Context: an optimization exercise on an open-source flow, tuned for small area and a short achievable clock period. The choices shown serve that exercise and are no tape-out recipe.
Not every run is shown, and edits may drop behaviour that the tests do not exercise.
Function was not checked in any run shown here: the RTL went through the layout flow alone.

**flow/design.v**
```verilog
module multiplier_8bit (
    input signed [7:0] A,
    input signed [7:0] B,
    output signed [15:0] P
);
    wire pp1;
    assign pp1 = A[0] & B[0];
    wire pp2;
    assign pp2 = A[0] & B[1];
    wire pp3;
    assign pp3 = A[0] & B[2];
    wire pp4;
    assign pp4 = A[0] & B[3];
    wire pp5;
    assign pp5 = A[0] & B[4];
    wire pp6;
    assign pp6 = A[0] & B[5];
    wire pp7;
    assign pp7 = A[0] & B[6];
    wire pp8;
    assign pp8 = ~(A[0] & B[7]);
    wire pp9;
    assign pp9 = A[1] & B[0];
    wire pp10;
    assign pp10 = A[1] & B[1];
    wire pp11;
    assign pp11 = A[1] & B[2];
    wire pp12;
    assign pp12 = A[1] & B[3];
    wire pp13;
    assign pp13 = A[1] & B[4];
    wire pp14;
    assign pp14 = A[1] & B[5];
    wire pp15;
    assign pp15 = A[1] & B[6];
    wire pp16;
    assign pp16 = ~(A[1] & B[7]);
    wire pp17;
    assign pp17 = A[2] & B[0];
    wire pp18;
    assign pp18 = A[2] & B[1];
    wire pp19;
    assign pp19 = A[2] & B[2];
    wire pp20;
    assign pp20 = A[2] & B[3];
    wire pp21;
    assign pp21 = A[2] & B[4];
    wire pp22;
    assign pp22 = A[2] & B[5];
    wire pp23;
    assign pp23 = A[2] & B[6];
    wire pp24;
    assign pp24 = ~(A[2] & B[7]);
    wire pp25;
    assign pp25 = A[3] & B[0];
    wire pp26;
    assign pp26 = A[3] & B[1];
    wire pp27;
    assign pp27 = A[3] & B[2];
    wire pp28;
    assign pp28 = A[3] & B[3];
    wire pp29;
    assign pp29 = A[3] & B[4];
    wire pp30;
    assign pp30 = A[3] & B[5];
    wire pp31;
    assign pp31 = A[3] & B[6];
    wire pp32;
    assign pp32 = ~(A[3] & B[7]);
    wire pp33;
    assign pp33 = A[4] & B[0];
    wire pp34;
    assign pp34 = A[4] & B[1];
    wire pp35;
    assign pp35 = A[4] & B[2];
    wire pp36;
    assign pp36 = A[4] & B[3];
    wire pp37;
    assign pp37 = A[4] & B[4];
    wire pp38;
    assign pp38 = A[4] & B[5];
    wire pp39;
    assign pp39 = A[4] & B[6];
    wire pp40;
    assign pp40 = ~(A[4] & B[7]);
    wire pp41;
    assign pp41 = A[5] & B[0];
    wire pp42;
    assign pp42 = A[5] & B[1];
    wire pp43;
    assign pp43 = A[5] & B[2];
    wire pp44;
    assign pp44 = A[5] & B[3];
    wire pp45;
    assign pp45 = A[5] & B[4];
    wire pp46;
    assign pp46 = A[5] & B[5];
    wire pp47;
    assign pp47 = A[5] & B[6];
    wire pp48;
    assign pp48 = ~(A[5] & B[7]);
    wire pp49;
    assign pp49 = A[6] & B[0];
    wire pp50;
    assign pp50 = A[6] & B[1];
    wire pp51;
    assign pp51 = A[6] & B[2];
    wire pp52;
    assign pp52 = A[6] & B[3];
    wire pp53;
    assign pp53 = A[6] & B[4];
    wire pp54;
    assign pp54 = A[6] & B[5];
    wire pp55;
    assign pp55 = A[6] & B[6];
    wire pp56;
    assign pp56 = ~(A[6] & B[7]);
    wire pp57;
    assign pp57 = ~(A[7] & B[0]);
    wire pp58;
    assign pp58 = ~(A[7] & B[1]);
    wire pp59;
    assign pp59 = ~(A[7] & B[2]);
    wire pp60;
    assign pp60 = ~(A[7] & B[3]);
    wire pp61;
    assign pp61 = ~(A[7] & B[4]);
    wire pp62;
    assign pp62 = ~(A[7] & B[5]);
    wire pp63;
    assign pp63 = ~(A[7] & B[6]);
    wire pp64;
    assign pp64 = A[7] & B[7];
    wire pp65;
    assign pp65 = ~pp16;
    wire s66;
    wire c67;
    ha_cell u68 (.a(pp7), .b(pp14), .s(s66), .co(c67));
    wire s69;
    wire c70;
    fa_cell u71 (.a(pp8), .b(pp15), .c(pp22), .s(s69), .co(c70));
    wire s72;
    wire c73;
    ha_cell u74 (.a(pp29), .b(pp36), .s(s72), .co(c73));
    wire s75;
    wire c76;
    fa_cell u77 (.a(pp65), .b(pp23), .c(pp30), .s(s75), .co(c76));
    wire s78;
    wire c79;
    ha_cell u80 (.a(pp37), .b(pp44), .s(s78), .co(c79));
    wire s81;
    wire c82;
    fa_cell u83 (.a(pp24), .b(pp31), .c(pp38), .s(s81), .co(c82));
    wire s84;
    wire c85;
    ha_cell u86 (.a(pp45), .b(pp52), .s(s84), .co(c85));
    wire s87;
    wire c88;
    ha_cell u89 (.a(pp32), .b(pp39), .s(s87), .co(c88));
    wire s90;
    wire c91;
    ha_cell u92 (.a(pp5), .b(pp12), .s(s90), .co(c91));
    wire s93;
    wire c94;
    fa_cell u95 (.a(pp6), .b(pp13), .c(pp20), .s(s93), .co(c94));
    wire s96;
    wire c97;
    ha_cell u98 (.a(pp27), .b(pp34), .s(s96), .co(c97));
    wire s99;
    wire c100;
    fa_cell u101 (.a(pp21), .b(pp28), .c(pp35), .s(s99), .co(c100));
    wire s102;
    wire c103;
    fa_cell u104 (.a(pp42), .b(pp49), .c(s66), .s(s102), .co(c103));
    wire s105;
    wire c106;
    fa_cell u107 (.a(pp43), .b(pp50), .c(pp57), .s(s105), .co(c106));
    wire s108;
    wire c109;
    fa_cell u110 (.a(c67), .b(s69), .c(s72), .s(s108), .co(c109));
    wire s111;
    wire c112;
    fa_cell u113 (.a(pp51), .b(pp58), .c(c70), .s(s111), .co(c112));
    wire s114;
    wire c115;
    fa_cell u116 (.a(c73), .b(s75), .c(s78), .s(s114), .co(c115));
    wire s117;
    wire c118;
    fa_cell u119 (.a(pp59), .b(pp16), .c(c76), .s(s117), .co(c118));
    wire s120;
    wire c121;
    fa_cell u122 (.a(c79), .b(s81), .c(s84), .s(s120), .co(c121));
    wire s123;
    wire c124;
    fa_cell u125 (.a(pp46), .b(pp53), .c(pp60), .s(s123), .co(c124));
    wire s126;
    wire c127;
    fa_cell u128 (.a(c82), .b(c85), .c(s87), .s(s126), .co(c127));
    wire s129;
    wire c130;
    fa_cell u131 (.a(pp40), .b(pp47), .c(pp54), .s(s129), .co(c130));
    wire s132;
    wire c133;
    ha_cell u134 (.a(pp61), .b(c88), .s(s132), .co(c133));
    wire s135;
    wire c136;
    ha_cell u137 (.a(pp48), .b(pp55), .s(s135), .co(c136));
    wire s138;
    wire c139;
    ha_cell u140 (.a(pp4), .b(pp11), .s(s138), .co(c139));
    wire s141;
    wire c142;
    fa_cell u143 (.a(pp19), .b(pp26), .c(pp33), .s(s141), .co(c142));
    wire s144;
    wire c145;
    fa_cell u146 (.a(pp41), .b(c91), .c(s93), .s(s144), .co(c145));
    wire s147;
    wire c148;
    fa_cell u149 (.a(c94), .b(c97), .c(s99), .s(s147), .co(c148));
    wire s150;
    wire c151;
    fa_cell u152 (.a(c100), .b(c103), .c(s105), .s(s150), .co(c151));
    wire s153;
    wire c154;
    fa_cell u155 (.a(c106), .b(c109), .c(s111), .s(s153), .co(c154));
    wire s156;
    wire c157;
    fa_cell u158 (.a(c112), .b(c115), .c(s117), .s(s156), .co(c157));
    wire s159;
    wire c160;
    fa_cell u161 (.a(c118), .b(c121), .c(s123), .s(s159), .co(c160));
    wire s162;
    wire c163;
    fa_cell u164 (.a(c124), .b(c127), .c(s129), .s(s162), .co(c163));
    wire s165;
    wire c166;
    fa_cell u167 (.a(pp62), .b(c130), .c(c133), .s(s165), .co(c166));
    wire s168;
    wire c169;
    ha_cell u170 (.a(pp56), .b(pp63), .s(s168), .co(c169));
    wire s171;
    wire c172;
    ha_cell u173 (.a(pp3), .b(pp10), .s(s171), .co(c172));
    wire s174;
    wire c175;
    fa_cell u176 (.a(pp18), .b(pp25), .c(s138), .s(s174), .co(c175));
    wire s177;
    wire c178;
    fa_cell u179 (.a(s90), .b(c139), .c(s141), .s(s177), .co(c178));
    wire s180;
    wire c181;
    fa_cell u182 (.a(s96), .b(c142), .c(s144), .s(s180), .co(c181));
    wire s183;
    wire c184;
    fa_cell u185 (.a(s102), .b(c145), .c(s147), .s(s183), .co(c184));
    wire s186;
    wire c187;
    fa_cell u188 (.a(s108), .b(c148), .c(s150), .s(s186), .co(c187));
    wire s189;
    wire c190;
    fa_cell u191 (.a(s114), .b(c151), .c(s153), .s(s189), .co(c190));
    wire s192;
    wire c193;
    fa_cell u194 (.a(s120), .b(c154), .c(s156), .s(s192), .co(c193));
    wire s195;
    wire c196;
    fa_cell u197 (.a(s126), .b(c157), .c(s159), .s(s195), .co(c196));
    wire s198;
    wire c199;
    fa_cell u200 (.a(s132), .b(c160), .c(s162), .s(s198), .co(c199));
    wire s201;
    wire c202;
    fa_cell u203 (.a(s135), .b(c163), .c(s165), .s(s201), .co(c202));
    wire s204;
    wire c205;
    fa_cell u206 (.a(c136), .b(c166), .c(s168), .s(s204), .co(c205));
    wire s207;
    wire c208;
    ha_cell u209 (.a(pp64), .b(c169), .s(s207), .co(c208));
    wire g210;
    wire p211;
    assign g210 = pp2 & pp9;
    assign p211 = pp2 ^ pp9;
    wire g212;
    wire p213;
    assign g212 = pp17 & s171;
    assign p213 = pp17 ^ s171;
    wire g214;
    wire p215;
    assign g214 = c172 & s174;
    assign p215 = c172 ^ s174;
    wire g216;
    wire p217;
    assign g216 = c175 & s177;
    assign p217 = c175 ^ s177;
    wire g218;
    wire p219;
    assign g218 = c178 & s180;
    assign p219 = c178 ^ s180;
    wire g220;
    wire p221;
    assign g220 = c181 & s183;
    assign p221 = c181 ^ s183;
    wire g222;
    wire p223;
    assign g222 = c184 & s186;
    assign p223 = c184 ^ s186;
    wire g224;
    wire p225;
    assign g224 = c187 & s189;
    assign p225 = c187 ^ s189;
    wire g226;
    wire p227;
    assign g226 = c190 & s192;
    assign p227 = c190 ^ s192;
    wire g228;
    wire p229;
    assign g228 = c193 & s195;
    assign p229 = c193 ^ s195;
    wire g230;
    wire p231;
    assign g230 = c196 & s198;
    assign p231 = c196 ^ s198;
    wire g232;
    wire p233;
    assign g232 = c199 & s201;
    assign p233 = c199 ^ s201;
    wire g234;
    wire p235;
    assign g234 = c202 & s204;
    assign p235 = c202 ^ s204;
    wire g236;
    wire p237;
    assign g236 = c205 & s207;
    assign p237 = c205 ^ s207;
    wire g238;
    wire p239;
    assign g238 = 1'b1 & c208;
    assign p239 = 1'b1 ^ c208;
    wire G240;
    assign G240 = g212 | (p213 & g210);
    wire P241;
    assign P241 = p213 & p211;
    wire G242;
    assign G242 = g216 | (p217 & g214);
    wire P243;
    assign P243 = p217 & p215;
    wire G244;
    assign G244 = g220 | (p221 & g218);
    wire P245;
    assign P245 = p221 & p219;
    wire G246;
    assign G246 = g224 | (p225 & g222);
    wire P247;
    assign P247 = p225 & p223;
    wire G248;
    assign G248 = g228 | (p229 & g226);
    wire P249;
    assign P249 = p229 & p227;
    wire G250;
    assign G250 = g232 | (p233 & g230);
    wire P251;
    assign P251 = p233 & p231;
    wire G252;
    assign G252 = g236 | (p237 & g234);
    wire P253;
    assign P253 = p237 & p235;
    wire G254;
    assign G254 = G242 | (P243 & G240);
    wire P255;
    assign P255 = P243 & P241;
    wire G256;
    assign G256 = G246 | (P247 & G244);
    wire P257;
    assign P257 = P247 & P245;
    wire G258;
    assign G258 = G250 | (P251 & G248);
    wire P259;
    assign P259 = P251 & P249;
    wire G260;
    assign G260 = G256 | (P257 & G254);
    wire P261;
    assign P261 = P257 & P255;
    wire G262;
    assign G262 = G258 | (P259 & G260);
    wire P263;
    assign P263 = P259 & P261;
    wire G264;
    assign G264 = G244 | (P245 & G254);
    wire P265;
    assign P265 = P245 & P255;
    wire G266;
    assign G266 = G248 | (P249 & G260);
    wire P267;
    assign P267 = P249 & P261;
    wire G268;
    assign G268 = G252 | (P253 & G262);
    wire P269;
    assign P269 = P253 & P263;
    wire G270;
    assign G270 = g214 | (p215 & G240);
    wire P271;
    assign P271 = p215 & P241;
    wire G272;
    assign G272 = g218 | (p219 & G254);
    wire P273;
    assign P273 = p219 & P255;
    wire G274;
    assign G274 = g222 | (p223 & G264);
    wire P275;
    assign P275 = p223 & P265;
    wire G276;
    assign G276 = g226 | (p227 & G260);
    wire P277;
    assign P277 = p227 & P261;
    wire G278;
    assign G278 = g230 | (p231 & G266);
    wire P279;
    assign P279 = p231 & P267;
    wire G280;
    assign G280 = g234 | (p235 & G262);
    wire P281;
    assign P281 = p235 & P263;
    wire G282;
    assign G282 = g238 | (p239 & G268);
    wire P283;
    assign P283 = p239 & P269;
    wire sum284;
    assign sum284 = p213 ^ g210;
    wire sum285;
    assign sum285 = p215 ^ G240;
    wire sum286;
    assign sum286 = p217 ^ G270;
    wire sum287;
    assign sum287 = p219 ^ G254;
    wire sum288;
    assign sum288 = p221 ^ G272;
    wire sum289;
    assign sum289 = p223 ^ G264;
    wire sum290;
    assign sum290 = p225 ^ G274;
    wire sum291;
    assign sum291 = p227 ^ G260;
    wire sum292;
    assign sum292 = p229 ^ G276;
    wire sum293;
    assign sum293 = p231 ^ G266;
    wire sum294;
    assign sum294 = p233 ^ G278;
    wire sum295;
    assign sum295 = p235 ^ G262;
    wire sum296;
    assign sum296 = p237 ^ G280;
    wire sum297;
    assign sum297 = p239 ^ G268;
    assign P = {sum297, sum296, sum295, sum294, sum293, sum292, sum291, sum290, sum289, sum288, sum287, sum286, sum285, sum284, p211, pp1};
endmodule
module adder_16bit (
    input signed [15:0] A,
    input signed [15:0] B,
    input signed [15:0] C,
    input signed [15:0] D,
    output signed [17:0] S
);
    wire s1;
    wire c2;
    ha_cell u3 (.a(A[0]), .b(B[0]), .s(s1), .co(c2));
    wire s4;
    wire c5;
    fa_cell u6 (.a(A[1]), .b(B[1]), .c(C[1]), .s(s4), .co(c5));
    wire s7;
    wire c8;
    fa_cell u9 (.a(A[2]), .b(B[2]), .c(C[2]), .s(s7), .co(c8));
    wire s10;
    wire c11;
    fa_cell u12 (.a(A[3]), .b(B[3]), .c(C[3]), .s(s10), .co(c11));
    wire s13;
    wire c14;
    fa_cell u15 (.a(A[4]), .b(B[4]), .c(C[4]), .s(s13), .co(c14));
    wire s16;
    wire c17;
    fa_cell u18 (.a(A[5]), .b(B[5]), .c(C[5]), .s(s16), .co(c17));
    wire s19;
    wire c20;
    fa_cell u21 (.a(A[6]), .b(B[6]), .c(C[6]), .s(s19), .co(c20));
    wire s22;
    wire c23;
    fa_cell u24 (.a(A[7]), .b(B[7]), .c(C[7]), .s(s22), .co(c23));
    wire s25;
    wire c26;
    fa_cell u27 (.a(A[8]), .b(B[8]), .c(C[8]), .s(s25), .co(c26));
    wire s28;
    wire c29;
    fa_cell u30 (.a(A[9]), .b(B[9]), .c(C[9]), .s(s28), .co(c29));
    wire s31;
    wire c32;
    fa_cell u33 (.a(A[10]), .b(B[10]), .c(C[10]), .s(s31), .co(c32));
    wire s34;
    wire c35;
    fa_cell u36 (.a(A[11]), .b(B[11]), .c(C[11]), .s(s34), .co(c35));
    wire s37;
    wire c38;
    fa_cell u39 (.a(A[12]), .b(B[12]), .c(C[12]), .s(s37), .co(c38));
    wire s40;
    wire c41;
    fa_cell u42 (.a(A[13]), .b(B[13]), .c(C[13]), .s(s40), .co(c41));
    wire s43;
    wire c44;
    fa_cell u45 (.a(A[14]), .b(B[14]), .c(C[14]), .s(s43), .co(c44));
    wire s46;
    wire c47;
    fa_cell u48 (.a(~A[15]), .b(~B[15]), .c(~C[15]), .s(s46), .co(c47));
    wire s49;
    wire c50;
    ha_cell u51 (.a(C[0]), .b(D[0]), .s(s49), .co(c50));
    wire s52;
    wire c53;
    fa_cell u54 (.a(D[1]), .b(c2), .c(s4), .s(s52), .co(c53));
    wire s55;
    wire c56;
    fa_cell u57 (.a(D[2]), .b(c5), .c(s7), .s(s55), .co(c56));
    wire s58;
    wire c59;
    fa_cell u60 (.a(D[3]), .b(c8), .c(s10), .s(s58), .co(c59));
    wire s61;
    wire c62;
    fa_cell u63 (.a(D[4]), .b(c11), .c(s13), .s(s61), .co(c62));
    wire s64;
    wire c65;
    fa_cell u66 (.a(D[5]), .b(c14), .c(s16), .s(s64), .co(c65));
    wire s67;
    wire c68;
    fa_cell u69 (.a(D[6]), .b(c17), .c(s19), .s(s67), .co(c68));
    wire s70;
    wire c71;
    fa_cell u72 (.a(D[7]), .b(c20), .c(s22), .s(s70), .co(c71));
    wire s73;
    wire c74;
    fa_cell u75 (.a(D[8]), .b(c23), .c(s25), .s(s73), .co(c74));
    wire s76;
    wire c77;
    fa_cell u78 (.a(D[9]), .b(c26), .c(s28), .s(s76), .co(c77));
    wire s79;
    wire c80;
    fa_cell u81 (.a(D[10]), .b(c29), .c(s31), .s(s79), .co(c80));
    wire s82;
    wire c83;
    fa_cell u84 (.a(D[11]), .b(c32), .c(s34), .s(s82), .co(c83));
    wire s85;
    wire c86;
    fa_cell u87 (.a(D[12]), .b(c35), .c(s37), .s(s85), .co(c86));
    wire s88;
    wire c89;
    fa_cell u90 (.a(D[13]), .b(c38), .c(s40), .s(s88), .co(c89));
    wire s91;
    wire c92;
    fa_cell u93 (.a(D[14]), .b(c41), .c(s43), .s(s91), .co(c92));
    wire s94;
    wire c95;
    fa_cell u96 (.a(~D[15]), .b(c44), .c(s46), .s(s94), .co(c95));
    wire g97;
    wire p98;
    assign g97 = s1 & s49;
    assign p98 = s1 ^ s49;
    wire g99;
    wire p100;
    assign g99 = c50 & s52;
    assign p100 = c50 ^ s52;
    wire g101;
    wire p102;
    assign g101 = c53 & s55;
    assign p102 = c53 ^ s55;
    wire g103;
    wire p104;
    assign g103 = c56 & s58;
    assign p104 = c56 ^ s58;
    wire g105;
    wire p106;
    assign g105 = c59 & s61;
    assign p106 = c59 ^ s61;
    wire g107;
    wire p108;
    assign g107 = c62 & s64;
    assign p108 = c62 ^ s64;
    wire g109;
    wire p110;
    assign g109 = c65 & s67;
    assign p110 = c65 ^ s67;
    wire g111;
    wire p112;
    assign g111 = c68 & s70;
    assign p112 = c68 ^ s70;
    wire g113;
    wire p114;
    assign g113 = c71 & s73;
    assign p114 = c71 ^ s73;
    wire g115;
    wire p116;
    assign g115 = c74 & s76;
    assign p116 = c74 ^ s76;
    wire g117;
    wire p118;
    assign g117 = c77 & s79;
    assign p118 = c77 ^ s79;
    wire g119;
    wire p120;
    assign g119 = c80 & s82;
    assign p120 = c80 ^ s82;
    wire g121;
    wire p122;
    assign g121 = c83 & s85;
    assign p122 = c83 ^ s85;
    wire g123;
    wire p124;
    assign g123 = c86 & s88;
    assign p124 = c86 ^ s88;
    wire g125;
    wire p126;
    assign g125 = c89 & s91;
    assign p126 = c89 ^ s91;
    wire g127;
    wire p128;
    assign g127 = c92 & s94;
    assign p128 = c92 ^ s94;
    wire g129;
    wire p130;
    assign g129 = c47 & c95;
    assign p130 = c47 ^ c95;
    wire g131;
    wire p132;
    assign g131 = 1'b1 & 1'b0;
    assign p132 = 1'b1 ^ 1'b0;
    wire G133;
    assign G133 = g99 | (p100 & g97);
    wire P134;
    assign P134 = p100 & p98;
    wire G135;
    assign G135 = g103 | (p104 & g101);
    wire P136;
    assign P136 = p104 & p102;
    wire G137;
    assign G137 = g107 | (p108 & g105);
    wire P138;
    assign P138 = p108 & p106;
    wire G139;
    assign G139 = g111 | (p112 & g109);
    wire P140;
    assign P140 = p112 & p110;
    wire G141;
    assign G141 = g115 | (p116 & g113);
    wire P142;
    assign P142 = p116 & p114;
    wire G143;
    assign G143 = g119 | (p120 & g117);
    wire P144;
    assign P144 = p120 & p118;
    wire G145;
    assign G145 = g123 | (p124 & g121);
    wire P146;
    assign P146 = p124 & p122;
    wire G147;
    assign G147 = g127 | (p128 & g125);
    wire P148;
    assign P148 = p128 & p126;
    wire G149;
    assign G149 = g131 | (p132 & g129);
    wire P150;
    assign P150 = p132 & p130;
    wire G151;
    assign G151 = g101 | (p102 & G133);
    wire P152;
    assign P152 = p102 & P134;
    wire G153;
    assign G153 = G135 | (P136 & G133);
    wire P154;
    assign P154 = P136 & P134;
    wire G155;
    assign G155 = g109 | (p110 & G137);
    wire P156;
    assign P156 = p110 & P138;
    wire G157;
    assign G157 = G139 | (P140 & G137);
    wire P158;
    assign P158 = P140 & P138;
    wire G159;
    assign G159 = g117 | (p118 & G141);
    wire P160;
    assign P160 = p118 & P142;
    wire G161;
    assign G161 = G143 | (P144 & G141);
    wire P162;
    assign P162 = P144 & P142;
    wire G163;
    assign G163 = g125 | (p126 & G145);
    wire P164;
    assign P164 = p126 & P146;
    wire G165;
    assign G165 = G147 | (P148 & G145);
    wire P166;
    assign P166 = P148 & P146;
    wire G167;
    assign G167 = g105 | (p106 & G153);
    wire P168;
    assign P168 = p106 & P154;
    wire G169;
    assign G169 = G137 | (P138 & G153);
    wire P170;
    assign P170 = P138 & P154;
    wire G171;
    assign G171 = G155 | (P156 & G153);
    wire P172;
    assign P172 = P156 & P154;
    wire G173;
    assign G173 = G157 | (P158 & G153);
    wire P174;
    assign P174 = P158 & P154;
    wire G175;
    assign G175 = g121 | (p122 & G161);
    wire P176;
    assign P176 = p122 & P162;
    wire G177;
    assign G177 = G145 | (P146 & G161);
    wire P178;
    assign P178 = P146 & P162;
    wire G179;
    assign G179 = G163 | (P164 & G161);
    wire P180;
    assign P180 = P164 & P162;
    wire G181;
    assign G181 = G165 | (P166 & G161);
    wire P182;
    assign P182 = P166 & P162;
    wire G183;
    assign G183 = g113 | (p114 & G173);
    wire P184;
    assign P184 = p114 & P174;
    wire G185;
    assign G185 = G141 | (P142 & G173);
    wire P186;
    assign P186 = P142 & P174;
    wire G187;
    assign G187 = G159 | (P160 & G173);
    wire P188;
    assign P188 = P160 & P174;
    wire G189;
    assign G189 = G161 | (P162 & G173);
    wire P190;
    assign P190 = P162 & P174;
    wire G191;
    assign G191 = G175 | (P176 & G173);
    wire P192;
    assign P192 = P176 & P174;
    wire G193;
    assign G193 = G177 | (P178 & G173);
    wire P194;
    assign P194 = P178 & P174;
    wire G195;
    assign G195 = G179 | (P180 & G173);
    wire P196;
    assign P196 = P180 & P174;
    wire G197;
    assign G197 = G181 | (P182 & G173);
    wire P198;
    assign P198 = P182 & P174;
    wire G199;
    assign G199 = g129 | (p130 & G197);
    wire P200;
    assign P200 = p130 & P198;
    wire G201;
    assign G201 = G149 | (P150 & G197);
    wire P202;
    assign P202 = P150 & P198;
    wire sum203;
    assign sum203 = p100 ^ g97;
    wire sum204;
    assign sum204 = p102 ^ G133;
    wire sum205;
    assign sum205 = p104 ^ G151;
    wire sum206;
    assign sum206 = p106 ^ G153;
    wire sum207;
    assign sum207 = p108 ^ G167;
    wire sum208;
    assign sum208 = p110 ^ G169;
    wire sum209;
    assign sum209 = p112 ^ G171;
    wire sum210;
    assign sum210 = p114 ^ G173;
    wire sum211;
    assign sum211 = p116 ^ G183;
    wire sum212;
    assign sum212 = p118 ^ G185;
    wire sum213;
    assign sum213 = p120 ^ G187;
    wire sum214;
    assign sum214 = p122 ^ G189;
    wire sum215;
    assign sum215 = p124 ^ G191;
    wire sum216;
    assign sum216 = p126 ^ G193;
    wire sum217;
    assign sum217 = p128 ^ G195;
    wire sum218;
    assign sum218 = p130 ^ G197;
    wire sum219;
    assign sum219 = p132 ^ G199;
    assign S = {sum219, sum218, sum217, sum216, sum215, sum214, sum213, sum212, sum211, sum210, sum209, sum208, sum207, sum206, sum205, sum204, sum203, p98};
endmodule
module fa_cell (
    input a,
    input b,
    input c,
    output s,
    output co
);
    assign s = a ^ b ^ c;
    assign co = (a & b) | (a & c) | (b & c);
endmodule
module ha_cell (
    input a,
    input b,
    output s,
    output co
);
    assign s = a ^ b;
    assign co = a & b;
endmodule
module adder_18bit (
    input signed [17:0] A,
    input signed [17:0] B,
    output signed [18:0] S
);
    assign S = A + B;
endmodule
module int8_mac_tree (
    input clk,  
    input reset,  
    input signed [7:0] in0,
    input signed [7:0] in1,
    input signed [7:0] in2,
    input signed [7:0] in3,
    input signed [7:0] in4,
    input signed [7:0] in5,
    input signed [7:0] in6,
    input signed [7:0] in7,
    input signed [7:0] in8,
    input signed [7:0] in9,
    input signed [7:0] in10,
    input signed [7:0] in11,
    input signed [7:0] in12,
    input signed [7:0] in13,
    input signed [7:0] in14,
    input signed [7:0] in15,
    output signed [31:0] out,
    output reg signed [15:0] prod0, prod1, prod2, prod3, prod4, prod5, prod6, prod7,
    output signed [17:0] sum_level2_0, sum_level2_1
);
    wire signed [15:0] p0, p1, p2, p3, p4, p5, p6, p7;
    multiplier_8bit mul0 (.A(in0),  .B(in1),  .P(p0));
    multiplier_8bit mul1 (.A(in2),  .B(in3),  .P(p1));
    multiplier_8bit mul2 (.A(in4),  .B(in5),  .P(p2));
    multiplier_8bit mul3 (.A(in6),  .B(in7),  .P(p3));
    multiplier_8bit mul4 (.A(in8),  .B(in9),  .P(p4));
    multiplier_8bit mul5 (.A(in10), .B(in11), .P(p5));
    multiplier_8bit mul6 (.A(in12), .B(in13), .P(p6));
    multiplier_8bit mul7 (.A(in14), .B(in15), .P(p7));
    always @(posedge clk or posedge reset) begin
        if (reset) begin
            prod0 <= 16'h0; prod1 <= 16'h0; prod2 <= 16'h0; prod3 <= 16'h0;
            prod4 <= 16'h0; prod5 <= 16'h0; prod6 <= 16'h0; prod7 <= 16'h0;
        end else begin
            prod0 <= p0; prod1 <= p1; prod2 <= p2; prod3 <= p3;
            prod4 <= p4; prod5 <= p5; prod6 <= p6; prod7 <= p7;
        end
    end
    adder_16bit sum0 (.A(prod0), .B(prod1), .C(prod2), .D(prod3), .S(sum_level2_0));
    adder_16bit sum1 (.A(prod4), .B(prod5), .C(prod6), .D(prod7), .S(sum_level2_1));
    reg signed [18:0] out_r;
    wire signed [18:0] out_sum;
    adder_18bit add_final (.A(sum_level2_0), .B(sum_level2_1), .S(out_sum));
    always @(posedge clk or posedge reset) begin
        if (reset)
            out_r <= 19'h0;
        else
            out_r <= out_sum;
    end
    assign out = out_r;
endmodule
```
**flow/flow/run.sh**
```bash
#!/bin/bash
# Standard layout, with the port buffers made from a plain buffer cell
# instead of the delay buffer buffer_ports picks on its own.
set -euo pipefail
export BUFFER_PORTS_ARGS="-buffer_cell sky130_fd_sc_hd__buf_2"
bash standard.sh > standard.log 2>&1
```
**flow/standard.sh**
```bash
#!/bin/bash
# synth_recipe.tcl (not shown) runs the flow's synth.tcl, then flattens the netlist and writes it again
# the make line also repeats each setting of config.mk as NAME=value (left out here)
make -C /OpenROAD-flow-scripts/flow DESIGN_CONFIG=/design/flow/config.mk WORK_HOME=/design/flow/orfs CLKGATE_MAP_FILE= SYNTH_SCRIPT=/design/flow/synth_recipe.tcl "${@:-finish}"
```
**flow/config.mk**
```make
export PLATFORM = sky130hd
export DESIGN_NAME = int8_mac_tree
export DESIGN_NICKNAME = int8_mac_tree
export VERILOG_FILES = /design/flow/design.v
export SDC_FILE = /design/flow/constraint.sdc
export NUM_CORES = 4
export LEC_CHECK = 0
export CAP_MARGIN = 20
export CORE_MARGIN = 2
export CORE_UTILIZATION = 65
export SLEW_MARGIN = 20
export SYNTH_HIERARCHICAL = 1
export SYNTH_MINIMUM_KEEP_SIZE = 0
```
**flow/constraint.sdc**
```tcl
create_clock -name core_clock -period 12.0 [get_ports {clk}]
set_input_delay 2.4000 -clock core_clock [delete_from_list [all_inputs] [get_ports {clk}]]
set_output_delay 2.4000 -clock core_clock [all_outputs]
set_load 0.01 [all_outputs]
```
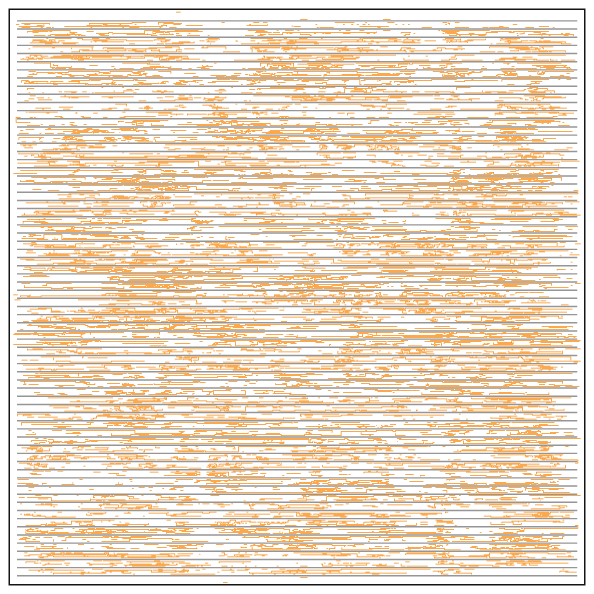
Figure 1: run 1, the metal 1 layer.
Drawn at 3 px/um. Supply wires on this layer in gray.
share of all routed wire = 44%
nets with wire on the layer = 2675

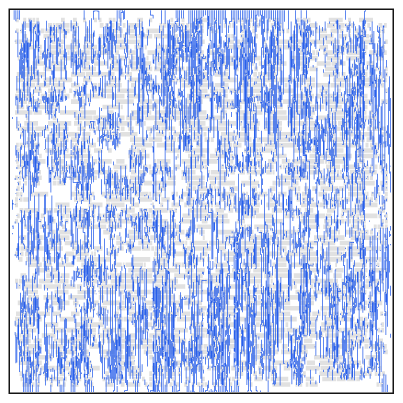
Figure 2: run 1, the metal 2 layer.
Drawn at 2 px/um. Cells faint in the background.
longest straight run = 58.8 um
wire length on this layer = 24.8 mm
share of all routed wire = 45%
Detailed Route WL: 55520 um
M2 GR Usage: 47.96%
DR vias: 15670

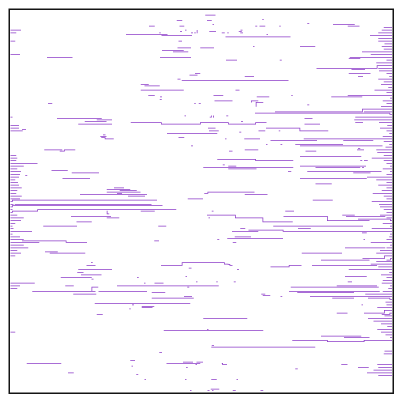
Figure 3: run 1, the metal 3 layer.
Drawn at 2 px/um.
longest straight run = 75.0 um
main direction = horizontal
met3 Use GR: 5.875%

==> qor.csv, run 1 <==
stage;metric;value;unit
yosys;Synth Instances;2094;
cts;CTS Buf Count;17;
floorplanning;Initial Util;66.02;%
floorplanning;io pins;326;
cts;H-tree depth;4;
floorplanning;row count;68;
yosys;mux share of post-synthesis cell area;0;%
yosys;adder-cell share of the synthesized area;49.29;%
cts;Worst-path clk slew;0.07;ns
yosys;Synth async-reset ratio;100.0;%
place;dpl cell area;0.02365;mm^2
timing;final setup violation count;0;
timing;final hold violation count;0;
cts;Clock Latency Late Sink;0.44;ns
place;hpwl dp;48000;um
hold_path;Min-Delay Path Class;flip-flop to flip-flop;
yosys;Synth top cells by count;and2_1 (402), fa_1 (399), ha_1 (260), buf_4 (177), nand2_1 (158);
floorplanning;Chip Height;191.3;um
yosys;post-synthesis sequential area ratio;16.13;%
worst_setup_path;WS Path Type;flip-flop to output pin;
hold_path;Hold Path Origin;prod3[0];
worst_setup_path;WP depth;11;
worst_setup_path;CP peak stage delay;0.56;ns
worst_setup_path;CP Capture Point;sum_level2_0[16];
worst_setup_path;critical path, cell by cell;fa_1 -> fa_1 -> fa_1 -> nand3_1 -> a21oi_1 -> or2_4 -> a311o_1 -> a221oi_2 -> o21bai_1 -> fa_1 -> buf_2;
timing;setup TNS;0;ns
yosys;synth warn;7;
yosys;Syn Area/Cell;10.89;um^2
hold_path;Hold EP;out_r[0];
grt;overall routing resource usage;32.24;%
routing;DRT Pass-1 Iters;7;
worst_setup_path;r2r startpoint;prod4[5];
yosys;top-count cell post-synth;and2_1;
worst_setup_path;most used cell, CP;fa_1;
cts;Max clock buf depth;2;
grt;first-pass GRT wire length;89210;um
floorplanning;die outline width;191.3;um
worst_setup_path;crit path launch;prod0[1];
routing;Final ANT Viol Nets;0;
timing;Slew @ Worst Pin;0.8998;ns
cts;Post-CTS Setup Bufs;0;
routing;DRC;0;
timing;WHS;0.7856;ns
layout;most frequent cells in the layout;and2_1 (402), fa_1 (399), buf_2 (325);
timing;Slew headroom;40.01;%
routing;Vias/cell;5.757;
layout;area grow syn2layout;6.073;%
run_status;run status;timing/DRC/antenna clean;
floorplanning;Core Box Area;0.03454;mm^2
routing;First DRT Iteration DRCs;996;
layout;share of cells above drive strength 1;17.07;%
yosys;mapped cell area;0.02281;mm^2
-- run 1: layer usage --
| metal | wire length, um | global-route usage (%) | share of wire, % |
|---|---|---|---|
| met5 | 13 | 0 | 0.023 |
| met4 | 2507 | 13.08 | 4.5 |
| met3 | 3946 | 5.875 | 7.1 |
| met2 | 24850 | 47.96 | 45 |
| met1 | 24200 | 47.02 | 44 |
-- run 1: cell type report --
class	count	area (um^2)
clock buffers	21	440.4
clock inverters	11	105.1
repair buffers	326	1634
flip-flops and latches	147	3679
fillers	2718	10350
multi-input cells	1666	17400
inverters	96	365.4
well taps	455	569.3
-- run 1: state kept, by name (all words and copies together) (netlist names) --
signal,cells
out_r,19
prod5,16
prod0,16
prod6,16
prod3,16
prod2,16
prod1,16
prod7,16
prod4,16
-- run 1: Yosys stat by module, one instance, submodules excluded --
module           cell area (um^2)  flip-flops and latches
adder_18bit                 873.3                       0
fa_cell                     20.02                       0
int8_mac_tree                3780                     147
ha_cell                     12.51                       0
multiplier_8bit              1060                       0
adder_16bit                 758.2                       0
Figure 4. Routing view (run 1).
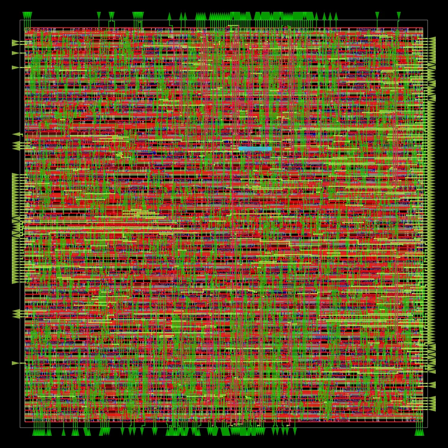

==> run 2: changes to the inputs <==
--- a/flow/config.mk
+++ b/flow/config.mk
@@ -7,7 +7,7 @@
 export LEC_CHECK = 0
 export CAP_MARGIN = 20
 export CORE_MARGIN = 2
-export CORE_UTILIZATION = 65
+export CORE_UTILIZATION = 40
 export SLEW_MARGIN = 20
 export SYNTH_HIERARCHICAL = 1
 export SYNTH_MINIMUM_KEEP_SIZE = 0
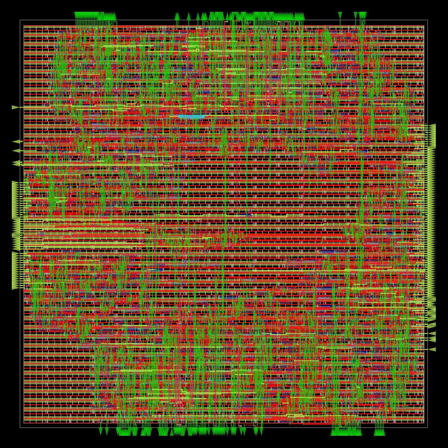
Figure 5: run 2, routing view.
overall routing resource usage: 21.61%
Top Layer Used: met5
DR vias: 15330

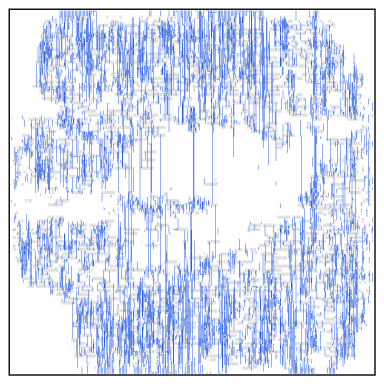
Figure 6: run 2, the metal 2 layer.
Drawn at 1.5 px/um. Cells faint in the background.
main direction = vertical
longest straight run = 109 um
share of all routed wire = 46%
nets with wire on the layer = 2695

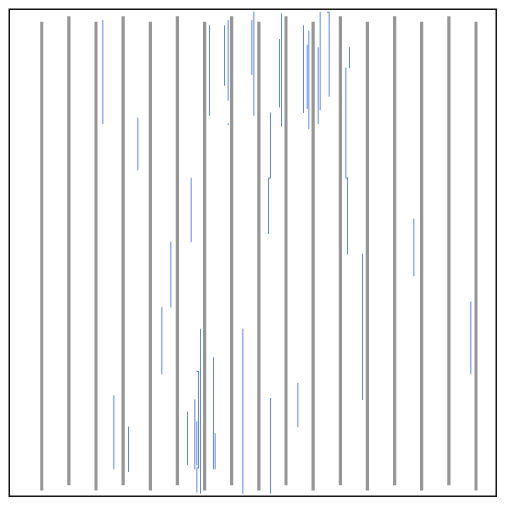
Figure 7: run 2, metal 4.
Drawn at 2 px/um. Supply wires on this layer in gray.
share of all routed wire = 2.5%
longest straight run = 82.3 um
wire length on this layer = 1530 um
Detailed Route WL: 60970 um

==> run 2 against run 1 <==
Hold slack improved by 0.041 ns. Utilization decreased by 26 points. Via count decreased by 2.2%. Critical endpoint unchanged. Sequential cell count unchanged.
==> qor.csv, run 2 <==
stage;metric;value;unit
floorplanning;# Taps;756;
timing;final hold violation count;0;
floorplanning;die outline width;242.8;um
layout;Non-clk bufs;327;
grt;met3 Use GR;6.081;%
yosys;Synth async-reset ratio;100.0;%
cts;Worst-path clk slew;0.06;ns
worst_setup_path;crit path launch;prod0[1];
layout;fill cell count;5462;
grt;first-pass GRT wire length;96800;um
layout;area grow syn2layout;8.350;%
layout;sequential cell count;147;
layout;NonClk Buf Share;6.724;%
worst_setup_path;WS Path Type;flip-flop to output pin;
timing;Slew @ Worst Pin;0.8153;ns
yosys;synth warn;7;
cts;Post-CTS Setup Bufs;0;
floorplanning;io pins;326;
timing;final setup violation count;0;
layout;CLK BUF;20;
place;dpl cell area;0.02402;mm^2
layout;clock network area share;2.674;%
worst_setup_path;most used cell, CP;fa_1;
run_status;run status;timing/DRC/antenna clean;
routing;met1 WL;27760;um
layout;count of multi-input gates;1666;
floorplanning;Initial Util;40.45;%
routing;Vias/cell;5.070;
worst_setup_path;WP depth;11;
layout;Most flops, register;out_r;
timing;setup TNS;0;ns
yosys;top-count cell post-synth;and2_1;
worst_setup_path;r2r startpoint;prod0[1];
routing;DRT Pass-1 Iters;5;
layout;Multi-input gate area;0.01740;mm^2
floorplanning;Core Box Area;0.05639;mm^2
-- run 2: cell count changes in the layout (fill, tap and decap cells not counted), sizes merged --
| cell | delta |
|---|---|
| bufinv | +4 |
| inv | -2 |
| buf | +1 |
| clkbuf | -1 |
| clkinvlp | -1 |
-- run 2: Yosys stat by module (local to each module, per instance) --
module,area [um^2],times used,cells,flip-flops and latches
ha_cell,12.51,108,1,0
adder_16bit,758.2,2,94,0
adder_18bit,873.3,1,113,0
multiplier_8bit,1060,8,148,0
int8_mac_tree,3780,1,161,147
fa_cell,20.02,340,1,0
-- run 2: cell families (layout without fill, tap and decap cells) --
family          count (synthesis)  in the layout  synth area share, %
fa+ha+maj                     659            659                49.29
buf+inv                       281            455                7.582
simple gates                  710            710                17.29
flops                         147            147                16.13
compound gates                215            215                6.562
xor+xnor                       82             82                3.149
-- run 2: worst min-delay path by stage --
stage | startpoint | end
after detailed placement | prod3[0] | out_r[0]
after CTS | prod3[0] | out_r[0]
final | prod3[0] | out_r[0]
after floorplan | prod7[0] | out_r[0]
after global placement | prod3[0] | out_r[0]
after global routing | prod3[0] | out_r[0]
Figure 8. The metal 3 layer (run 2).
Drawn at 2 px/um.
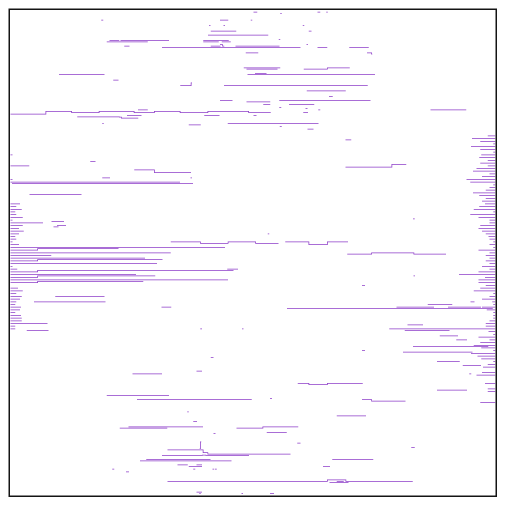

## Run 3: files that changed since run 2, shown whole
==> flow/design.v <==
module multiplier_8bit (
    input signed [7:0] A,
    input signed [7:0] B,
    output signed [15:0] P
);
    wire pp1;
    assign pp1 = A[0] & B[0];
    wire pp2;
    assign pp2 = A[0] & B[1];
    wire pp3;
    assign pp3 = A[0] & B[2];
    wire pp4;
    assign pp4 = A[0] & B[3];
    wire pp5;
    assign pp5 = A[0] & B[4];
    wire pp6;
    assign pp6 = A[0] & B[5];
    wire pp7;
    assign pp7 = A[0] & B[6];
    wire pp8;
    assign pp8 = ~(A[0] & B[7]);
    wire pp9;
    assign pp9 = A[1] & B[0];
    wire pp10;
    assign pp10 = A[1] & B[1];
    wire pp11;
    assign pp11 = A[1] & B[2];
    wire pp12;
    assign pp12 = A[1] & B[3];
    wire pp13;
    assign pp13 = A[1] & B[4];
    wire pp14;
    assign pp14 = A[1] & B[5];
    wire pp15;
    assign pp15 = A[1] & B[6];
    wire pp16;
    assign pp16 = ~(A[1] & B[7]);
    wire pp17;
    assign pp17 = A[2] & B[0];
    wire pp18;
    assign pp18 = A[2] & B[1];
    wire pp19;
    assign pp19 = A[2] & B[2];
    wire pp20;
    assign pp20 = A[2] & B[3];
    wire pp21;
    assign pp21 = A[2] & B[4];
    wire pp22;
    assign pp22 = A[2] & B[5];
    wire pp23;
    assign pp23 = A[2] & B[6];
    wire pp24;
    assign pp24 = ~(A[2] & B[7]);
    wire pp25;
    assign pp25 = A[3] & B[0];
    wire pp26;
    assign pp26 = A[3] & B[1];
    wire pp27;
    assign pp27 = A[3] & B[2];
    wire pp28;
    assign pp28 = A[3] & B[3];
    wire pp29;
    assign pp29 = A[3] & B[4];
    wire pp30;
    assign pp30 = A[3] & B[5];
    wire pp31;
    assign pp31 = A[3] & B[6];
    wire pp32;
    assign pp32 = ~(A[3] & B[7]);
    wire pp33;
    assign pp33 = A[4] & B[0];
    wire pp34;
    assign pp34 = A[4] & B[1];
    wire pp35;
    assign pp35 = A[4] & B[2];
    wire pp36;
    assign pp36 = A[4] & B[3];
    wire pp37;
    assign pp37 = A[4] & B[4];
    wire pp38;
    assign pp38 = A[4] & B[5];
    wire pp39;
    assign pp39 = A[4] & B[6];
    wire pp40;
    assign pp40 = ~(A[4] & B[7]);
    wire pp41;
    assign pp41 = A[5] & B[0];
    wire pp42;
    assign pp42 = A[5] & B[1];
    wire pp43;
    assign pp43 = A[5] & B[2];
    wire pp44;
    assign pp44 = A[5] & B[3];
    wire pp45;
    assign pp45 = A[5] & B[4];
    wire pp46;
    assign pp46 = A[5] & B[5];
    wire pp47;
    assign pp47 = A[5] & B[6];
    wire pp48;
    assign pp48 = ~(A[5] & B[7]);
    wire pp49;
    assign pp49 = A[6] & B[0];
    wire pp50;
    assign pp50 = A[6] & B[1];
    wire pp51;
    assign pp51 = A[6] & B[2];
    wire pp52;
    assign pp52 = A[6] & B[3];
    wire pp53;
    assign pp53 = A[6] & B[4];
    wire pp54;
    assign pp54 = A[6] & B[5];
    wire pp55;
    assign pp55 = A[6] & B[6];
    wire pp56;
    assign pp56 = ~(A[6] & B[7]);
    wire pp57;
    assign pp57 = ~(A[7] & B[0]);
    wire pp58;
    assign pp58 = ~(A[7] & B[1]);
    wire pp59;
    assign pp59 = ~(A[7] & B[2]);
    wire pp60;
    assign pp60 = ~(A[7] & B[3]);
    wire pp61;
    assign pp61 = ~(A[7] & B[4]);
    wire pp62;
    assign pp62 = ~(A[7] & B[5]);
    wire pp63;
    assign pp63 = ~(A[7] & B[6]);
    wire pp64;
    assign pp64 = A[7] & B[7];
    wire pp65;
    assign pp65 = ~pp16;
    wire s66;
    wire c67;
    ha_cell u68 (.a(pp7), .b(pp14), .s(s66), .co(c67));
    wire s69;
    wire c70;
    fa_cell u71 (.a(pp8), .b(pp15), .c(pp22), .s(s69), .co(c70));
    wire s72;
    wire c73;
    ha_cell u74 (.a(pp29), .b(pp36), .s(s72), .co(c73));
    wire s75;
    wire c76;
    fa_cell u77 (.a(pp65), .b(pp23), .c(pp30), .s(s75), .co(c76));
    wire s78;
    wire c79;
    ha_cell u80 (.a(pp37), .b(pp44), .s(s78), .co(c79));
    wire s81;
    wire c82;
    fa_cell u83 (.a(pp24), .b(pp31), .c(pp38), .s(s81), .co(c82));
    wire s84;
    wire c85;
    ha_cell u86 (.a(pp45), .b(pp52), .s(s84), .co(c85));
    wire s87;
    wire c88;
    ha_cell u89 (.a(pp32), .b(pp39), .s(s87), .co(c88));
    wire s90;
    wire c91;
    ha_cell u92 (.a(pp5), .b(pp12), .s(s90), .co(c91));
    wire s93;
    wire c94;
    fa_cell u95 (.a(pp6), .b(pp13), .c(pp20), .s(s93), .co(c94));
    wire s96;
    wire c97;
    ha_cell u98 (.a(pp27), .b(pp34), .s(s96), .co(c97));
    wire s99;
    wire c100;
    fa_cell u101 (.a(pp21), .b(pp28), .c(pp35), .s(s99), .co(c100));
    wire s102;
    wire c103;
    fa_cell u104 (.a(pp42), .b(pp49), .c(s66), .s(s102), .co(c103));
    wire s105;
    wire c106;
    fa_cell u107 (.a(pp43), .b(pp50), .c(pp57), .s(s105), .co(c106));
    wire s108;
    wire c109;
    fa_cell u110 (.a(c67), .b(s69), .c(s72), .s(s108), .co(c109));
    wire s111;
    wire c112;
    fa_cell u113 (.a(pp51), .b(pp58), .c(c70), .s(s111), .co(c112));
    wire s114;
    wire c115;
    fa_cell u116 (.a(c73), .b(s75), .c(s78), .s(s114), .co(c115));
    wire s117;
    wire c118;
    fa_cell u119 (.a(pp59), .b(pp16), .c(c76), .s(s117), .co(c118));
    wire s120;
    wire c121;
    fa_cell u122 (.a(c79), .b(s81), .c(s84), .s(s120), .co(c121));
    wire s123;
    wire c124;
    fa_cell u125 (.a(pp46), .b(pp53), .c(pp60), .s(s123), .co(c124));
    wire s126;
    wire c127;
    fa_cell u128 (.a(c82), .b(c85), .c(s87), .s(s126), .co(c127));
    wire s129;
    wire c130;
    fa_cell u131 (.a(pp40), .b(pp47), .c(pp54), .s(s129), .co(c130));
    wire s132;
    wire c133;
    ha_cell u134 (.a(pp61), .b(c88), .s(s132), .co(c133));
    wire s135;
    wire c136;
    ha_cell u137 (.a(pp48), .b(pp55), .s(s135), .co(c136));
    wire s138;
    wire c139;
    ha_cell u140 (.a(pp4), .b(pp11), .s(s138), .co(c139));
    wire s141;
    wire c142;
    fa_cell u143 (.a(pp19), .b(pp26), .c(pp33), .s(s141), .co(c142));
    wire s144;
    wire c145;
    fa_cell u146 (.a(pp41), .b(c91), .c(s93), .s(s144), .co(c145));
    wire s147;
    wire c148;
    fa_cell u149 (.a(c94), .b(c97), .c(s99), .s(s147), .co(c148));
    wire s150;
    wire c151;
    fa_cell u152 (.a(c100), .b(c103), .c(s105), .s(s150), .co(c151));
    wire s153;
    wire c154;
    fa_cell u155 (.a(c106), .b(c109), .c(s111), .s(s153), .co(c154));
    wire s156;
    wire c157;
    fa_cell u158 (.a(c112), .b(c115), .c(s117), .s(s156), .co(c157));
    wire s159;
    wire c160;
    fa_cell u161 (.a(c118), .b(c121), .c(s123), .s(s159), .co(c160));
    wire s162;
    wire c163;
    fa_cell u164 (.a(c124), .b(c127), .c(s129), .s(s162), .co(c163));
    wire s165;
    wire c166;
    fa_cell u167 (.a(pp62), .b(c130), .c(c133), .s(s165), .co(c166));
    wire s168;
    wire c169;
    ha_cell u170 (.a(pp56), .b(pp63), .s(s168), .co(c169));
    wire s171;
    wire c172;
    ha_cell u173 (.a(pp3), .b(pp10), .s(s171), .co(c172));
    wire s174;
    wire c175;
    fa_cell u176 (.a(pp18), .b(pp25), .c(s138), .s(s174), .co(c175));
    wire s177;
    wire c178;
    fa_cell u179 (.a(s90), .b(c139), .c(s141), .s(s177), .co(c178));
    wire s180;
    wire c181;
    fa_cell u182 (.a(s96), .b(c142), .c(s144), .s(s180), .co(c181));
    wire s183;
    wire c184;
    fa_cell u185 (.a(s102), .b(c145), .c(s147), .s(s183), .co(c184));
    wire s186;
    wire c187;
    fa_cell u188 (.a(s108), .b(c148), .c(s150), .s(s186), .co(c187));
    wire s189;
    wire c190;
    fa_cell u191 (.a(s114), .b(c151), .c(s153), .s(s189), .co(c190));
    wire s192;
    wire c193;
    fa_cell u194 (.a(s120), .b(c154), .c(s156), .s(s192), .co(c193));
    wire s195;
    wire c196;
    fa_cell u197 (.a(s126), .b(c157), .c(s159), .s(s195), .co(c196));
    wire s198;
    wire c199;
    fa_cell u200 (.a(s132), .b(c160), .c(s162), .s(s198), .co(c199));
    wire s201;
    wire c202;
    fa_cell u203 (.a(s135), .b(c163), .c(s165), .s(s201), .co(c202));
    wire s204;
    wire c205;
    fa_cell u206 (.a(c136), .b(c166), .c(s168), .s(s204), .co(c205));
    wire s207;
    wire c208;
    ha_cell u209 (.a(pp64), .b(c169), .s(s207), .co(c208));
    wire s210;
    wire c211;
    ha_cell u212 (.a(pp2), .b(pp9), .s(s210), .co(c211));
    wire s213;
    wire c214;
    ha_cell u215 (.a(pp17), .b(s171), .s(s213), .co(c214));
    wire s216;
    wire c217;
    ha_cell u218 (.a(c172), .b(s174), .s(s216), .co(c217));
    wire s219;
    wire c220;
    ha_cell u221 (.a(c175), .b(s177), .s(s219), .co(c220));
    wire s222;
    wire c223;
    ha_cell u224 (.a(c178), .b(s180), .s(s222), .co(c223));
    wire s225;
    wire c226;
    ha_cell u227 (.a(c181), .b(s183), .s(s225), .co(c226));
    wire s228;
    wire c229;
    ha_cell u230 (.a(c184), .b(s186), .s(s228), .co(c229));
    wire s231;
    wire c232;
    ha_cell u233 (.a(c187), .b(s189), .s(s231), .co(c232));
    wire s234;
    wire c235;
    ha_cell u236 (.a(c190), .b(s192), .s(s234), .co(c235));
    wire s237;
    wire c238;
    ha_cell u239 (.a(c193), .b(s195), .s(s237), .co(c238));
    wire s240;
    wire c241;
    ha_cell u242 (.a(c196), .b(s198), .s(s240), .co(c241));
    wire s243;
    wire c244;
    ha_cell u245 (.a(c199), .b(s201), .s(s243), .co(c244));
    wire s246;
    wire c247;
    ha_cell u248 (.a(c202), .b(s204), .s(s246), .co(c247));
    wire s249;
    wire c250;
    ha_cell u251 (.a(c205), .b(s207), .s(s249), .co(c250));
    wire g252;
    wire p253;
    assign g252 = 1'b1 & c208;
    assign p253 = 1'b1 ^ c208;
    wire G254;
    assign G254 = c214 | (s213 & c211);
    wire P255;
    assign P255 = s213 & s210;
    wire G256;
    assign G256 = c220 | (s219 & c217);
    wire P257;
    assign P257 = s219 & s216;
    wire G258;
    assign G258 = c226 | (s225 & c223);
    wire P259;
    assign P259 = s225 & s222;
    wire G260;
    assign G260 = c232 | (s231 & c229);
    wire P261;
    assign P261 = s231 & s228;
    wire G262;
    assign G262 = c238 | (s237 & c235);
    wire P263;
    assign P263 = s237 & s234;
    wire G264;
    assign G264 = c244 | (s243 & c241);
    wire P265;
    assign P265 = s243 & s240;
    wire G266;
    assign G266 = c250 | (s249 & c247);
    wire P267;
    assign P267 = s249 & s246;
    wire G268;
    assign G268 = G256 | (P257 & G254);
    wire P269;
    assign P269 = P257 & P255;
    wire G270;
    assign G270 = G260 | (P261 & G258);
    wire P271;
    assign P271 = P261 & P259;
    wire G272;
    assign G272 = G264 | (P265 & G262);
    wire P273;
    assign P273 = P265 & P263;
    wire G274;
    assign G274 = G270 | (P271 & G268);
    wire P275;
    assign P275 = P271 & P269;
    wire G276;
    assign G276 = G272 | (P273 & G274);
    wire P277;
    assign P277 = P273 & P275;
    wire G278;
    assign G278 = G258 | (P259 & G268);
    wire P279;
    assign P279 = P259 & P269;
    wire G280;
    assign G280 = G262 | (P263 & G274);
    wire P281;
    assign P281 = P263 & P275;
    wire G282;
    assign G282 = G266 | (P267 & G276);
    wire P283;
    assign P283 = P267 & P277;
    wire G284;
    assign G284 = c217 | (s216 & G254);
    wire P285;
    assign P285 = s216 & P255;
    wire G286;
    assign G286 = c223 | (s222 & G268);
    wire P287;
    assign P287 = s222 & P269;
    wire G288;
    assign G288 = c229 | (s228 & G278);
    wire P289;
    assign P289 = s228 & P279;
    wire G290;
    assign G290 = c235 | (s234 & G274);
    wire P291;
    assign P291 = s234 & P275;
    wire G292;
    assign G292 = c241 | (s240 & G280);
    wire P293;
    assign P293 = s240 & P281;
    wire G294;
    assign G294 = c247 | (s246 & G276);
    wire P295;
    assign P295 = s246 & P277;
    wire G296;
    assign G296 = g252 | (p253 & G282);
    wire P297;
    assign P297 = p253 & P283;
    wire sum298;
    assign sum298 = s213 ^ c211;
    wire sum299;
    assign sum299 = s216 ^ G254;
    wire sum300;
    assign sum300 = s219 ^ G284;
    wire sum301;
    assign sum301 = s222 ^ G268;
    wire sum302;
    assign sum302 = s225 ^ G286;
    wire sum303;
    assign sum303 = s228 ^ G278;
    wire sum304;
    assign sum304 = s231 ^ G288;
    wire sum305;
    assign sum305 = s234 ^ G274;
    wire sum306;
    assign sum306 = s237 ^ G290;
    wire sum307;
    assign sum307 = s240 ^ G280;
    wire sum308;
    assign sum308 = s243 ^ G292;
    wire sum309;
    assign sum309 = s246 ^ G276;
    wire sum310;
    assign sum310 = s249 ^ G294;
    wire sum311;
    assign sum311 = p253 ^ G282;
    assign P = {sum311, sum310, sum309, sum308, sum307, sum306, sum305, sum304, sum303, sum302, sum301, sum300, sum299, sum298, s210, pp1};
endmodule
module adder_16bit (
    input signed [15:0] A,
    input signed [15:0] B,
    input signed [15:0] C,
    input signed [15:0] D,
    output signed [17:0] S
);
    wire s1;
    wire c2;
    ha_cell u3 (.a(A[0]), .b(B[0]), .s(s1), .co(c2));
    wire s4;
    wire c5;
    fa_cell u6 (.a(A[1]), .b(B[1]), .c(C[1]), .s(s4), .co(c5));
    wire s7;
    wire c8;
    fa_cell u9 (.a(A[2]), .b(B[2]), .c(C[2]), .s(s7), .co(c8));
    wire s10;
    wire c11;
    fa_cell u12 (.a(A[3]), .b(B[3]), .c(C[3]), .s(s10), .co(c11));
    wire s13;
    wire c14;
    fa_cell u15 (.a(A[4]), .b(B[4]), .c(C[4]), .s(s13), .co(c14));
    wire s16;
    wire c17;
    fa_cell u18 (.a(A[5]), .b(B[5]), .c(C[5]), .s(s16), .co(c17));
    wire s19;
    wire c20;
    fa_cell u21 (.a(A[6]), .b(B[6]), .c(C[6]), .s(s19), .co(c20));
    wire s22;
    wire c23;
    fa_cell u24 (.a(A[7]), .b(B[7]), .c(C[7]), .s(s22), .co(c23));
    wire s25;
    wire c26;
    fa_cell u27 (.a(A[8]), .b(B[8]), .c(C[8]), .s(s25), .co(c26));
    wire s28;
    wire c29;
    fa_cell u30 (.a(A[9]), .b(B[9]), .c(C[9]), .s(s28), .co(c29));
    wire s31;
    wire c32;
    fa_cell u33 (.a(A[10]), .b(B[10]), .c(C[10]), .s(s31), .co(c32));
    wire s34;
    wire c35;
    fa_cell u36 (.a(A[11]), .b(B[11]), .c(C[11]), .s(s34), .co(c35));
    wire s37;
    wire c38;
    fa_cell u39 (.a(A[12]), .b(B[12]), .c(C[12]), .s(s37), .co(c38));
    wire s40;
    wire c41;
    fa_cell u42 (.a(A[13]), .b(B[13]), .c(C[13]), .s(s40), .co(c41));
    wire s43;
    wire c44;
    fa_cell u45 (.a(A[14]), .b(B[14]), .c(C[14]), .s(s43), .co(c44));
    wire s46;
    wire c47;
    fa_cell u48 (.a(~A[15]), .b(~B[15]), .c(~C[15]), .s(s46), .co(c47));
    wire s49;
    wire c50;
    ha_cell u51 (.a(C[0]), .b(D[0]), .s(s49), .co(c50));
    wire s52;
    wire c53;
    fa_cell u54 (.a(D[1]), .b(c2), .c(s4), .s(s52), .co(c53));
    wire s55;
    wire c56;
    fa_cell u57 (.a(D[2]), .b(c5), .c(s7), .s(s55), .co(c56));
    wire s58;
    wire c59;
    fa_cell u60 (.a(D[3]), .b(c8), .c(s10), .s(s58), .co(c59));
    wire s61;
    wire c62;
    fa_cell u63 (.a(D[4]), .b(c11), .c(s13), .s(s61), .co(c62));
    wire s64;
    wire c65;
    fa_cell u66 (.a(D[5]), .b(c14), .c(s16), .s(s64), .co(c65));
    wire s67;
    wire c68;
    fa_cell u69 (.a(D[6]), .b(c17), .c(s19), .s(s67), .co(c68));
    wire s70;
    wire c71;
    fa_cell u72 (.a(D[7]), .b(c20), .c(s22), .s(s70), .co(c71));
    wire s73;
    wire c74;
    fa_cell u75 (.a(D[8]), .b(c23), .c(s25), .s(s73), .co(c74));
    wire s76;
    wire c77;
    fa_cell u78 (.a(D[9]), .b(c26), .c(s28), .s(s76), .co(c77));
    wire s79;
    wire c80;
    fa_cell u81 (.a(D[10]), .b(c29), .c(s31), .s(s79), .co(c80));
    wire s82;
    wire c83;
    fa_cell u84 (.a(D[11]), .b(c32), .c(s34), .s(s82), .co(c83));
    wire s85;
    wire c86;
    fa_cell u87 (.a(D[12]), .b(c35), .c(s37), .s(s85), .co(c86));
    wire s88;
    wire c89;
    fa_cell u90 (.a(D[13]), .b(c38), .c(s40), .s(s88), .co(c89));
    wire s91;
    wire c92;
    fa_cell u93 (.a(D[14]), .b(c41), .c(s43), .s(s91), .co(c92));
    wire s94;
    wire c95;
    fa_cell u96 (.a(~D[15]), .b(c44), .c(s46), .s(s94), .co(c95));
    wire s97;
    wire c98;
    ha_cell u99 (.a(s1), .b(s49), .s(s97), .co(c98));
    wire s100;
    wire c101;
    ha_cell u102 (.a(c50), .b(s52), .s(s100), .co(c101));
    wire s103;
    wire c104;
    ha_cell u105 (.a(c53), .b(s55), .s(s103), .co(c104));
    wire s106;
    wire c107;
    ha_cell u108 (.a(c56), .b(s58), .s(s106), .co(c107));
    wire s109;
    wire c110;
    ha_cell u111 (.a(c59), .b(s61), .s(s109), .co(c110));
    wire s112;
    wire c113;
    ha_cell u114 (.a(c62), .b(s64), .s(s112), .co(c113));
    wire s115;
    wire c116;
    ha_cell u117 (.a(c65), .b(s67), .s(s115), .co(c116));
    wire s118;
    wire c119;
    ha_cell u120 (.a(c68), .b(s70), .s(s118), .co(c119));
    wire s121;
    wire c122;
    ha_cell u123 (.a(c71), .b(s73), .s(s121), .co(c122));
    wire s124;
    wire c125;
    ha_cell u126 (.a(c74), .b(s76), .s(s124), .co(c125));
    wire s127;
    wire c128;
    ha_cell u129 (.a(c77), .b(s79), .s(s127), .co(c128));
    wire s130;
    wire c131;
    ha_cell u132 (.a(c80), .b(s82), .s(s130), .co(c131));
    wire s133;
    wire c134;
    ha_cell u135 (.a(c83), .b(s85), .s(s133), .co(c134));
    wire s136;
    wire c137;
    ha_cell u138 (.a(c86), .b(s88), .s(s136), .co(c137));
    wire s139;
    wire c140;
    ha_cell u141 (.a(c89), .b(s91), .s(s139), .co(c140));
    wire s142;
    wire c143;
    ha_cell u144 (.a(c92), .b(s94), .s(s142), .co(c143));
    wire s145;
    wire c146;
    ha_cell u147 (.a(c47), .b(c95), .s(s145), .co(c146));
    wire g148;
    wire p149;
    assign g148 = 1'b1 & 1'b0;
    assign p149 = 1'b1 ^ 1'b0;
    wire G150;
    assign G150 = c101 | (s100 & c98);
    wire P151;
    assign P151 = s100 & s97;
    wire G152;
    assign G152 = c107 | (s106 & c104);
    wire P153;
    assign P153 = s106 & s103;
    wire G154;
    assign G154 = c113 | (s112 & c110);
    wire P155;
    assign P155 = s112 & s109;
    wire G156;
    assign G156 = c119 | (s118 & c116);
    wire P157;
    assign P157 = s118 & s115;
    wire G158;
    assign G158 = c125 | (s124 & c122);
    wire P159;
    assign P159 = s124 & s121;
    wire G160;
    assign G160 = c131 | (s130 & c128);
    wire P161;
    assign P161 = s130 & s127;
    wire G162;
    assign G162 = c137 | (s136 & c134);
    wire P163;
    assign P163 = s136 & s133;
    wire G164;
    assign G164 = c143 | (s142 & c140);
    wire P165;
    assign P165 = s142 & s139;
    wire G166;
    assign G166 = g148 | (p149 & c146);
    wire P167;
    assign P167 = p149 & s145;
    wire G168;
    assign G168 = c104 | (s103 & G150);
    wire P169;
    assign P169 = s103 & P151;
    wire G170;
    assign G170 = G152 | (P153 & G150);
    wire P171;
    assign P171 = P153 & P151;
    wire G172;
    assign G172 = c116 | (s115 & G154);
    wire P173;
    assign P173 = s115 & P155;
    wire G174;
    assign G174 = G156 | (P157 & G154);
    wire P175;
    assign P175 = P157 & P155;
    wire G176;
    assign G176 = c128 | (s127 & G158);
    wire P177;
    assign P177 = s127 & P159;
    wire G178;
    assign G178 = G160 | (P161 & G158);
    wire P179;
    assign P179 = P161 & P159;
    wire G180;
    assign G180 = c140 | (s139 & G162);
    wire P181;
    assign P181 = s139 & P163;
    wire G182;
    assign G182 = G164 | (P165 & G162);
    wire P183;
    assign P183 = P165 & P163;
    wire G184;
    assign G184 = c110 | (s109 & G170);
    wire P185;
    assign P185 = s109 & P171;
    wire G186;
    assign G186 = G154 | (P155 & G170);
    wire P187;
    assign P187 = P155 & P171;
    wire G188;
    assign G188 = G172 | (P173 & G170);
    wire P189;
    assign P189 = P173 & P171;
    wire G190;
    assign G190 = G174 | (P175 & G170);
    wire P191;
    assign P191 = P175 & P171;
    wire G192;
    assign G192 = c134 | (s133 & G178);
    wire P193;
    assign P193 = s133 & P179;
    wire G194;
    assign G194 = G162 | (P163 & G178);
    wire P195;
    assign P195 = P163 & P179;
    wire G196;
    assign G196 = G180 | (P181 & G178);
    wire P197;
    assign P197 = P181 & P179;
    wire G198;
    assign G198 = G182 | (P183 & G178);
    wire P199;
    assign P199 = P183 & P179;
    wire G200;
    assign G200 = c122 | (s121 & G190);
    wire P201;
    assign P201 = s121 & P191;
    wire G202;
    assign G202 = G158 | (P159 & G190);
    wire P203;
    assign P203 = P159 & P191;
    wire G204;
    assign G204 = G176 | (P177 & G190);
    wire P205;
    assign P205 = P177 & P191;
    wire G206;
    assign G206 = G178 | (P179 & G190);
    wire P207;
    assign P207 = P179 & P191;
    wire G208;
    assign G208 = G192 | (P193 & G190);
    wire P209;
    assign P209 = P193 & P191;
    wire G210;
    assign G210 = G194 | (P195 & G190);
    wire P211;
    assign P211 = P195 & P191;
    wire G212;
    assign G212 = G196 | (P197 & G190);
    wire P213;
    assign P213 = P197 & P191;
    wire G214;
    assign G214 = G198 | (P199 & G190);
    wire P215;
    assign P215 = P199 & P191;
    wire G216;
    assign G216 = c146 | (s145 & G214);
    wire P217;
    assign P217 = s145 & P215;
    wire G218;
    assign G218 = G166 | (P167 & G214);
    wire P219;
    assign P219 = P167 & P215;
    wire sum220;
    assign sum220 = s100 ^ c98;
    wire sum221;
    assign sum221 = s103 ^ G150;
    wire sum222;
    assign sum222 = s106 ^ G168;
    wire sum223;
    assign sum223 = s109 ^ G170;
    wire sum224;
    assign sum224 = s112 ^ G184;
    wire sum225;
    assign sum225 = s115 ^ G186;
    wire sum226;
    assign sum226 = s118 ^ G188;
    wire sum227;
    assign sum227 = s121 ^ G190;
    wire sum228;
    assign sum228 = s124 ^ G200;
    wire sum229;
    assign sum229 = s127 ^ G202;
    wire sum230;
    assign sum230 = s130 ^ G204;
    wire sum231;
    assign sum231 = s133 ^ G206;
    wire sum232;
    assign sum232 = s136 ^ G208;
    wire sum233;
    assign sum233 = s139 ^ G210;
    wire sum234;
    assign sum234 = s142 ^ G212;
    wire sum235;
    assign sum235 = s145 ^ G214;
    wire sum236;
    assign sum236 = p149 ^ G216;
    assign S = {sum236, sum235, sum234, sum233, sum232, sum231, sum230, sum229, sum228, sum227, sum226, sum225, sum224, sum223, sum222, sum221, sum220, s97};
endmodule
module fa_cell (
    input a,
    input b,
    input c,
    output s,
    output co
);
    assign s = a ^ b ^ c;
    assign co = (a & b) | (a & c) | (b & c);
endmodule
module ha_cell (
    input a,
    input b,
    output s,
    output co
);
    assign s = a ^ b;
    assign co = a & b;
endmodule
module adder_18bit (
    input signed [17:0] A,
    input signed [17:0] B,
    output signed [18:0] S
);
    assign S = A + B;
endmodule
module int8_mac_tree (
    input clk,  
    input reset,  
    input signed [7:0] in0,
    input signed [7:0] in1,
    input signed [7:0] in2,
    input signed [7:0] in3,
    input signed [7:0] in4,
    input signed [7:0] in5,
    input signed [7:0] in6,
    input signed [7:0] in7,
    input signed [7:0] in8,
    input signed [7:0] in9,
    input signed [7:0] in10,
    input signed [7:0] in11,
    input signed [7:0] in12,
    input signed [7:0] in13,
    input signed [7:0] in14,
    input signed [7:0] in15,
    output signed [31:0] out,
    output reg signed [15:0] prod0, prod1, prod2, prod3, prod4, prod5, prod6, prod7,
    output signed [17:0] sum_level2_0, sum_level2_1
);
    wire signed [15:0] p0, p1, p2, p3, p4, p5, p6, p7;
    multiplier_8bit mul0 (.A(in0),  .B(in1),  .P(p0));
    multiplier_8bit mul1 (.A(in2),  .B(in3),  .P(p1));
    multiplier_8bit mul2 (.A(in4),  .B(in5),  .P(p2));
    multiplier_8bit mul3 (.A(in6),  .B(in7),  .P(p3));
    multiplier_8bit mul4 (.A(in8),  .B(in9),  .P(p4));
    multiplier_8bit mul5 (.A(in10), .B(in11), .P(p5));
    multiplier_8bit mul6 (.A(in12), .B(in13), .P(p6));
    multiplier_8bit mul7 (.A(in14), .B(in15), .P(p7));
    always @(posedge clk or posedge reset) begin
        if (reset) begin
            prod0 <= 16'h0; prod1 <= 16'h0; prod2 <= 16'h0; prod3 <= 16'h0;
            prod4 <= 16'h0; prod5 <= 16'h0; prod6 <= 16'h0; prod7 <= 16'h0;
        end else begin
            prod0 <= p0; prod1 <= p1; prod2 <= p2; prod3 <= p3;
            prod4 <= p4; prod5 <= p5; prod6 <= p6; prod7 <= p7;
        end
    end
    adder_16bit sum0 (.A(prod0), .B(prod1), .C(prod2), .D(prod3), .S(sum_level2_0));
    adder_16bit sum1 (.A(prod4), .B(prod5), .C(prod6), .D(prod7), .S(sum_level2_1));
    reg signed [18:0] out_r;
    wire signed [18:0] out_sum;
    adder_18bit add_final (.A(sum_level2_0), .B(sum_level2_1), .S(out_sum));
    always @(posedge clk or posedge reset) begin
        if (reset)
            out_r <= 19'h0;
        else
            out_r <= out_sum;
    end
    assign out = out_r;
endmodule
==> flow/config.mk <==
export PLATFORM = sky130hd
export DESIGN_NAME = int8_mac_tree
export DESIGN_NICKNAME = int8_mac_tree
export VERILOG_FILES = /design/flow/design.v
export SDC_FILE = /design/flow/constraint.sdc
export NUM_CORES = 4
export LEC_CHECK = 0
export CAP_MARGIN = 20
export CORE_MARGIN = 2
export CORE_UTILIZATION = 65
export SLEW_MARGIN = 20
export SYNTH_HIERARCHICAL = 1
export SYNTH_MINIMUM_KEEP_SIZE = 0
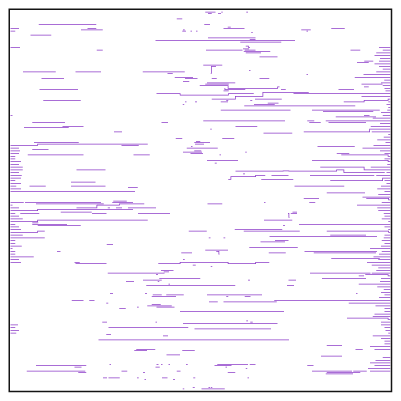
Figure 9: run 3, the metal 3 layer.
Drawn at 2 px/um.
share of all routed wire = 7.8%
main direction = horizontal
longest straight run = 95.0 um
nets with wire on the layer = 348
wire length on this layer = 4350 um
met3 Use GR: 5.337%
DR vias: 15940
Detailed Route WL: 55860 um

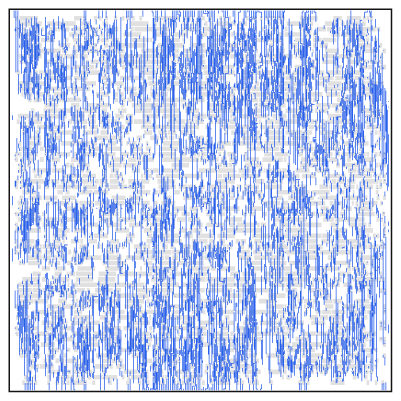
Figure 10: run 3, the metal 2 layer.
Drawn at 2 px/um. Cells faint in the background.
longest straight run = 56.1 um
main direction = vertical
nets with wire on the layer = 2733
share of all routed wire = 44%
wire length on this layer = 24.8 mm
M2 GR Usage: 50.29%

==> run 3 against run 2 <==
Still clean on timing, DRC and antenna. Cell count decreased by 9.6%. Wire length decreased by 8.4%. Fmax increased by 3.4%. Clock skew increased by 0.0045 ns. Global-route usage increased by 11 points. Largest cell class unchanged. Highest routed layer is now met4.
==> qor.csv, run 3 <==
stage;metric;value;unit
layout;Multi-input gate area;0.01740;mm^2
hold_path;Hold Path Origin;prod5[0];
hold_path;Min-Delay Path Class;flip-flop to flip-flop;
routing;Final ANT Viol Nets;0;
routing;DRC;0;
yosys;adder-cell share of the synthesized area;48.94;%
timing;WHS;0.7702;ns
yosys;Synth Instances;2100;
yosys;Synth Area in Simple Gates;18.27;%
cts;Max clock buf depth;2;
floorplanning;row count;68;
routing;DRT Pass-1 Iters;5;
yosys;largest family of logic cells by synthesized area;adder cells;
run_status;run status;timing/DRC/antenna clean;
worst_setup_path;CP Capture Point;sum_level2_1[9];
yosys;Synth async-reset ratio;100.0;%
yosys;mapped cell area;0.02259;mm^2
floorplanning;die outline width;190.4;um
layout;fill cell count;2687;
cts;Clock Latency Late Sink;0.43;ns
routing;Vias/cell;5.827;
yosys;top-count cell post-synth;and2_1;
layout;share of cells above drive strength 1;18.73;%
worst_setup_path;most used cell, CP;ha_1;
floorplanning;io pins;326;
yosys;Syn Area/Cell;10.76;um^2
layout;max reg flops;19;
cts;Worst-path clk slew;0.06;ns
timing;final hold violation count;0;
yosys;Synth top cells by count;and2_1 (400), fa_1 (341), ha_1 (338), buf_4 (177), nand2_1 (162);
hold_path;Hold EP;out_r[0];
routing;First DRT Iteration DRCs;901;
place;hpwl dp;47990;um
worst_setup_path;WP depth;13;
worst_setup_path;crit path launch;prod4[1];
worst_setup_path;critical path, cell by cell;fa_1 -> fa_1 -> ha_1 -> ha_1 -> o211ai_1 -> nand2_1 -> a31o_2 -> a21o_1 -> a21o_2 -> ha_1 -> nor2_1 -> xnor2_1 -> buf_2;
worst_setup_path;r2r startpoint;prod4[1];
yosys;post-synthesis compound-gate area fraction;6.092;%
layout;most frequent cells in the layout;and2_1 (400), fa_1 (341), ha_1 (338);
yosys;mux share of post-synthesis cell area;0.3988;%
yosys;synth warn;7;
place;dpl cell area;0.02347;mm^2
yosys;post-synthesis sequential area ratio;16.28;%
cts;Post-CTS Setup Bufs;0;
worst_setup_path;CP peak stage delay;0.59;ns
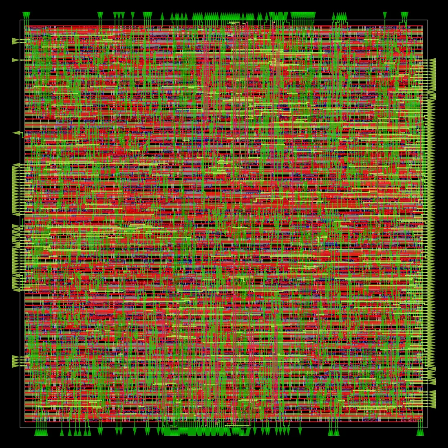
Figure 11: run 3, routing view.
overall routing resource usage: 32.46%
Routed met3 length: 4354 um
Top Layer Used: met4
met1 WL: 24480 um
met2 WL post-DR: 24840 um

run 3: metal layers:
metal | track usage [%] | part of all wire [%] | vias up
li1 | - | - | 7205
met1 | 46.66 | 44 | 7993
met2 | 50.29 | 44 | 626
met3 | 5.337 | 7.8 | 113
met4 | 11.30 | 3.9 | 0
met5 | 0 | 0 | -
run 3: final cells by class:
class / count / area share [%]
multi-input combinational: 1728 / 72.41
tap: 455 / 2.369
clock buffer: 19 / 1.843
sequential: 147 / 15.31
clock inverter: 12 / 0.5050
inverter: 48 / 0.7705
timing repair buffer: 326 / 6.799
run 3: Yosys stat by module (local to each module, per instance):
module,area [um^2],flops+latches,copies in the design,cells
fa_cell,20.02,0,340,1
adder_18bit,873.3,0,1,113
ha_cell,12.51,0,254,1
int8_mac_tree,3780,147,1,161
multiplier_8bit,849.6,0,8,133
adder_16bit,578.1,0,2,84
Figure 12. The metal 1 layer (run 3).
Drawn at 3 px/um. Supply wires on this layer in gray.
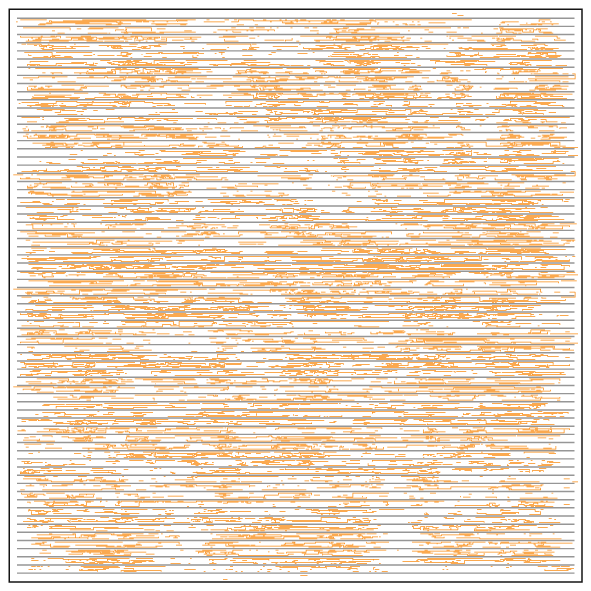

==> run 4: changes to the inputs <==
--- a/flow/design.v
+++ b/flow/design.v
@@ -352,94 +352,118 @@
     wire P267;
     assign P267 = s249 & s246;
     wire G268;
-    assign G268 = G256 | (P257 & G254);
+    assign G268 = c217 | (s216 & G254);
     wire P269;
-    assign P269 = P257 & P255;
+    assign P269 = s216 & P255;
     wire G270;
-    assign G270 = G260 | (P261 & G258);
+    assign G270 = G256 | (P257 & G254);
     wire P271;
-    assign P271 = P261 & P259;
+    assign P271 = P257 & P255;
     wire G272;
-    assign G272 = G264 | (P265 & G262);
+    assign G272 = c229 | (s228 & G258);
     wire P273;
-    assign P273 = P265 & P263;
+    assign P273 = s228 & P259;
     wire G274;
-    assign G274 = G270 | (P271 & G268);
+    assign G274 = G260 | (P261 & G258);
     wire P275;
-    assign P275 = P271 & P269;
+    assign P275 = P261 & P259;
     wire G276;
-    assign G276 = G272 | (P273 & G274);
+    assign G276 = c241 | (s240 & G262);
     wire P277;
-    assign P277 = P273 & P275;
+    assign P277 = s240 & P263;
     wire G278;
-    assign G278 = G258 | (P259 & G268);
+    assign G278 = G264 | (P265 & G262);
     wire P279;
-    assign P279 = P259 & P269;
+    assign P279 = P265 & P263;
     wire G280;
-    assign G280 = G262 | (P263 & G274);
+    assign G280 = g252 | (p253 & G266);
     wire P281;
-    assign P281 = P263 & P275;
+    assign P281 = p253 & P267;
     wire G282;
-    assign G282 = G266 | (P267 & G276);
+    assign G282 = c223 | (s222 & G270);
     wire P283;
-    assign P283 = P267 & P277;
+    assign P283 = s222 & P271;
     wire G284;
-    assign G284 = c217 | (s216 & G254);
+    assign G284 = G258 | (P259 & G270);
     wire P285;
-    assign P285 = s216 & P255;
+    assign P285 = P259 & P271;
     wire G286;
-    assign G286 = c223 | (s222 & G268);
+    assign G286 = G272 | (P273 & G270);
     wire P287;
-    assign P287 = s222 & P269;
+    assign P287 = P273 & P271;
     wire G288;
-    assign G288 = c229 | (s228 & G278);
+    assign G288 = G274 | (P275 & G270);
     wire P289;
-    assign P289 = s228 & P279;
+    assign P289 = P275 & P271;
     wire G290;
-    assign G290 = c235 | (s234 & G274);
+    assign G290 = c247 | (s246 & G278);
     wire P291;
-    assign P291 = s234 & P275;
+    assign P291 = s246 & P279;
     wire G292;
-    assign G292 = c241 | (s240 & G280);
+    assign G292 = G266 | (P267 & G278);
     wire P293;
-    assign P293 = s240 & P281;
+    assign P293 = P267 & P279;
     wire G294;
-    assign G294 = c247 | (s246 & G276);
+    assign G294 = G280 | (P281 & G278);
     wire P295;
-    assign P295 = s246 & P277;
+    assign P295 = P281 & P279;
     wire G296;
-    assign G296 = g252 | (p253 & G282);
+    assign G296 = c235 | (s234 & G288);
     wire P297;
-    assign P297 = p253 & P283;
-    wire sum298;
-    assign sum298 = s213 ^ c211;
-    wire sum299;
-    assign sum299 = s216 ^ G254;
-    wire sum300;
-    assign sum300 = s219 ^ G284;
-    wire sum301;
-    assign sum301 = s222 ^ G268;
-    wire sum302;
-    assign sum302 = s225 ^ G286;
-    wire sum303;
-    assign sum303 = s228 ^ G278;
-    wire sum304;
-    assign sum304 = s231 ^ G288;
-    wire sum305;
-    assign sum305 = s234 ^ G274;
-    wire sum306;
-    assign sum306 = s237 ^ G290;
-    wire sum307;
-    assign sum307 = s240 ^ G280;
-    wire sum308;
-    assign sum308 = s243 ^ G292;
-    wire sum309;
-    assign sum309 = s246 ^ G276;
+    assign P297 = s234 & P289;
+    wire G298;
+    assign G298 = G262 | (P263 & G288);
+    wire P299;
+    assign P299 = P263 & P289;
+    wire G300;
+    assign G300 = G276 | (P277 & G288);
+    wire P301;
+    assign P301 = P277 & P289;
+    wire G302;
+    assign G302 = G278 | (P279 & G288);
+    wire P303;
+    assign P303 = P279 & P289;
+    wire G304;
+    assign G304 = G290 | (P291 & G288);
+    wire P305;
+    assign P305 = P291 & P289;
+    wire G306;
+    assign G306 = G292 | (P293 & G288);
+    wire P307;
+    assign P307 = P293 & P289;
+    wire G308;
+    assign G308 = G294 | (P295 & G288);
+    wire P309;
+    assign P309 = P295 & P289;
     wire sum310;
-    assign sum310 = s249 ^ G294;
+    assign sum310 = s213 ^ c211;
     wire sum311;
-    assign sum311 = p253 ^ G282;
-    assign P = {sum311, sum310, sum309, sum308, sum307, sum306, sum305, sum304, sum303, sum302, sum301, sum300, sum299, sum298, s210, pp1};
+    assign sum311 = s216 ^ G254;
+    wire sum312;
+    assign sum312 = s219 ^ G268;
+    wire sum313;
+    assign sum313 = s222 ^ G270;
+    wire sum314;
+    assign sum314 = s225 ^ G282;
+    wire sum315;
+    assign sum315 = s228 ^ G284;
+    wire sum316;
+    assign sum316 = s231 ^ G286;
+    wire sum317;
+    assign sum317 = s234 ^ G288;
+    wire sum318;
+    assign sum318 = s237 ^ G296;
+    wire sum319;
+    assign sum319 = s240 ^ G298;
+    wire sum320;
+    assign sum320 = s243 ^ G300;
+    wire sum321;
+    assign sum321 = s246 ^ G302;
+    wire sum322;
+    assign sum322 = s249 ^ G304;
+    wire sum323;
+    assign sum323 = p253 ^ G306;
+    assign P = {sum323, sum322, sum321, sum320, sum319, sum318, sum317, sum316, sum315, sum314, sum313, sum312, sum311, sum310, s210, pp1};
 endmodule
 module adder_16bit (
     input signed [15:0] A,
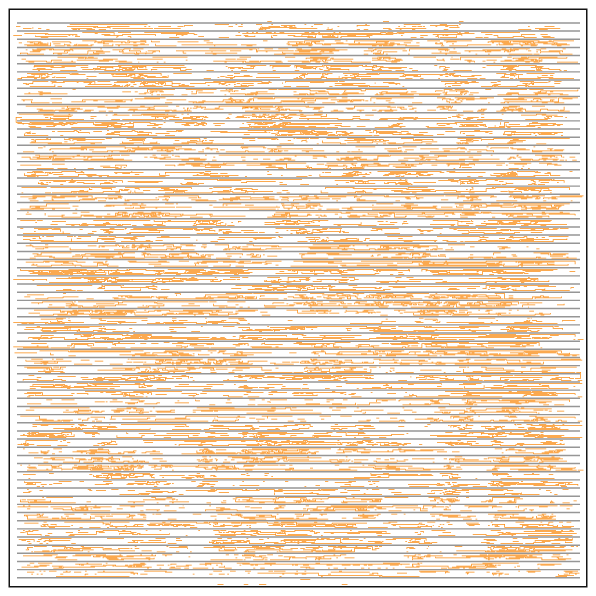
Figure 13: run 4, the metal 1 layer.
Drawn at 3 px/um. Supply wires on this layer in gray.
nets with wire on the layer = 2731
share of all routed wire = 43%
main direction = horizontal
wire length on this layer = 24.4 mm

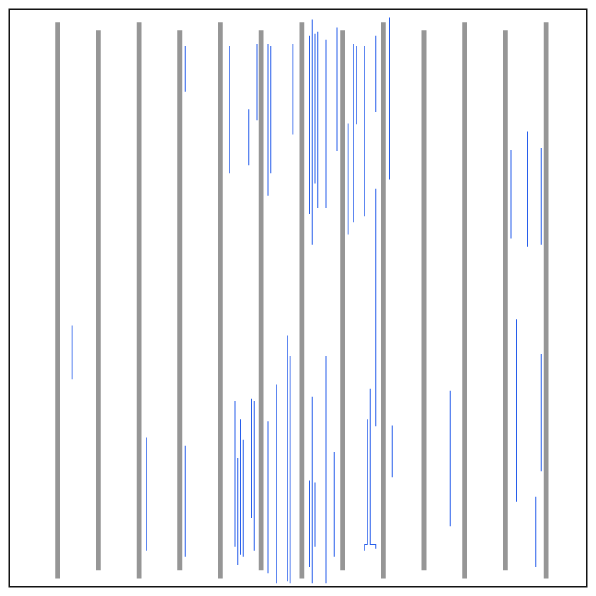
Figure 14: run 4, metal 4.
Drawn at 3 px/um. Supply wires on this layer in gray.
wire length on this layer = 2120 um
longest straight run = 81.6 um
main direction = vertical
nets with wire on the layer = 45
Detailed Route WL: 57090 um
DR vias: 16320

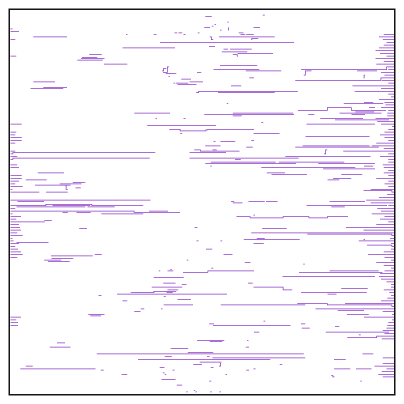
Figure 15: run 4, the metal 3 layer.
Drawn at 2 px/um.
longest straight run = 103 um
main direction = horizontal
nets with wire on the layer = 329
share of all routed wire = 7.7%
wire length on this layer = 4370 um
met3 Use GR: 5.902%

==> run 4 against run 3 <==
Hold slack improved by 0.051 ns. Sequential cell count unchanged. Cell count increased by 2.4%. Fmax increased by 1.1%. Sequential share of layout area decreased by 0.26 points. Worst setup slack improved by 0.071 ns. Count of clock-buffer cells in the layout decreased by 1. First-iteration DRC count increased by 2.1%. Critical endpoint unchanged. Critical path type unchanged. Die area increased by 1.7%.
==> qor.csv, run 4 <==
stage;metric;value;unit
yosys;post-synthesis sequential area ratio;16.01;%
yosys;Synth async-reset ratio;100.0;%
floorplanning;Core Box Area;0.03471;mm^2
timing;final setup violation count;0;
grt;overall routing resource usage;32.68;%
yosys;Syn Area/Cell;10.61;um^2
yosys;Synth top cells by count;and2_1 (408), fa_1 (341), ha_1 (314), buf_4 (177), nand2_1 (162);
grt;GR peak layer;met2;
routing;Vias/cell;5.830;
yosys;largest family of logic cells by synthesized area;adder cells;
hold_path;Hold Path Origin;prod3[0];
worst_setup_path;critical path, cell by cell;fa_1 -> fa_1 -> ha_1 -> ha_1 -> o211ai_1 -> nand2_1 -> a31o_2 -> a21o_1 -> a21o_2 -> ha_1 -> nor2_1 -> xnor2_1 -> buf_2;
routing;Routed met3 length;4374;um
routing;Top Layer Used;met4;
timing;final hold violation count;0;
cts;Post-CTS Setup Bufs;0;
floorplanning;io pins;326;
floorplanning;die outline width;192.0;um
grt;M2 GR Usage;51.43;%
yosys;Synth Instances;2164;
place;dpl cell area;0.02385;mm^2
worst_setup_path;CP peak stage delay;0.55;ns
routing;met2 WL post-DR;26150;um
worst_setup_path;WS Path Type;flip-flop to output pin;
layout;Most flops, register;out_r;
cts;H-tree depth;4;
routing;met1 WL;24440;um
timing;WHS;0.8213;ns
routing;Final ANT Viol Nets;0;
grt;first-pass GRT wire length;91790;um
run_status;run status;timing/DRC/antenna clean;
yosys;post-synthesis compound-gate area fraction;8.475;%
-- run 4: cell types whose count changed after synthesis, moves of 16 or more --
cell | previous run | this run
xor2_1 | 14 | 30
inv_1 | 48 | 64
nor2b_1 | 5 | 21
o2111ai_1 | 0 | 16
a21oi_2 | 14 | 30
ha_1 | 338 | 314
-- run 4: layout make-up --
class | count | area, um^2 | share of cell area [%]
multi-input combinational | 1776 | 17720 | 72.48
sequential | 147 | 3679 | 15.04
timing repair buffer | 326 | 1634 | 6.683
tap | 455 | 569.3 | 2.328
clock buffer | 18 | 439.2 | 1.796
inverter | 64 | 245.2 | 1.003
clock inverter | 13 | 160.2 | 0.6550
antenna | 1 | 2.502 | 0.01023
-- run 4: worst max-delay path: cells and delay by family (launching register included) --
| kind | cells | cell delay [ns] |
|---|---|---|
| XOR/XNOR | 1 | 0.28 |
| AO/OA/AOI/OAI | 4 | 0.97 |
| adder cells (fa/ha/maj) | 5 | 1.61 |
| AND/OR/NAND/NOR | 2 | 0.25 |
| buffers and inverters | 1 | 0.23 |
| flip-flops | 1 | 0.40 |
Figure 16. The metal 2 layer (run 4).
Drawn at 2 px/um. Cells faint in the background.
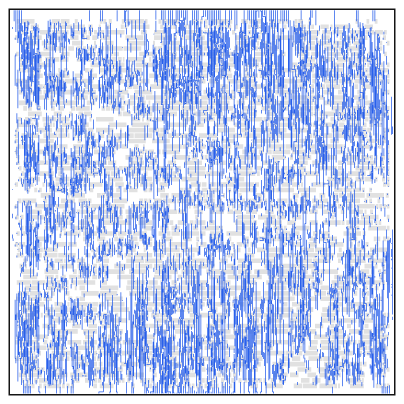

--- run 5: outline of the changes from run 4 ---
flow/design.v: 881 -> 1083 lines; modules unchanged: 4
  multiplier_8bit: edited, 467 -> 447 lines
  hac_cell: new, 9 lines
  adder_18bit: edited, 7 -> 220 lines
==> module hac_cell as of run 5 <==
module hac_cell (
    input a,
    input b,
    output s,
    output co
);
    assign s = ~(a ^ b);
    assign co = a | b;
endmodule
==> module adder_18bit as of run 5 <==
module adder_18bit (
    input signed [17:0] A,
    input signed [17:0] B,
    output signed [18:0] S
);
    wire s1;
    wire c2;
    ha_cell u3 (.a(A[0]), .b(B[0]), .s(s1), .co(c2));
    wire s4;
    wire c5;
    ha_cell u6 (.a(A[1]), .b(B[1]), .s(s4), .co(c5));
    wire s7;
    wire c8;
    ha_cell u9 (.a(A[2]), .b(B[2]), .s(s7), .co(c8));
    wire s10;
    wire c11;
    ha_cell u12 (.a(A[3]), .b(B[3]), .s(s10), .co(c11));
    wire s13;
    wire c14;
    ha_cell u15 (.a(A[4]), .b(B[4]), .s(s13), .co(c14));
    wire s16;
    wire c17;
    ha_cell u18 (.a(A[5]), .b(B[5]), .s(s16), .co(c17));
    wire s19;
    wire c20;
    ha_cell u21 (.a(A[6]), .b(B[6]), .s(s19), .co(c20));
    wire s22;
    wire c23;
    ha_cell u24 (.a(A[7]), .b(B[7]), .s(s22), .co(c23));
    wire s25;
    wire c26;
    ha_cell u27 (.a(A[8]), .b(B[8]), .s(s25), .co(c26));
    wire s28;
    wire c29;
    ha_cell u30 (.a(A[9]), .b(B[9]), .s(s28), .co(c29));
    wire s31;
    wire c32;
    ha_cell u33 (.a(A[10]), .b(B[10]), .s(s31), .co(c32));
    wire s34;
    wire c35;
    ha_cell u36 (.a(A[11]), .b(B[11]), .s(s34), .co(c35));
    wire s37;
    wire c38;
    ha_cell u39 (.a(A[12]), .b(B[12]), .s(s37), .co(c38));
    wire s40;
    wire c41;
    ha_cell u42 (.a(A[13]), .b(B[13]), .s(s40), .co(c41));
    wire s43;
    wire c44;
    ha_cell u45 (.a(A[14]), .b(B[14]), .s(s43), .co(c44));
    wire s46;
    wire c47;
    ha_cell u48 (.a(A[15]), .b(B[15]), .s(s46), .co(c47));
    wire s49;
    wire c50;
    ha_cell u51 (.a(A[16]), .b(B[16]), .s(s49), .co(c50));
    wire s52;
    wire c53;
    ha_cell u54 (.a(A[17]), .b(B[17]), .s(s52), .co(c53));
    wire s55;
    wire c56;
    ha_cell u57 (.a(A[17]), .b(B[17]), .s(s55), .co(c56));
    wire G58;
    assign G58 = c5 | (s4 & c2);
    wire P59;
    assign P59 = s4 & s1;
    wire G60;
    assign G60 = c11 | (s10 & c8);
    wire P61;
    assign P61 = s10 & s7;
    wire G62;
    assign G62 = c17 | (s16 & c14);
    wire P63;
    assign P63 = s16 & s13;
    wire G64;
    assign G64 = c23 | (s22 & c20);
    wire P65;
    assign P65 = s22 & s19;
    wire G66;
    assign G66 = c29 | (s28 & c26);
    wire P67;
    assign P67 = s28 & s25;
    wire G68;
    assign G68 = c35 | (s34 & c32);
    wire P69;
    assign P69 = s34 & s31;
    wire G70;
    assign G70 = c41 | (s40 & c38);
    wire P71;
    assign P71 = s40 & s37;
    wire G72;
    assign G72 = c47 | (s46 & c44);
    wire P73;
    assign P73 = s46 & s43;
    wire G74;
    assign G74 = c53 | (s52 & c50);
    wire P75;
    assign P75 = s52 & s49;
    wire G76;
    assign G76 = G60 | (P61 & G58);
    wire P77;
    assign P77 = P61 & P59;
    wire G78;
    assign G78 = G64 | (P65 & G62);
    wire P79;
    assign P79 = P65 & P63;
    wire G80;
    assign G80 = G68 | (P69 & G66);
    wire P81;
    assign P81 = P69 & P67;
    wire G82;
    assign G82 = G72 | (P73 & G70);
    wire P83;
    assign P83 = P73 & P71;
    wire G84;
    assign G84 = G78 | (P79 & G76);
    wire P85;
    assign P85 = P79 & P77;
    wire G86;
    assign G86 = G82 | (P83 & G80);
    wire P87;
    assign P87 = P83 & P81;
    wire G88;
    assign G88 = G86 | (P87 & G84);
    wire P89;
    assign P89 = P87 & P85;
    wire G90;
    assign G90 = G80 | (P81 & G84);
    wire P91;
    assign P91 = P81 & P85;
    wire G92;
    assign G92 = G62 | (P63 & G76);
    wire P93;
    assign P93 = P63 & P77;
    wire G94;
    assign G94 = G66 | (P67 & G84);
    wire P95;
    assign P95 = P67 & P85;
    wire G96;
    assign G96 = G70 | (P71 & G90);
    wire P97;
    assign P97 = P71 & P91;
    wire G98;
    assign G98 = G74 | (P75 & G88);
    wire P99;
    assign P99 = P75 & P89;
    wire G100;
    assign G100 = c8 | (s7 & G58);
    wire P101;
    assign P101 = s7 & P59;
    wire G102;
    assign G102 = c14 | (s13 & G76);
    wire P103;
    assign P103 = s13 & P77;
    wire G104;
    assign G104 = c20 | (s19 & G92);
    wire P105;
    assign P105 = s19 & P93;
    wire G106;
    assign G106 = c26 | (s25 & G84);
    wire P107;
    assign P107 = s25 & P85;
    wire G108;
    assign G108 = c32 | (s31 & G94);
    wire P109;
    assign P109 = s31 & P95;
    wire G110;
    assign G110 = c38 | (s37 & G90);
    wire P111;
    assign P111 = s37 & P91;
    wire G112;
    assign G112 = c44 | (s43 & G96);
    wire P113;
    assign P113 = s43 & P97;
    wire G114;
    assign G114 = c50 | (s49 & G88);
    wire P115;
    assign P115 = s49 & P89;
    wire G116;
    assign G116 = c56 | (s55 & G98);
    wire P117;
    assign P117 = s55 & P99;
    wire sum118;
    assign sum118 = s4 ^ c2;
    wire sum119;
    assign sum119 = s7 ^ G58;
    wire sum120;
    assign sum120 = s10 ^ G100;
    wire sum121;
    assign sum121 = s13 ^ G76;
    wire sum122;
    assign sum122 = s16 ^ G102;
    wire sum123;
    assign sum123 = s19 ^ G92;
    wire sum124;
    assign sum124 = s22 ^ G104;
    wire sum125;
    assign sum125 = s25 ^ G84;
    wire sum126;
    assign sum126 = s28 ^ G106;
    wire sum127;
    assign sum127 = s31 ^ G94;
    wire sum128;
    assign sum128 = s34 ^ G108;
    wire sum129;
    assign sum129 = s37 ^ G90;
    wire sum130;
    assign sum130 = s40 ^ G110;
    wire sum131;
    assign sum131 = s43 ^ G96;
    wire sum132;
    assign sum132 = s46 ^ G112;
    wire sum133;
    assign sum133 = s49 ^ G88;
    wire sum134;
    assign sum134 = s52 ^ G114;
    wire sum135;
    assign sum135 = s55 ^ G98;
    assign S = {sum135, sum134, sum133, sum132, sum131, sum130, sum129, sum128, sum127, sum126, sum125, sum124, sum123, sum122, sum121, sum120, sum119, sum118, s1};
endmodule
==> flow/flow/run.sh (replaced) <==
#!/bin/bash
# Standard layout, with the port buffers made from a plain buffer cell
# instead of the delay buffer buffer_ports picks on its own, and timing
# repair aiming at a setup slack of 6.0 ns.
set -euo pipefail
export BUFFER_PORTS_ARGS="-buffer_cell sky130_fd_sc_hd__buf_2"
bash standard.sh SETUP_SLACK_MARGIN=6.0 finish > standard.log 2>&1
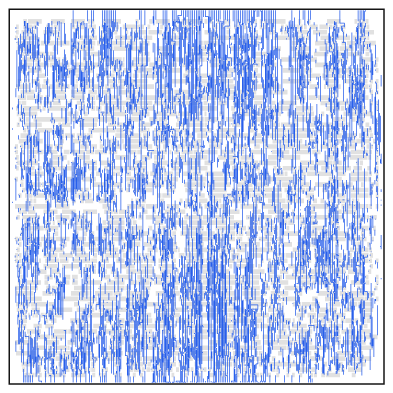
Figure 17: run 5, the metal 2 layer.
Drawn at 2 px/um. Cells faint in the background.
wire length on this layer = 24.9 mm
main direction = vertical
DR vias: 14990
M2 GR Usage: 49.93%
Detailed Route WL: 53380 um

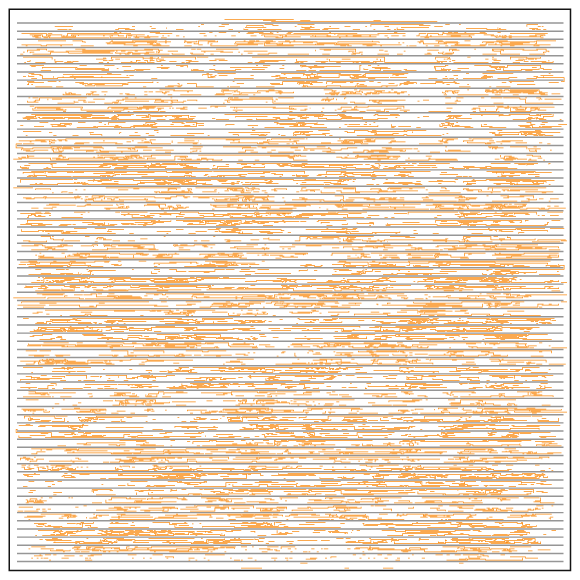
Figure 18: run 5, the metal 1 layer.
Drawn at 3 px/um. Supply wires on this layer in gray.
main direction = horizontal
share of all routed wire = 43%
nets with wire on the layer = 2551
wire length on this layer = 23.1 mm

==> run 5 against run 4 <==
Sequential cell count is the same. Design area down 3.6%. Fmax up 3.2%. Synthesized cell count is 7.4% lower.
==> qor.csv, run 5 <==
stage;metric;value;unit
worst_setup_path;CP Capture Point;sum_level2_1[9];
place;hpwl dp;45190;um
yosys;Synth async-reset ratio;100.0;%
timing;setup TNS;0;ns
layout;Multi-input gate area;0.01670;mm^2
layout;Register Area;0.003679;mm^2
yosys;Synth Instances;2003;
timing;final hold violation count;0;
layout;most frequent cells in the layout;and2_1 (400), fa_1 (348), buf_2 (313);
grt;met3 Use GR;7.429;%
timing;Slew @ Worst Pin;0.9289;ns
worst_setup_path;WS Path Type;flip-flop to output pin;
worst_setup_path;critical path, cell by cell;fa_1 -> fa_1 -> ha_1 -> ha_2 -> o211ai_1 -> nand2_1 -> a31o_2 -> a21o_1 -> a21o_2 -> ha_4 -> nor2_4 -> xnor2_2 -> buf_2;
yosys;Syn Area/Cell;10.82;um^2
layout;fill cell count;2519;
floorplanning;Chip Height;186.6;um
yosys;synth warn;7;
layout;max reg flops;19;
worst_setup_path;WP depth;13;
routing;First DRT Iteration DRCs;674;
cts;Max clock buf depth;2;
cts;Worst-path clk slew;0.07;ns
worst_setup_path;r2r startpoint;prod0[1];
timing;Slew headroom;38.07;%
timing;WHS;0.8323;ns
floorplanning;io pins;326;
run_status;run status;timing/DRC/antenna clean;
cts;H-tree depth;4;
place;dpl cell area;0.02240;mm^2
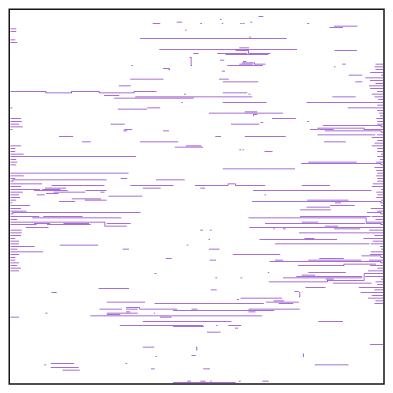
Figure 19: run 5, the metal 3 layer.
Drawn at 2 px/um.
wire length on this layer = 3880 um
share of all routed wire = 7.3%
nets with wire on the layer = 281

[run 5: cell families after synthesis]
logic type	synth area share, %
AOI/OAI and AO/OA	6.167
xor gates and xnor gates	3.517
adders and majority gates	47.63
buffers and inverters	7.276
DFF	16.98
other	0.1386
and+or+nand+nor	18.30
[run 5: what timing repair did]
| item | 4_1_cts | 5_1_grt |
|---|---|---|
| pin swaps | 41 | 25 |
| buffers inserted | 21 | 15 |
| gates resized for setup | 51 | 26 |
| setup endpoints to repair | 20 | 24 |
[run 5: final cells by class]
class	instances	share of cell area [%]
clock buffer	17	1.805
clock inverter	15	0.5204
tap	442	2.347
sequential	147	15.61
multi-input combinational	1632	70.89
timing repair buffer	363	8.368
inverter	28	0.4620
[run 5: how the worst min path moves through the flow]
stage                        start  depth (start not counted)  slack [ns]  endpoint
after floorplan           prod7[0]                          5        0.95  out_r[0]
after global placement    prod5[0]                          3        0.81  out_r[0]
after detailed placement  prod5[0]                          3        0.83  out_r[0]
after CTS                 prod5[0]                          3        0.84  out_r[0]
after global routing      prod4[0]                          3        0.88  out_r[0]
final                     prod4[0]                          3        0.83  out_r[0]
Figure 20. Metal 4 (run 5).
Drawn at 3 px/um. Supply wires on this layer in gray.
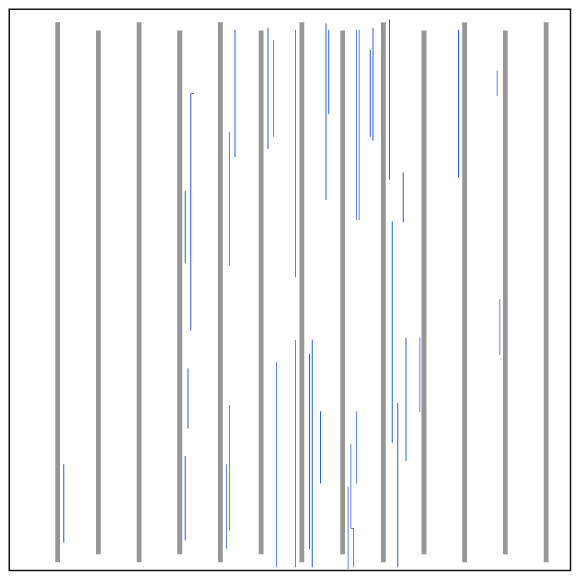

==> run 6: changes to the inputs <==
--- a/flow/design.v
+++ b/flow/design.v
@@ -142,10 +142,10 @@
     ha_cell u73 (.a(pp29), .b(pp36), .s(s71), .co(c72));
     wire s74;
     wire c75;
-    fa_cell u76 (.a(pp16), .b(pp23), .c(pp30), .s(s74), .co(c75));
+    fa_cell u76 (.a(1'b1), .b(pp16), .c(pp23), .s(s74), .co(c75));
     wire s77;
     wire c78;
-    fa_cell u79 (.a(pp37), .b(pp44), .c(pp51), .s(s77), .co(c78));
+    fa_cell u79 (.a(pp30), .b(pp37), .c(pp44), .s(s77), .co(c78));
     wire s80;
     wire c81;
     fa_cell u82 (.a(pp24), .b(pp31), .c(pp38), .s(s80), .co(c81));
@@ -169,13 +169,13 @@
     fa_cell u100 (.a(pp43), .b(pp50), .c(pp57), .s(s98), .co(c99));
     wire s101;
     wire c102;
-    fa_cell u103 (.a(c66), .b(s68), .c(s71), .s(s101), .co(c102));
+    fa_cell u103 (.a(c66), .b(s71), .c(s68), .s(s101), .co(c102));
     wire s104;
     wire c105;
-    fa_cell u106 (.a(pp58), .b(1'b1), .c(c69), .s(s104), .co(c105));
+    fa_cell u106 (.a(pp51), .b(pp58), .c(c72), .s(s104), .co(c105));
     wire s107;
     wire c108;
-    fa_cell u109 (.a(c72), .b(s74), .c(s77), .s(s107), .co(c108));
+    fa_cell u109 (.a(c69), .b(s74), .c(s77), .s(s107), .co(c108));
     wire s110;
     wire c111;
     fa_cell u112 (.a(pp45), .b(pp52), .c(pp59), .s(s110), .co(c111));
@@ -199,25 +199,25 @@
     fa_cell u130 (.a(pp19), .b(pp26), .c(pp33), .s(s128), .co(c129));
     wire s131;
     wire c132;
-    fa_cell u133 (.a(pp41), .b(c84), .c(s86), .s(s131), .co(c132));
+    fa_cell u133 (.a(pp41), .b(c84), .c(s89), .s(s131), .co(c132));
     wire s134;
     wire c135;
-    fa_cell u136 (.a(c87), .b(c90), .c(s92), .s(s134), .co(c135));
+    fa_cell u136 (.a(c90), .b(c87), .c(s92), .s(s134), .co(c135));
     wire s137;
     wire c138;
-    fa_cell u139 (.a(c93), .b(c96), .c(s98), .s(s137), .co(c138));
+    fa_cell u139 (.a(c93), .b(s98), .c(c96), .s(s137), .co(c138));
     wire s140;
     wire c141;
-    fa_cell u142 (.a(c99), .b(c102), .c(s104), .s(s140), .co(c141));
+    fa_cell u142 (.a(c99), .b(s104), .c(c102), .s(s140), .co(c141));
     wire s143;
     wire c144;
-    fa_cell u145 (.a(c105), .b(c108), .c(s110), .s(s143), .co(c144));
+    fa_cell u145 (.a(s110), .b(c105), .c(c108), .s(s143), .co(c144));
     wire s146;
     wire c147;
-    fa_cell u148 (.a(c111), .b(c114), .c(s116), .s(s146), .co(c147));
+    fa_cell u148 (.a(c111), .b(s116), .c(s119), .s(s146), .co(c147));
     wire s149;
     wire c150;
-    fa_cell u151 (.a(pp61), .b(c117), .c(c120), .s(s149), .co(c150));
+    fa_cell u151 (.a(pp61), .b(c117), .c(s122), .s(s149), .co(c150));
     wire s152;
     wire c153;
     fa_cell u154 (.a(pp48), .b(pp55), .c(pp62), .s(s152), .co(c153));
@@ -229,16 +229,16 @@
     fa_cell u160 (.a(pp18), .b(pp25), .c(s125), .s(s158), .co(c159));
     wire s161;
     wire c162;
-    fa_cell u163 (.a(s83), .b(c126), .c(s128), .s(s161), .co(c162));
+    fa_cell u163 (.a(c126), .b(s83), .c(s128), .s(s161), .co(c162));
     wire s164;
     wire c165;
-    fa_cell u166 (.a(s89), .b(c129), .c(s131), .s(s164), .co(c165));
+    fa_cell u166 (.a(c129), .b(s86), .c(s131), .s(s164), .co(c165));
     wire s167;
     wire c168;
-    fa_cell u169 (.a(s95), .b(c132), .c(s134), .s(s167), .co(c168));
+    fa_cell u169 (.a(c132), .b(s95), .c(s134), .s(s167), .co(c168));
     wire s170;
     wire c171;
-    fa_cell u172 (.a(s101), .b(c135), .c(s137), .s(s170), .co(c171));
+    fa_cell u172 (.a(c135), .b(s101), .c(s137), .s(s170), .co(c171));
     wire s173;
     wire c174;
     fa_cell u175 (.a(s107), .b(c138), .c(s140), .s(s173), .co(c174));
@@ -247,13 +247,13 @@
     fa_cell u178 (.a(s113), .b(c141), .c(s143), .s(s176), .co(c177));
     wire s179;
     wire c180;
-    fa_cell u181 (.a(s119), .b(c144), .c(s146), .s(s179), .co(c180));
+    fa_cell u181 (.a(c114), .b(c144), .c(s146), .s(s179), .co(c180));
     wire s182;
     wire c183;
-    fa_cell u184 (.a(s122), .b(c147), .c(s149), .s(s182), .co(c183));
+    fa_cell u184 (.a(c120), .b(s149), .c(c147), .s(s182), .co(c183));
     wire s185;
     wire c186;
-    fa_cell u187 (.a(c123), .b(c150), .c(s152), .s(s185), .co(c186));
+    fa_cell u187 (.a(c123), .b(s152), .c(c150), .s(s185), .co(c186));
     wire s188;
     wire c189;
     fa_cell u190 (.a(pp56), .b(pp63), .c(c153), .s(s188), .co(c189));
@@ -262,13 +262,13 @@
     ha_cell u193 (.a(pp2), .b(pp9), .s(s191), .co(c192));
     wire s194;
     wire c195;
-    ha_cell u196 (.a(pp17), .b(s155), .s(s194), .co(c195));
+    fa_cell u196 (.a(pp17), .b(c192), .c(s155), .s(s194), .co(c195));
     wire s197;
     wire c198;
-    ha_cell u199 (.a(c156), .b(s158), .s(s197), .co(c198));
+    fa_cell u199 (.a(c156), .b(c195), .c(s158), .s(s197), .co(c198));
     wire s200;
     wire c201;
-    ha_cell u202 (.a(c159), .b(s161), .s(s200), .co(c201));
+    fa_cell u202 (.a(c159), .b(s161), .c(c198), .s(s200), .co(c201));
     wire s203;
     wire c204;
     ha_cell u205 (.a(c162), .b(s164), .s(s203), .co(c204));
@@ -303,147 +303,99 @@
     wire p234;
     assign g233 = 1'b1 & 1'b0;
     assign p234 = 1'b1 ^ 1'b0;
-    wire G235;
-    assign G235 = c195 | (s194 & c192);
-    wire P236;
-    assign P236 = s194 & s191;
-    wire G237;
-    assign G237 = c201 | (s200 & c198);
-    wire P238;
-    assign P238 = s200 & s197;
-    wire G239;
-    assign G239 = c207 | (s206 & c204);
-    wire P240;
-    assign P240 = s206 & s203;
-    wire G241;
-    assign G241 = c213 | (s212 & c210);
-    wire P242;
-    assign P242 = s212 & s209;
-    wire G243;
-    assign G243 = c219 | (s218 & c216);
-    wire P244;
-    assign P244 = s218 & s215;
-    wire G245;
-    assign G245 = c225 | (s224 & c222);
-    wire P246;
-    assign P246 = s224 & s221;
-    wire G247;
-    assign G247 = c231 | (s230 & c228);
-    wire P248;
-    assign P248 = s230 & s227;
-    wire G249;
-    assign G249 = c198 | (s197 & G235);
-    wire P250;
-    assign P250 = s197 & P236;
-    wire G251;
-    assign G251 = G237 | (P238 & G235);
-    wire P252;
-    assign P252 = P238 & P236;
-    wire G253;
-    assign G253 = c210 | (s209 & G239);
-    wire P254;
-    assign P254 = s209 & P240;
-    wire G255;
-    assign G255 = G241 | (P242 & G239);
-    wire P256;
-    assign P256 = P242 & P240;
-    wire G257;
-    assign G257 = c222 | (s221 & G243);
-    wire P258;
-    assign P258 = s221 & P244;
-    wire G259;
-    assign G259 = G245 | (P246 & G243);
-    wire P260;
-    assign P260 = P246 & P244;
-    wire G261;
-    assign G261 = g233 | (p234 & G247);
-    wire P262;
-    assign P262 = p234 & P248;
-    wire G263;
-    assign G263 = c204 | (s203 & G251);
-    wire P264;
-    assign P264 = s203 & P252;
-    wire G265;
-    assign G265 = G239 | (P240 & G251);
-    wire P266;
-    assign P266 = P240 & P252;
-    wire G267;
-    assign G267 = G253 | (P254 & G251);
-    wire P268;
-    assign P268 = P254 & P252;
-    wire G269;
-    assign G269 = G255 | (P256 & G251);
-    wire P270;
-    assign P270 = P256 & P252;
-    wire G271;
-    assign G271 = c228 | (s227 & G259);
-    wire P272;
-    assign P272 = s227 & P260;
-    wire G273;
-    assign G273 = G247 | (P248 & G259);
-    wire P274;
-    assign P274 = P248 & P260;
-    wire G275;
-    assign G275 = G261 | (P262 & G259);
-    wire P276;
-    assign P276 = P262 & P260;
-    wire G277;
-    assign G277 = c216 | (s215 & G269);
-    wire P278;
-    assign P278 = s215 & P270;
-    wire G279;
-    assign G279 = G243 | (P244 & G269);
-    wire P280;
-    assign P280 = P244 & P270;
-    wire G281;
-    assign G281 = G257 | (P258 & G269);
-    wire P282;
-    assign P282 = P258 & P270;
-    wire G283;
-    assign G283 = G259 | (P260 & G269);
-    wire P284;
-    assign P284 = P260 & P270;
-    wire G285;
-    assign G285 = G271 | (P272 & G269);
-    wire P286;
-    assign P286 = P272 & P270;
-    wire G287;
-    assign G287 = G273 | (P274 & G269);
-    wire P288;
-    assign P288 = P274 & P270;
-    wire G289;
-    assign G289 = G275 | (P276 & G269);
-    wire P290;
-    assign P290 = P276 & P270;
-    wire sum291;
-    assign sum291 = s194 ^ c192;
-    wire sum292;
-    assign sum292 = s197 ^ G235;
-    wire sum293;
-    assign sum293 = s200 ^ G249;
-    wire sum294;
-    assign sum294 = s203 ^ G251;
-    wire sum295;
-    assign sum295 = s206 ^ G263;
-    wire sum296;
-    assign sum296 = s209 ^ G265;
-    wire sum297;
-    assign sum297 = s212 ^ G267;
-    wire sum298;
-    assign sum298 = s215 ^ G269;
-    wire sum299;
-    assign sum299 = s218 ^ G277;
-    wire sum300;
-    assign sum300 = s221 ^ G279;
-    wire sum301;
-    assign sum301 = s224 ^ G281;
-    wire sum302;
-    assign sum302 = s227 ^ G283;
-    wire sum303;
-    assign sum303 = s230 ^ G285;
-    wire sum304;
-    assign sum304 = p234 ^ G287;
-    assign P = {sum304, sum303, sum302, sum301, sum300, sum299, sum298, sum297, sum296, sum295, sum294, sum293, sum292, sum291, s191, pp1};
+    wire g235;
+    assign g235 = c204 | (s203 & c201);
+    wire G236;
+    assign G236 = c207 | (s206 & g235);
+    wire P237;
+    assign P237 = s206 & s203;
+    wire G238;
+    assign G238 = c213 | (s212 & c210);
+    wire P239;
+    assign P239 = s212 & s209;
+    wire G240;
+    assign G240 = c219 | (s218 & c216);
+    wire P241;
+    assign P241 = s218 & s215;
+    wire G242;
+    assign G242 = c225 | (s224 & c222);
+    wire P243;
+    assign P243 = s224 & s221;
+    wire G244;
+    assign G244 = c231 | (s230 & c228);
+    wire P245;
+    assign P245 = s230 & s227;
+    wire G246;
+    assign G246 = c210 | (s209 & G236);
+    wire P247;
+    assign P247 = s209 & P237;
+    wire G248;
+    assign G248 = G238 | (P239 & G236);
+    wire P249;
+    assign P249 = P239 & P237;
+    wire G250;
+    assign G250 = c222 | (s221 & G240);
+    wire P251;
+    assign P251 = s221 & P241;
+    wire G252;
+    assign G252 = G242 | (P243 & G240);
+    wire P253;
+    assign P253 = P243 & P241;
+    wire G254;
+    assign G254 = g233 | (p234 & G244);
+    wire P255;
+    assign P255 = p234 & P245;
+    wire G256;
+    assign G256 = c216 | (s215 & G248);
+    wire P257;
+    assign P257 = s215 & P249;
+    wire G258;
+    assign G258 = G240 | (P241 & G248);
+    wire P259;
+    assign P259 = P241 & P249;
+    wire G260;
+    assign G260 = G250 | (P251 & G248);
+    wire P261;
+    assign P261 = P251 & P249;
+    wire G262;
+    assign G262 = G252 | (P253 & G248);
+    wire P263;
+    assign P263 = P253 & P249;
+    wire G264;
+    assign G264 = c228 | (s227 & G262);
+    wire P265;
+    assign P265 = s227 & P263;
+    wire G266;
+    assign G266 = G244 | (P245 & G262);
+    wire P267;
+    assign P267 = P245 & P263;
+    wire G268;
+    assign G268 = G254 | (P255 & G262);
+    wire P269;
+    assign P269 = P255 & P263;
+    wire sum270;
+    assign sum270 = s203 ^ c201;
+    wire sum271;
+    assign sum271 = s206 ^ g235;
+    wire sum272;
+    assign sum272 = s209 ^ G236;
+    wire sum273;
+    assign sum273 = s212 ^ G246;
+    wire sum274;
+    assign sum274 = s215 ^ G248;
+    wire sum275;
+    assign sum275 = s218 ^ G256;
+    wire sum276;
+    assign sum276 = s221 ^ G258;
+    wire sum277;
+    assign sum277 = s224 ^ G260;
+    wire sum278;
+    assign sum278 = s227 ^ G262;
+    wire sum279;
+    assign sum279 = s230 ^ G264;
+    wire sum280;
+    assign sum280 = p234 ^ G266;
+    assign P = {sum280, sum279, sum278, sum277, sum276, sum275, sum274, sum273, sum272, sum271, sum270, s200, s197, s194, s191, pp1};
 endmodule
 module adder_16bit (
     input signed [15:0] A,
==> flow/flow/run.sh (replaced) <==
#!/bin/bash
# Standard layout, with the port buffers made from a plain buffer cell
# instead of the delay buffer buffer_ports picks on its own, and timing
# repair aiming at a setup slack of 6.0 ns.
set -euo pipefail
export BUFFER_PORTS_ARGS="-buffer_cell sky130_fd_sc_hd__buf_1"
bash standard.sh SETUP_SLACK_MARGIN=6.0 finish > standard.log 2>&1
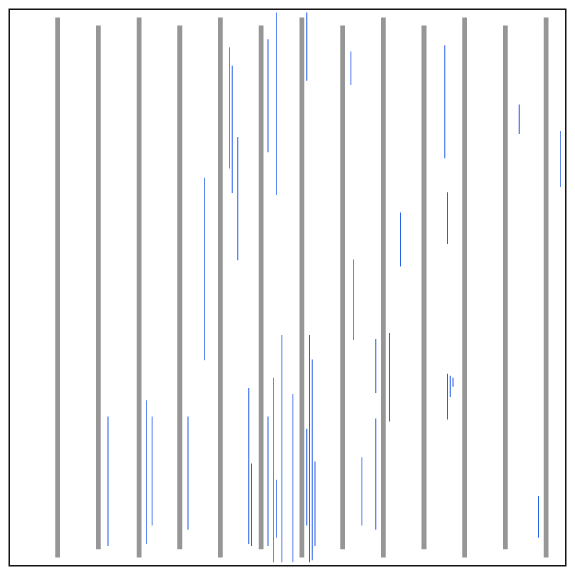
Figure 21: run 6, metal 4.
Drawn at 3 px/um. Supply wires on this layer in gray.
main direction = vertical
longest straight run = 75.5 um
nets with wire on the layer = 34
wire length on this layer = 1280 um
Detailed Route WL: 51540 um
DR vias: 14470

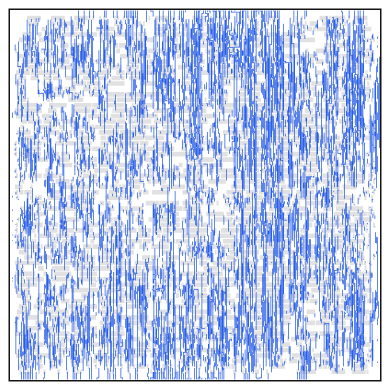
Figure 22: run 6, the metal 2 layer.
Drawn at 2 px/um. Cells faint in the background.
wire length on this layer = 24.4 mm
nets with wire on the layer = 2612
share of all routed wire = 47%
longest straight run = 58.5 um
main direction = vertical
M2 GR Usage: 49.53%

==> run 6 against run 5 <==
Still clean on timing, DRC and antenna. Utilization decreased by 0.86 points. Wire length decreased by 3.5%. Fmax decreased by 0.29%. Sequential share of layout area increased by 0.35 points. Critical path depth unchanged. Synthesized area decreased by 1.8%. Sequential cell count unchanged. Design area decreased by 2.2%. First-iteration DRC count increased by 16%.
==> qor.csv, run 6 <==
stage;metric;value;unit
run_status;run status;timing/DRC/antenna clean;
routing;DRT Pass-1 Iters;5;
place;dpl cell area;0.02161;mm^2
hold_path;Min-Delay Path Class;flip-flop to flip-flop;
layout;most frequent cells in the layout;and2_1 (400), fa_1 (372), buf_1 (297);
routing;First DRT Iteration DRCs;781;
worst_setup_path;crit path launch;prod1[1];
yosys;synth warn;7;
routing;DRC;0;
worst_setup_path;WP depth;13;
yosys;mux share of post-synthesis cell area;0.3762;%
layout;area grow syn2layout;8.270;%
floorplanning;Chip Height;185.0;um
worst_setup_path;WS Path Type;flip-flop to output pin;
yosys;top-count cell post-synth;and2_1;
yosys;mapped cell area;0.02129;mm^2
yosys;Synth async-reset ratio;100.0;%
layout;Ant. Diodes;0;
routing;Final ANT Viol Nets;0;
yosys;post-synthesis compound-gate area fraction;4.673;%
floorplanning;Initial Util;65.76;%
yosys;xor and xnor area share after synthesis;2.592;%
floorplanning;row count;66;
place;hpwl dp;43640;um
worst_setup_path;CP Capture Point;sum_level2_0[9];
worst_setup_path;r2r startpoint;prod1[1];
timing;setup TNS;0;ns
floorplanning;die outline width;185.0;um
timing;WHS;0.8076;ns
yosys;Synth top cells by count;and2_1 (400), fa_1 (372), ha_1 (252), buf_4 (196), nand2_1 (168);
worst_setup_path;critical path, cell by cell;fa_1 -> fa_1 -> ha_1 -> ha_2 -> o211ai_1 -> nand2_1 -> a31o_2 -> a21o_1 -> a21o_2 -> ha_4 -> nor2_4 -> xnor2_4 -> buf_6;
grt;overall routing resource usage;31.33;%
routing;Top Layer Used;met4;
yosys;adder-cell share of the synthesized area;49.80;%
hold_path;Hold EP;out_r[0];
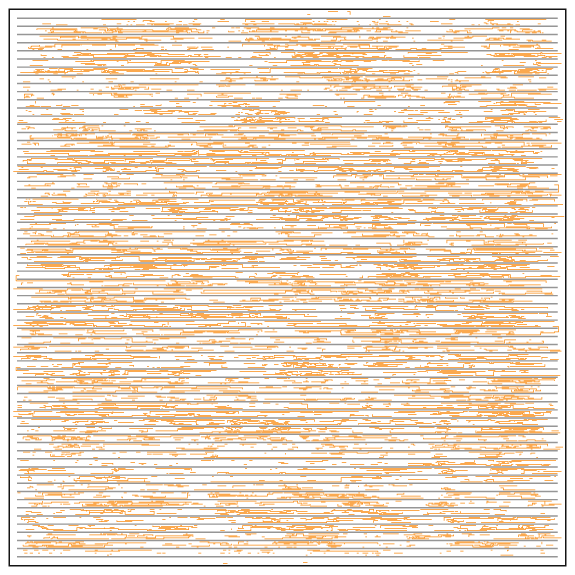
Figure 23: run 6, the metal 1 layer.
Drawn at 3 px/um. Supply wires on this layer in gray.
longest straight run = 49.7 um
nets with wire on the layer = 2429
share of all routed wire = 43%
main direction = horizontal
wire length on this layer = 21.9 mm

==> run 6: cell count changes after synthesis, sizes merged, moves of 16 or more <==
cell / change
nand2b: -16
ha: -16
nor2: -40
xnor2: -16
o21ai: -24
fa: +24
==> run 6: modules after synthesis, one instance, submodules excluded <==
module,cells inside,flip-flops and latches
adder_16bit,84,0
adder_18bit,85,0
fa_cell,1,0
ha_cell,1,0
int8_mac_tree,161,147
multiplier_8bit,119,0
==> run 6: metal layers <==
| metal | up-vias | GRT usage (%) |
|---|---|---|
| met1 | 7408 | 44.13 |
| met5 | - | 0 |
| li1 | 6496 | - |
| met2 | 485 | 49.53 |
| met3 | 78 | 7.511 |
| met4 | 0 | 7.651 |
==> run 6: final cells by class <==
cell class | count | area (um^2)
Clock buffer | 20 | 466.7
Timing Repair Buffer | 373 | 1737
Clock inverter | 12 | 142.6
Sequential cell | 147 | 3679
Multi-Input combinational cell | 1552 | 16330
Tap cell | 442 | 553.0
Fill cell | 2507 | 9324
Inverter | 36 | 138.9
Figure 24. Routing view (run 6).
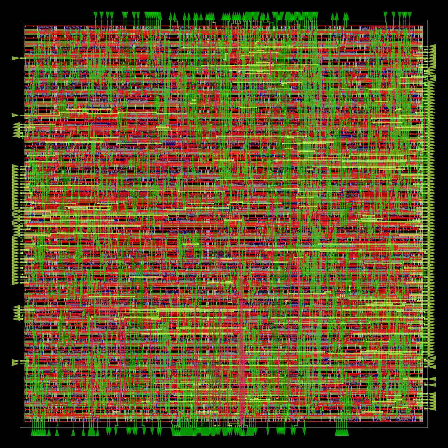

==> run 7: changes to the inputs <==
--- a/flow/design.v
+++ b/flow/design.v
@@ -500,236 +500,13 @@
     wire s94;
     wire c95;
     fa_cell u96 (.a(~D[15]), .b(c44), .c(s46), .s(s94), .co(c95));
-    wire s97;
-    wire c98;
-    ha_cell u99 (.a(s1), .b(s49), .s(s97), .co(c98));
-    wire s100;
-    wire c101;
-    ha_cell u102 (.a(c50), .b(s52), .s(s100), .co(c101));
-    wire s103;
-    wire c104;
-    ha_cell u105 (.a(c53), .b(s55), .s(s103), .co(c104));
-    wire s106;
-    wire c107;
-    ha_cell u108 (.a(c56), .b(s58), .s(s106), .co(c107));
-    wire s109;
-    wire c110;
-    ha_cell u111 (.a(c59), .b(s61), .s(s109), .co(c110));
-    wire s112;
-    wire c113;
-    ha_cell u114 (.a(c62), .b(s64), .s(s112), .co(c113));
-    wire s115;
-    wire c116;
-    ha_cell u117 (.a(c65), .b(s67), .s(s115), .co(c116));
-    wire s118;
-    wire c119;
-    ha_cell u120 (.a(c68), .b(s70), .s(s118), .co(c119));
-    wire s121;
-    wire c122;
-    ha_cell u123 (.a(c71), .b(s73), .s(s121), .co(c122));
-    wire s124;
-    wire c125;
-    ha_cell u126 (.a(c74), .b(s76), .s(s124), .co(c125));
-    wire s127;
-    wire c128;
-    ha_cell u129 (.a(c77), .b(s79), .s(s127), .co(c128));
-    wire s130;
-    wire c131;
-    ha_cell u132 (.a(c80), .b(s82), .s(s130), .co(c131));
-    wire s133;
-    wire c134;
-    ha_cell u135 (.a(c83), .b(s85), .s(s133), .co(c134));
-    wire s136;
-    wire c137;
-    ha_cell u138 (.a(c86), .b(s88), .s(s136), .co(c137));
-    wire s139;
-    wire c140;
-    ha_cell u141 (.a(c89), .b(s91), .s(s139), .co(c140));
-    wire s142;
-    wire c143;
-    ha_cell u144 (.a(c92), .b(s94), .s(s142), .co(c143));
-    wire s145;
-    wire c146;
-    ha_cell u147 (.a(c47), .b(c95), .s(s145), .co(c146));
-    wire g148;
-    wire p149;
-    assign g148 = 1'b1 & 1'b0;
-    assign p149 = 1'b1 ^ 1'b0;
-    wire G150;
-    assign G150 = c101 | (s100 & c98);
-    wire P151;
-    assign P151 = s100 & s97;
-    wire G152;
-    assign G152 = c107 | (s106 & c104);
-    wire P153;
-    assign P153 = s106 & s103;
-    wire G154;
-    assign G154 = c113 | (s112 & c110);
-    wire P155;
-    assign P155 = s112 & s109;
-    wire G156;
-    assign G156 = c119 | (s118 & c116);
-    wire P157;
-    assign P157 = s118 & s115;
-    wire G158;
-    assign G158 = c125 | (s124 & c122);
-    wire P159;
-    assign P159 = s124 & s121;
-    wire G160;
-    assign G160 = c131 | (s130 & c128);
-    wire P161;
-    assign P161 = s130 & s127;
-    wire G162;
-    assign G162 = c137 | (s136 & c134);
-    wire P163;
-    assign P163 = s136 & s133;
-    wire G164;
-    assign G164 = c143 | (s142 & c140);
-    wire P165;
-    assign P165 = s142 & s139;
-    wire G166;
-    assign G166 = g148 | (p149 & c146);
-    wire P167;
-    assign P167 = p149 & s145;
-    wire G168;
-    assign G168 = c104 | (s103 & G150);
-    wire P169;
-    assign P169 = s103 & P151;
-    wire G170;
-    assign G170 = G152 | (P153 & G150);
-    wire P171;
-    assign P171 = P153 & P151;
-    wire G172;
-    assign G172 = c116 | (s115 & G154);
-    wire P173;
-    assign P173 = s115 & P155;
-    wire G174;
-    assign G174 = G156 | (P157 & G154);
-    wire P175;
-    assign P175 = P157 & P155;
-    wire G176;
-    assign G176 = c128 | (s127 & G158);
-    wire P177;
-    assign P177 = s127 & P159;
-    wire G178;
-    assign G178 = G160 | (P161 & G158);
-    wire P179;
-    assign P179 = P161 & P159;
-    wire G180;
-    assign G180 = c140 | (s139 & G162);
-    wire P181;
-    assign P181 = s139 & P163;
-    wire G182;
-    assign G182 = G164 | (P165 & G162);
-    wire P183;
-    assign P183 = P165 & P163;
-    wire G184;
-    assign G184 = c110 | (s109 & G170);
-    wire P185;
-    assign P185 = s109 & P171;
-    wire G186;
-    assign G186 = G154 | (P155 & G170);
-    wire P187;
-    assign P187 = P155 & P171;
-    wire G188;
-    assign G188 = G172 | (P173 & G170);
-    wire P189;
-    assign P189 = P173 & P171;
-    wire G190;
-    assign G190 = G174 | (P175 & G170);
-    wire P191;
-    assign P191 = P175 & P171;
-    wire G192;
-    assign G192 = c134 | (s133 & G178);
-    wire P193;
-    assign P193 = s133 & P179;
-    wire G194;
-    assign G194 = G162 | (P163 & G178);
-    wire P195;
-    assign P195 = P163 & P179;
-    wire G196;
-    assign G196 = G180 | (P181 & G178);
-    wire P197;
-    assign P197 = P181 & P179;
-    wire G198;
-    assign G198 = G182 | (P183 & G178);
-    wire P199;
-    assign P199 = P183 & P179;
-    wire G200;
-    assign G200 = c122 | (s121 & G190);
-    wire P201;
-    assign P201 = s121 & P191;
-    wire G202;
-    assign G202 = G158 | (P159 & G190);
-    wire P203;
-    assign P203 = P159 & P191;
-    wire G204;
-    assign G204 = G176 | (P177 & G190);
-    wire P205;
-    assign P205 = P177 & P191;
-    wire G206;
-    assign G206 = G178 | (P179 & G190);
-    wire P207;
-    assign P207 = P179 & P191;
-    wire G208;
-    assign G208 = G192 | (P193 & G190);
-    wire P209;
-    assign P209 = P193 & P191;
-    wire G210;
-    assign G210 = G194 | (P195 & G190);
-    wire P211;
-    assign P211 = P195 & P191;
-    wire G212;
-    assign G212 = G196 | (P197 & G190);
-    wire P213;
-    assign P213 = P197 & P191;
-    wire G214;
-    assign G214 = G198 | (P199 & G190);
-    wire P215;
-    assign P215 = P199 & P191;
-    wire G216;
-    assign G216 = c146 | (s145 & G214);
-    wire P217;
-    assign P217 = s145 & P215;
-    wire G218;
-    assign G218 = G166 | (P167 & G214);
-    wire P219;
-    assign P219 = P167 & P215;
-    wire sum220;
-    assign sum220 = s100 ^ c98;
-    wire sum221;
-    assign sum221 = s103 ^ G150;
-    wire sum222;
-    assign sum222 = s106 ^ G168;
-    wire sum223;
-    assign sum223 = s109 ^ G170;
-    wire sum224;
-    assign sum224 = s112 ^ G184;
-    wire sum225;
-    assign sum225 = s115 ^ G186;
-    wire sum226;
-    assign sum226 = s118 ^ G188;
-    wire sum227;
-    assign sum227 = s121 ^ G190;
-    wire sum228;
-    assign sum228 = s124 ^ G200;
-    wire sum229;
-    assign sum229 = s127 ^ G202;
-    wire sum230;
-    assign sum230 = s130 ^ G204;
-    wire sum231;
-    assign sum231 = s133 ^ G206;
-    wire sum232;
-    assign sum232 = s136 ^ G208;
-    wire sum233;
-    assign sum233 = s139 ^ G210;
-    wire sum234;
-    assign sum234 = s142 ^ G212;
-    wire sum235;
-    assign sum235 = s145 ^ G214;
-    wire sum236;
-    assign sum236 = p149 ^ G216;
-    assign S = {sum236, sum235, sum234, sum233, sum232, sum231, sum230, sum229, sum228, sum227, sum226, sum225, sum224, sum223, sum222, sum221, sum220, s97};
+    wire [17:0] va97;
+    wire [17:0] vb98;
+    wire [17:0] vs99;
+    assign va97 = {1'b1, c47, c92, c89, c86, c83, c80, c77, c74, c71, c68, c65, c62, c59, c56, c53, c50, s1};
+    assign vb98 = {1'b0, c95, s94, s91, s88, s85, s82, s79, s76, s73, s70, s67, s64, s61, s58, s55, s52, s49};
+    assign vs99 = va97 + vb98;
+    assign S = {vs99[17], vs99[16], vs99[15], vs99[14], vs99[13], vs99[12], vs99[11], vs99[10], vs99[9], vs99[8], vs99[7], vs99[6], vs99[5], vs99[4], vs99[3], vs99[2], vs99[1], vs99[0]};
 endmodule
 module fa_cell (
     input a,
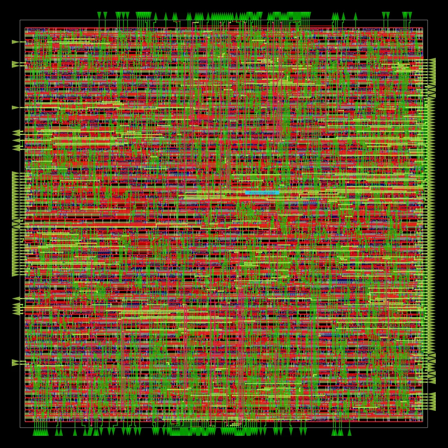
Figure 25: run 7, routing view.
Top Layer Used: met5
met2 WL post-DR: 24280 um
Routed met3 length: 4050 um
DR vias: 15170

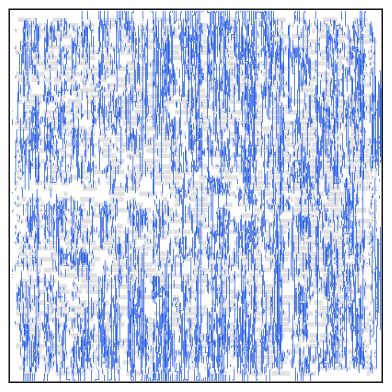
Figure 26: run 7, the metal 2 layer.
Drawn at 2 px/um. Cells faint in the background.
longest straight run = 52.7 um
main direction = vertical
nets with wire on the layer = 2653

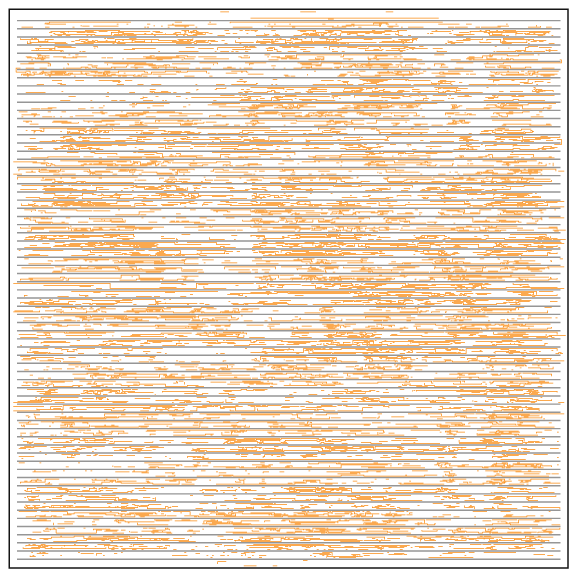
Figure 27: run 7, the metal 1 layer.
Drawn at 3 px/um. Supply wires on this layer in gray.
nets with wire on the layer = 2535
share of all routed wire = 43%
met1 usage: 46.36%
Detailed Route WL: 52940 um

==> run 7 against run 6 <==
Count of clock-buffer cells in the layout is the same. Worst setup slack gained 0.37 ns. Wire length grew 2.7%. Critical path depth shrank 3. Critical endpoint is now sum_level2_1[13].
==> qor.csv, run 7 <==
stage;metric;value;unit
yosys;mapped cell area;0.02148;mm^2
layout;sequential cell area share;15.89;%
run_status;run status;timing/DRC/antenna clean;
worst_setup_path;CP Buf/Inv Count;2;
yosys;post-synthesis compound-gate area fraction;6.163;%
timing;setup TNS;0;ns
layout;sequential cell count;147;
layout;multi-input combinational area share;72.10;%
cts;Clock Latency Late Sink;0.43;ns
timing;final setup violation count;0;
routing;Final ANT Viol Nets;0;
timing;Slew @ Worst Pin;0.8640;ns
yosys;top-count cell post-synth;and2_1;
yosys;Synth top cells by count;and2_1 (400), fa_1 (374), ha_1 (242), nand2_1 (184), buf_4 (160);
routing;First DRT Iteration DRCs;832;
layout;Most flops, register;out_r;
grt;M2 GR Usage;48.91;%
layout;clock network area share;2.482;%
layout;max reg flops;19;
## run 7: final timing paths
check | from | endpoint | slack (ns) | cells after the start
worst max-delay path | prod4[4] | sum_level2_1[13] | 5.99 | 10
worst min-delay path | prod5[0] | out_r[0] | 0.82 | 3
worst max register to register | prod4[4] | out_r[15] | 7.35 | 18
worst min register to register | prod5[0] | out_r[0] | 0.82 | 3
max in group asynchronous | reset | prod4[2] | 8.62 | 3
min in group asynchronous | reset | prod1[15] | 2.05 | 2
## run 7: per-stage QoR
stage	util [%]	area, um^2	hold slack, ns	worst slack, ns
floorplan	-	21480	0.9275	6.239
global placement	67.78	22050	0.7964	5.816
detailed placement	67.78	22050	0.8071	5.753
CTS	70.43	22920	0.8112	5.938
global route	71.42	23240	0.8615	5.898
finish	71.43	23240	0.8182	5.986

separate check: timing with driven ports:
No port has a modelled driver above. Below, the same layouts with a new extraction and two added sets of constraints.
Step 1 sets driving cells, clkbuf_16 on the clock port and buf_2 on the other inputs (assumed; they add their load-dependent delay and slew).
Step 2 moves the port delays by t, midway between the first and last clock arrival at a register: inputs arrive t later, outputs are due t later. That takes back most of the time a late clock gives input paths.
Slacks: ideal / step 1 / step 2; pairs: ideal / step 1.
run | shift t [ns] | slack for setup (ns) | worst slew at a driven data input, ns | pins driven straight from the clock port
run 1 | 0.483 | 5.297 / 5.246 / 5.501 | 0.04 | 1
run 2 | 0.537 | 5.133 / 5.076 / 5.473 | 0.03 | 1
run 3 | 0.472 | 5.360 / 5.310 / 5.462 | 0.04 | 1
run 4 | 0.468 | 5.431 / 5.382 / 5.848 | 0.05 | 1
run 5 | 0.486 | 5.636 / 5.590 / 5.963 | 0.03 | 1
run 6 | 0.476 | 5.618 / 5.570 / 5.713 | 0.04 | 1
run 7 | 0.479 | 5.986 / 5.936 / 5.703 | 0.04 | 1
After both steps every run listed still meets setup and hold. For run 7, which loses most, drivers alone change the setup slack by -0.050 ns; drivers and shift together by -0.283 ns.
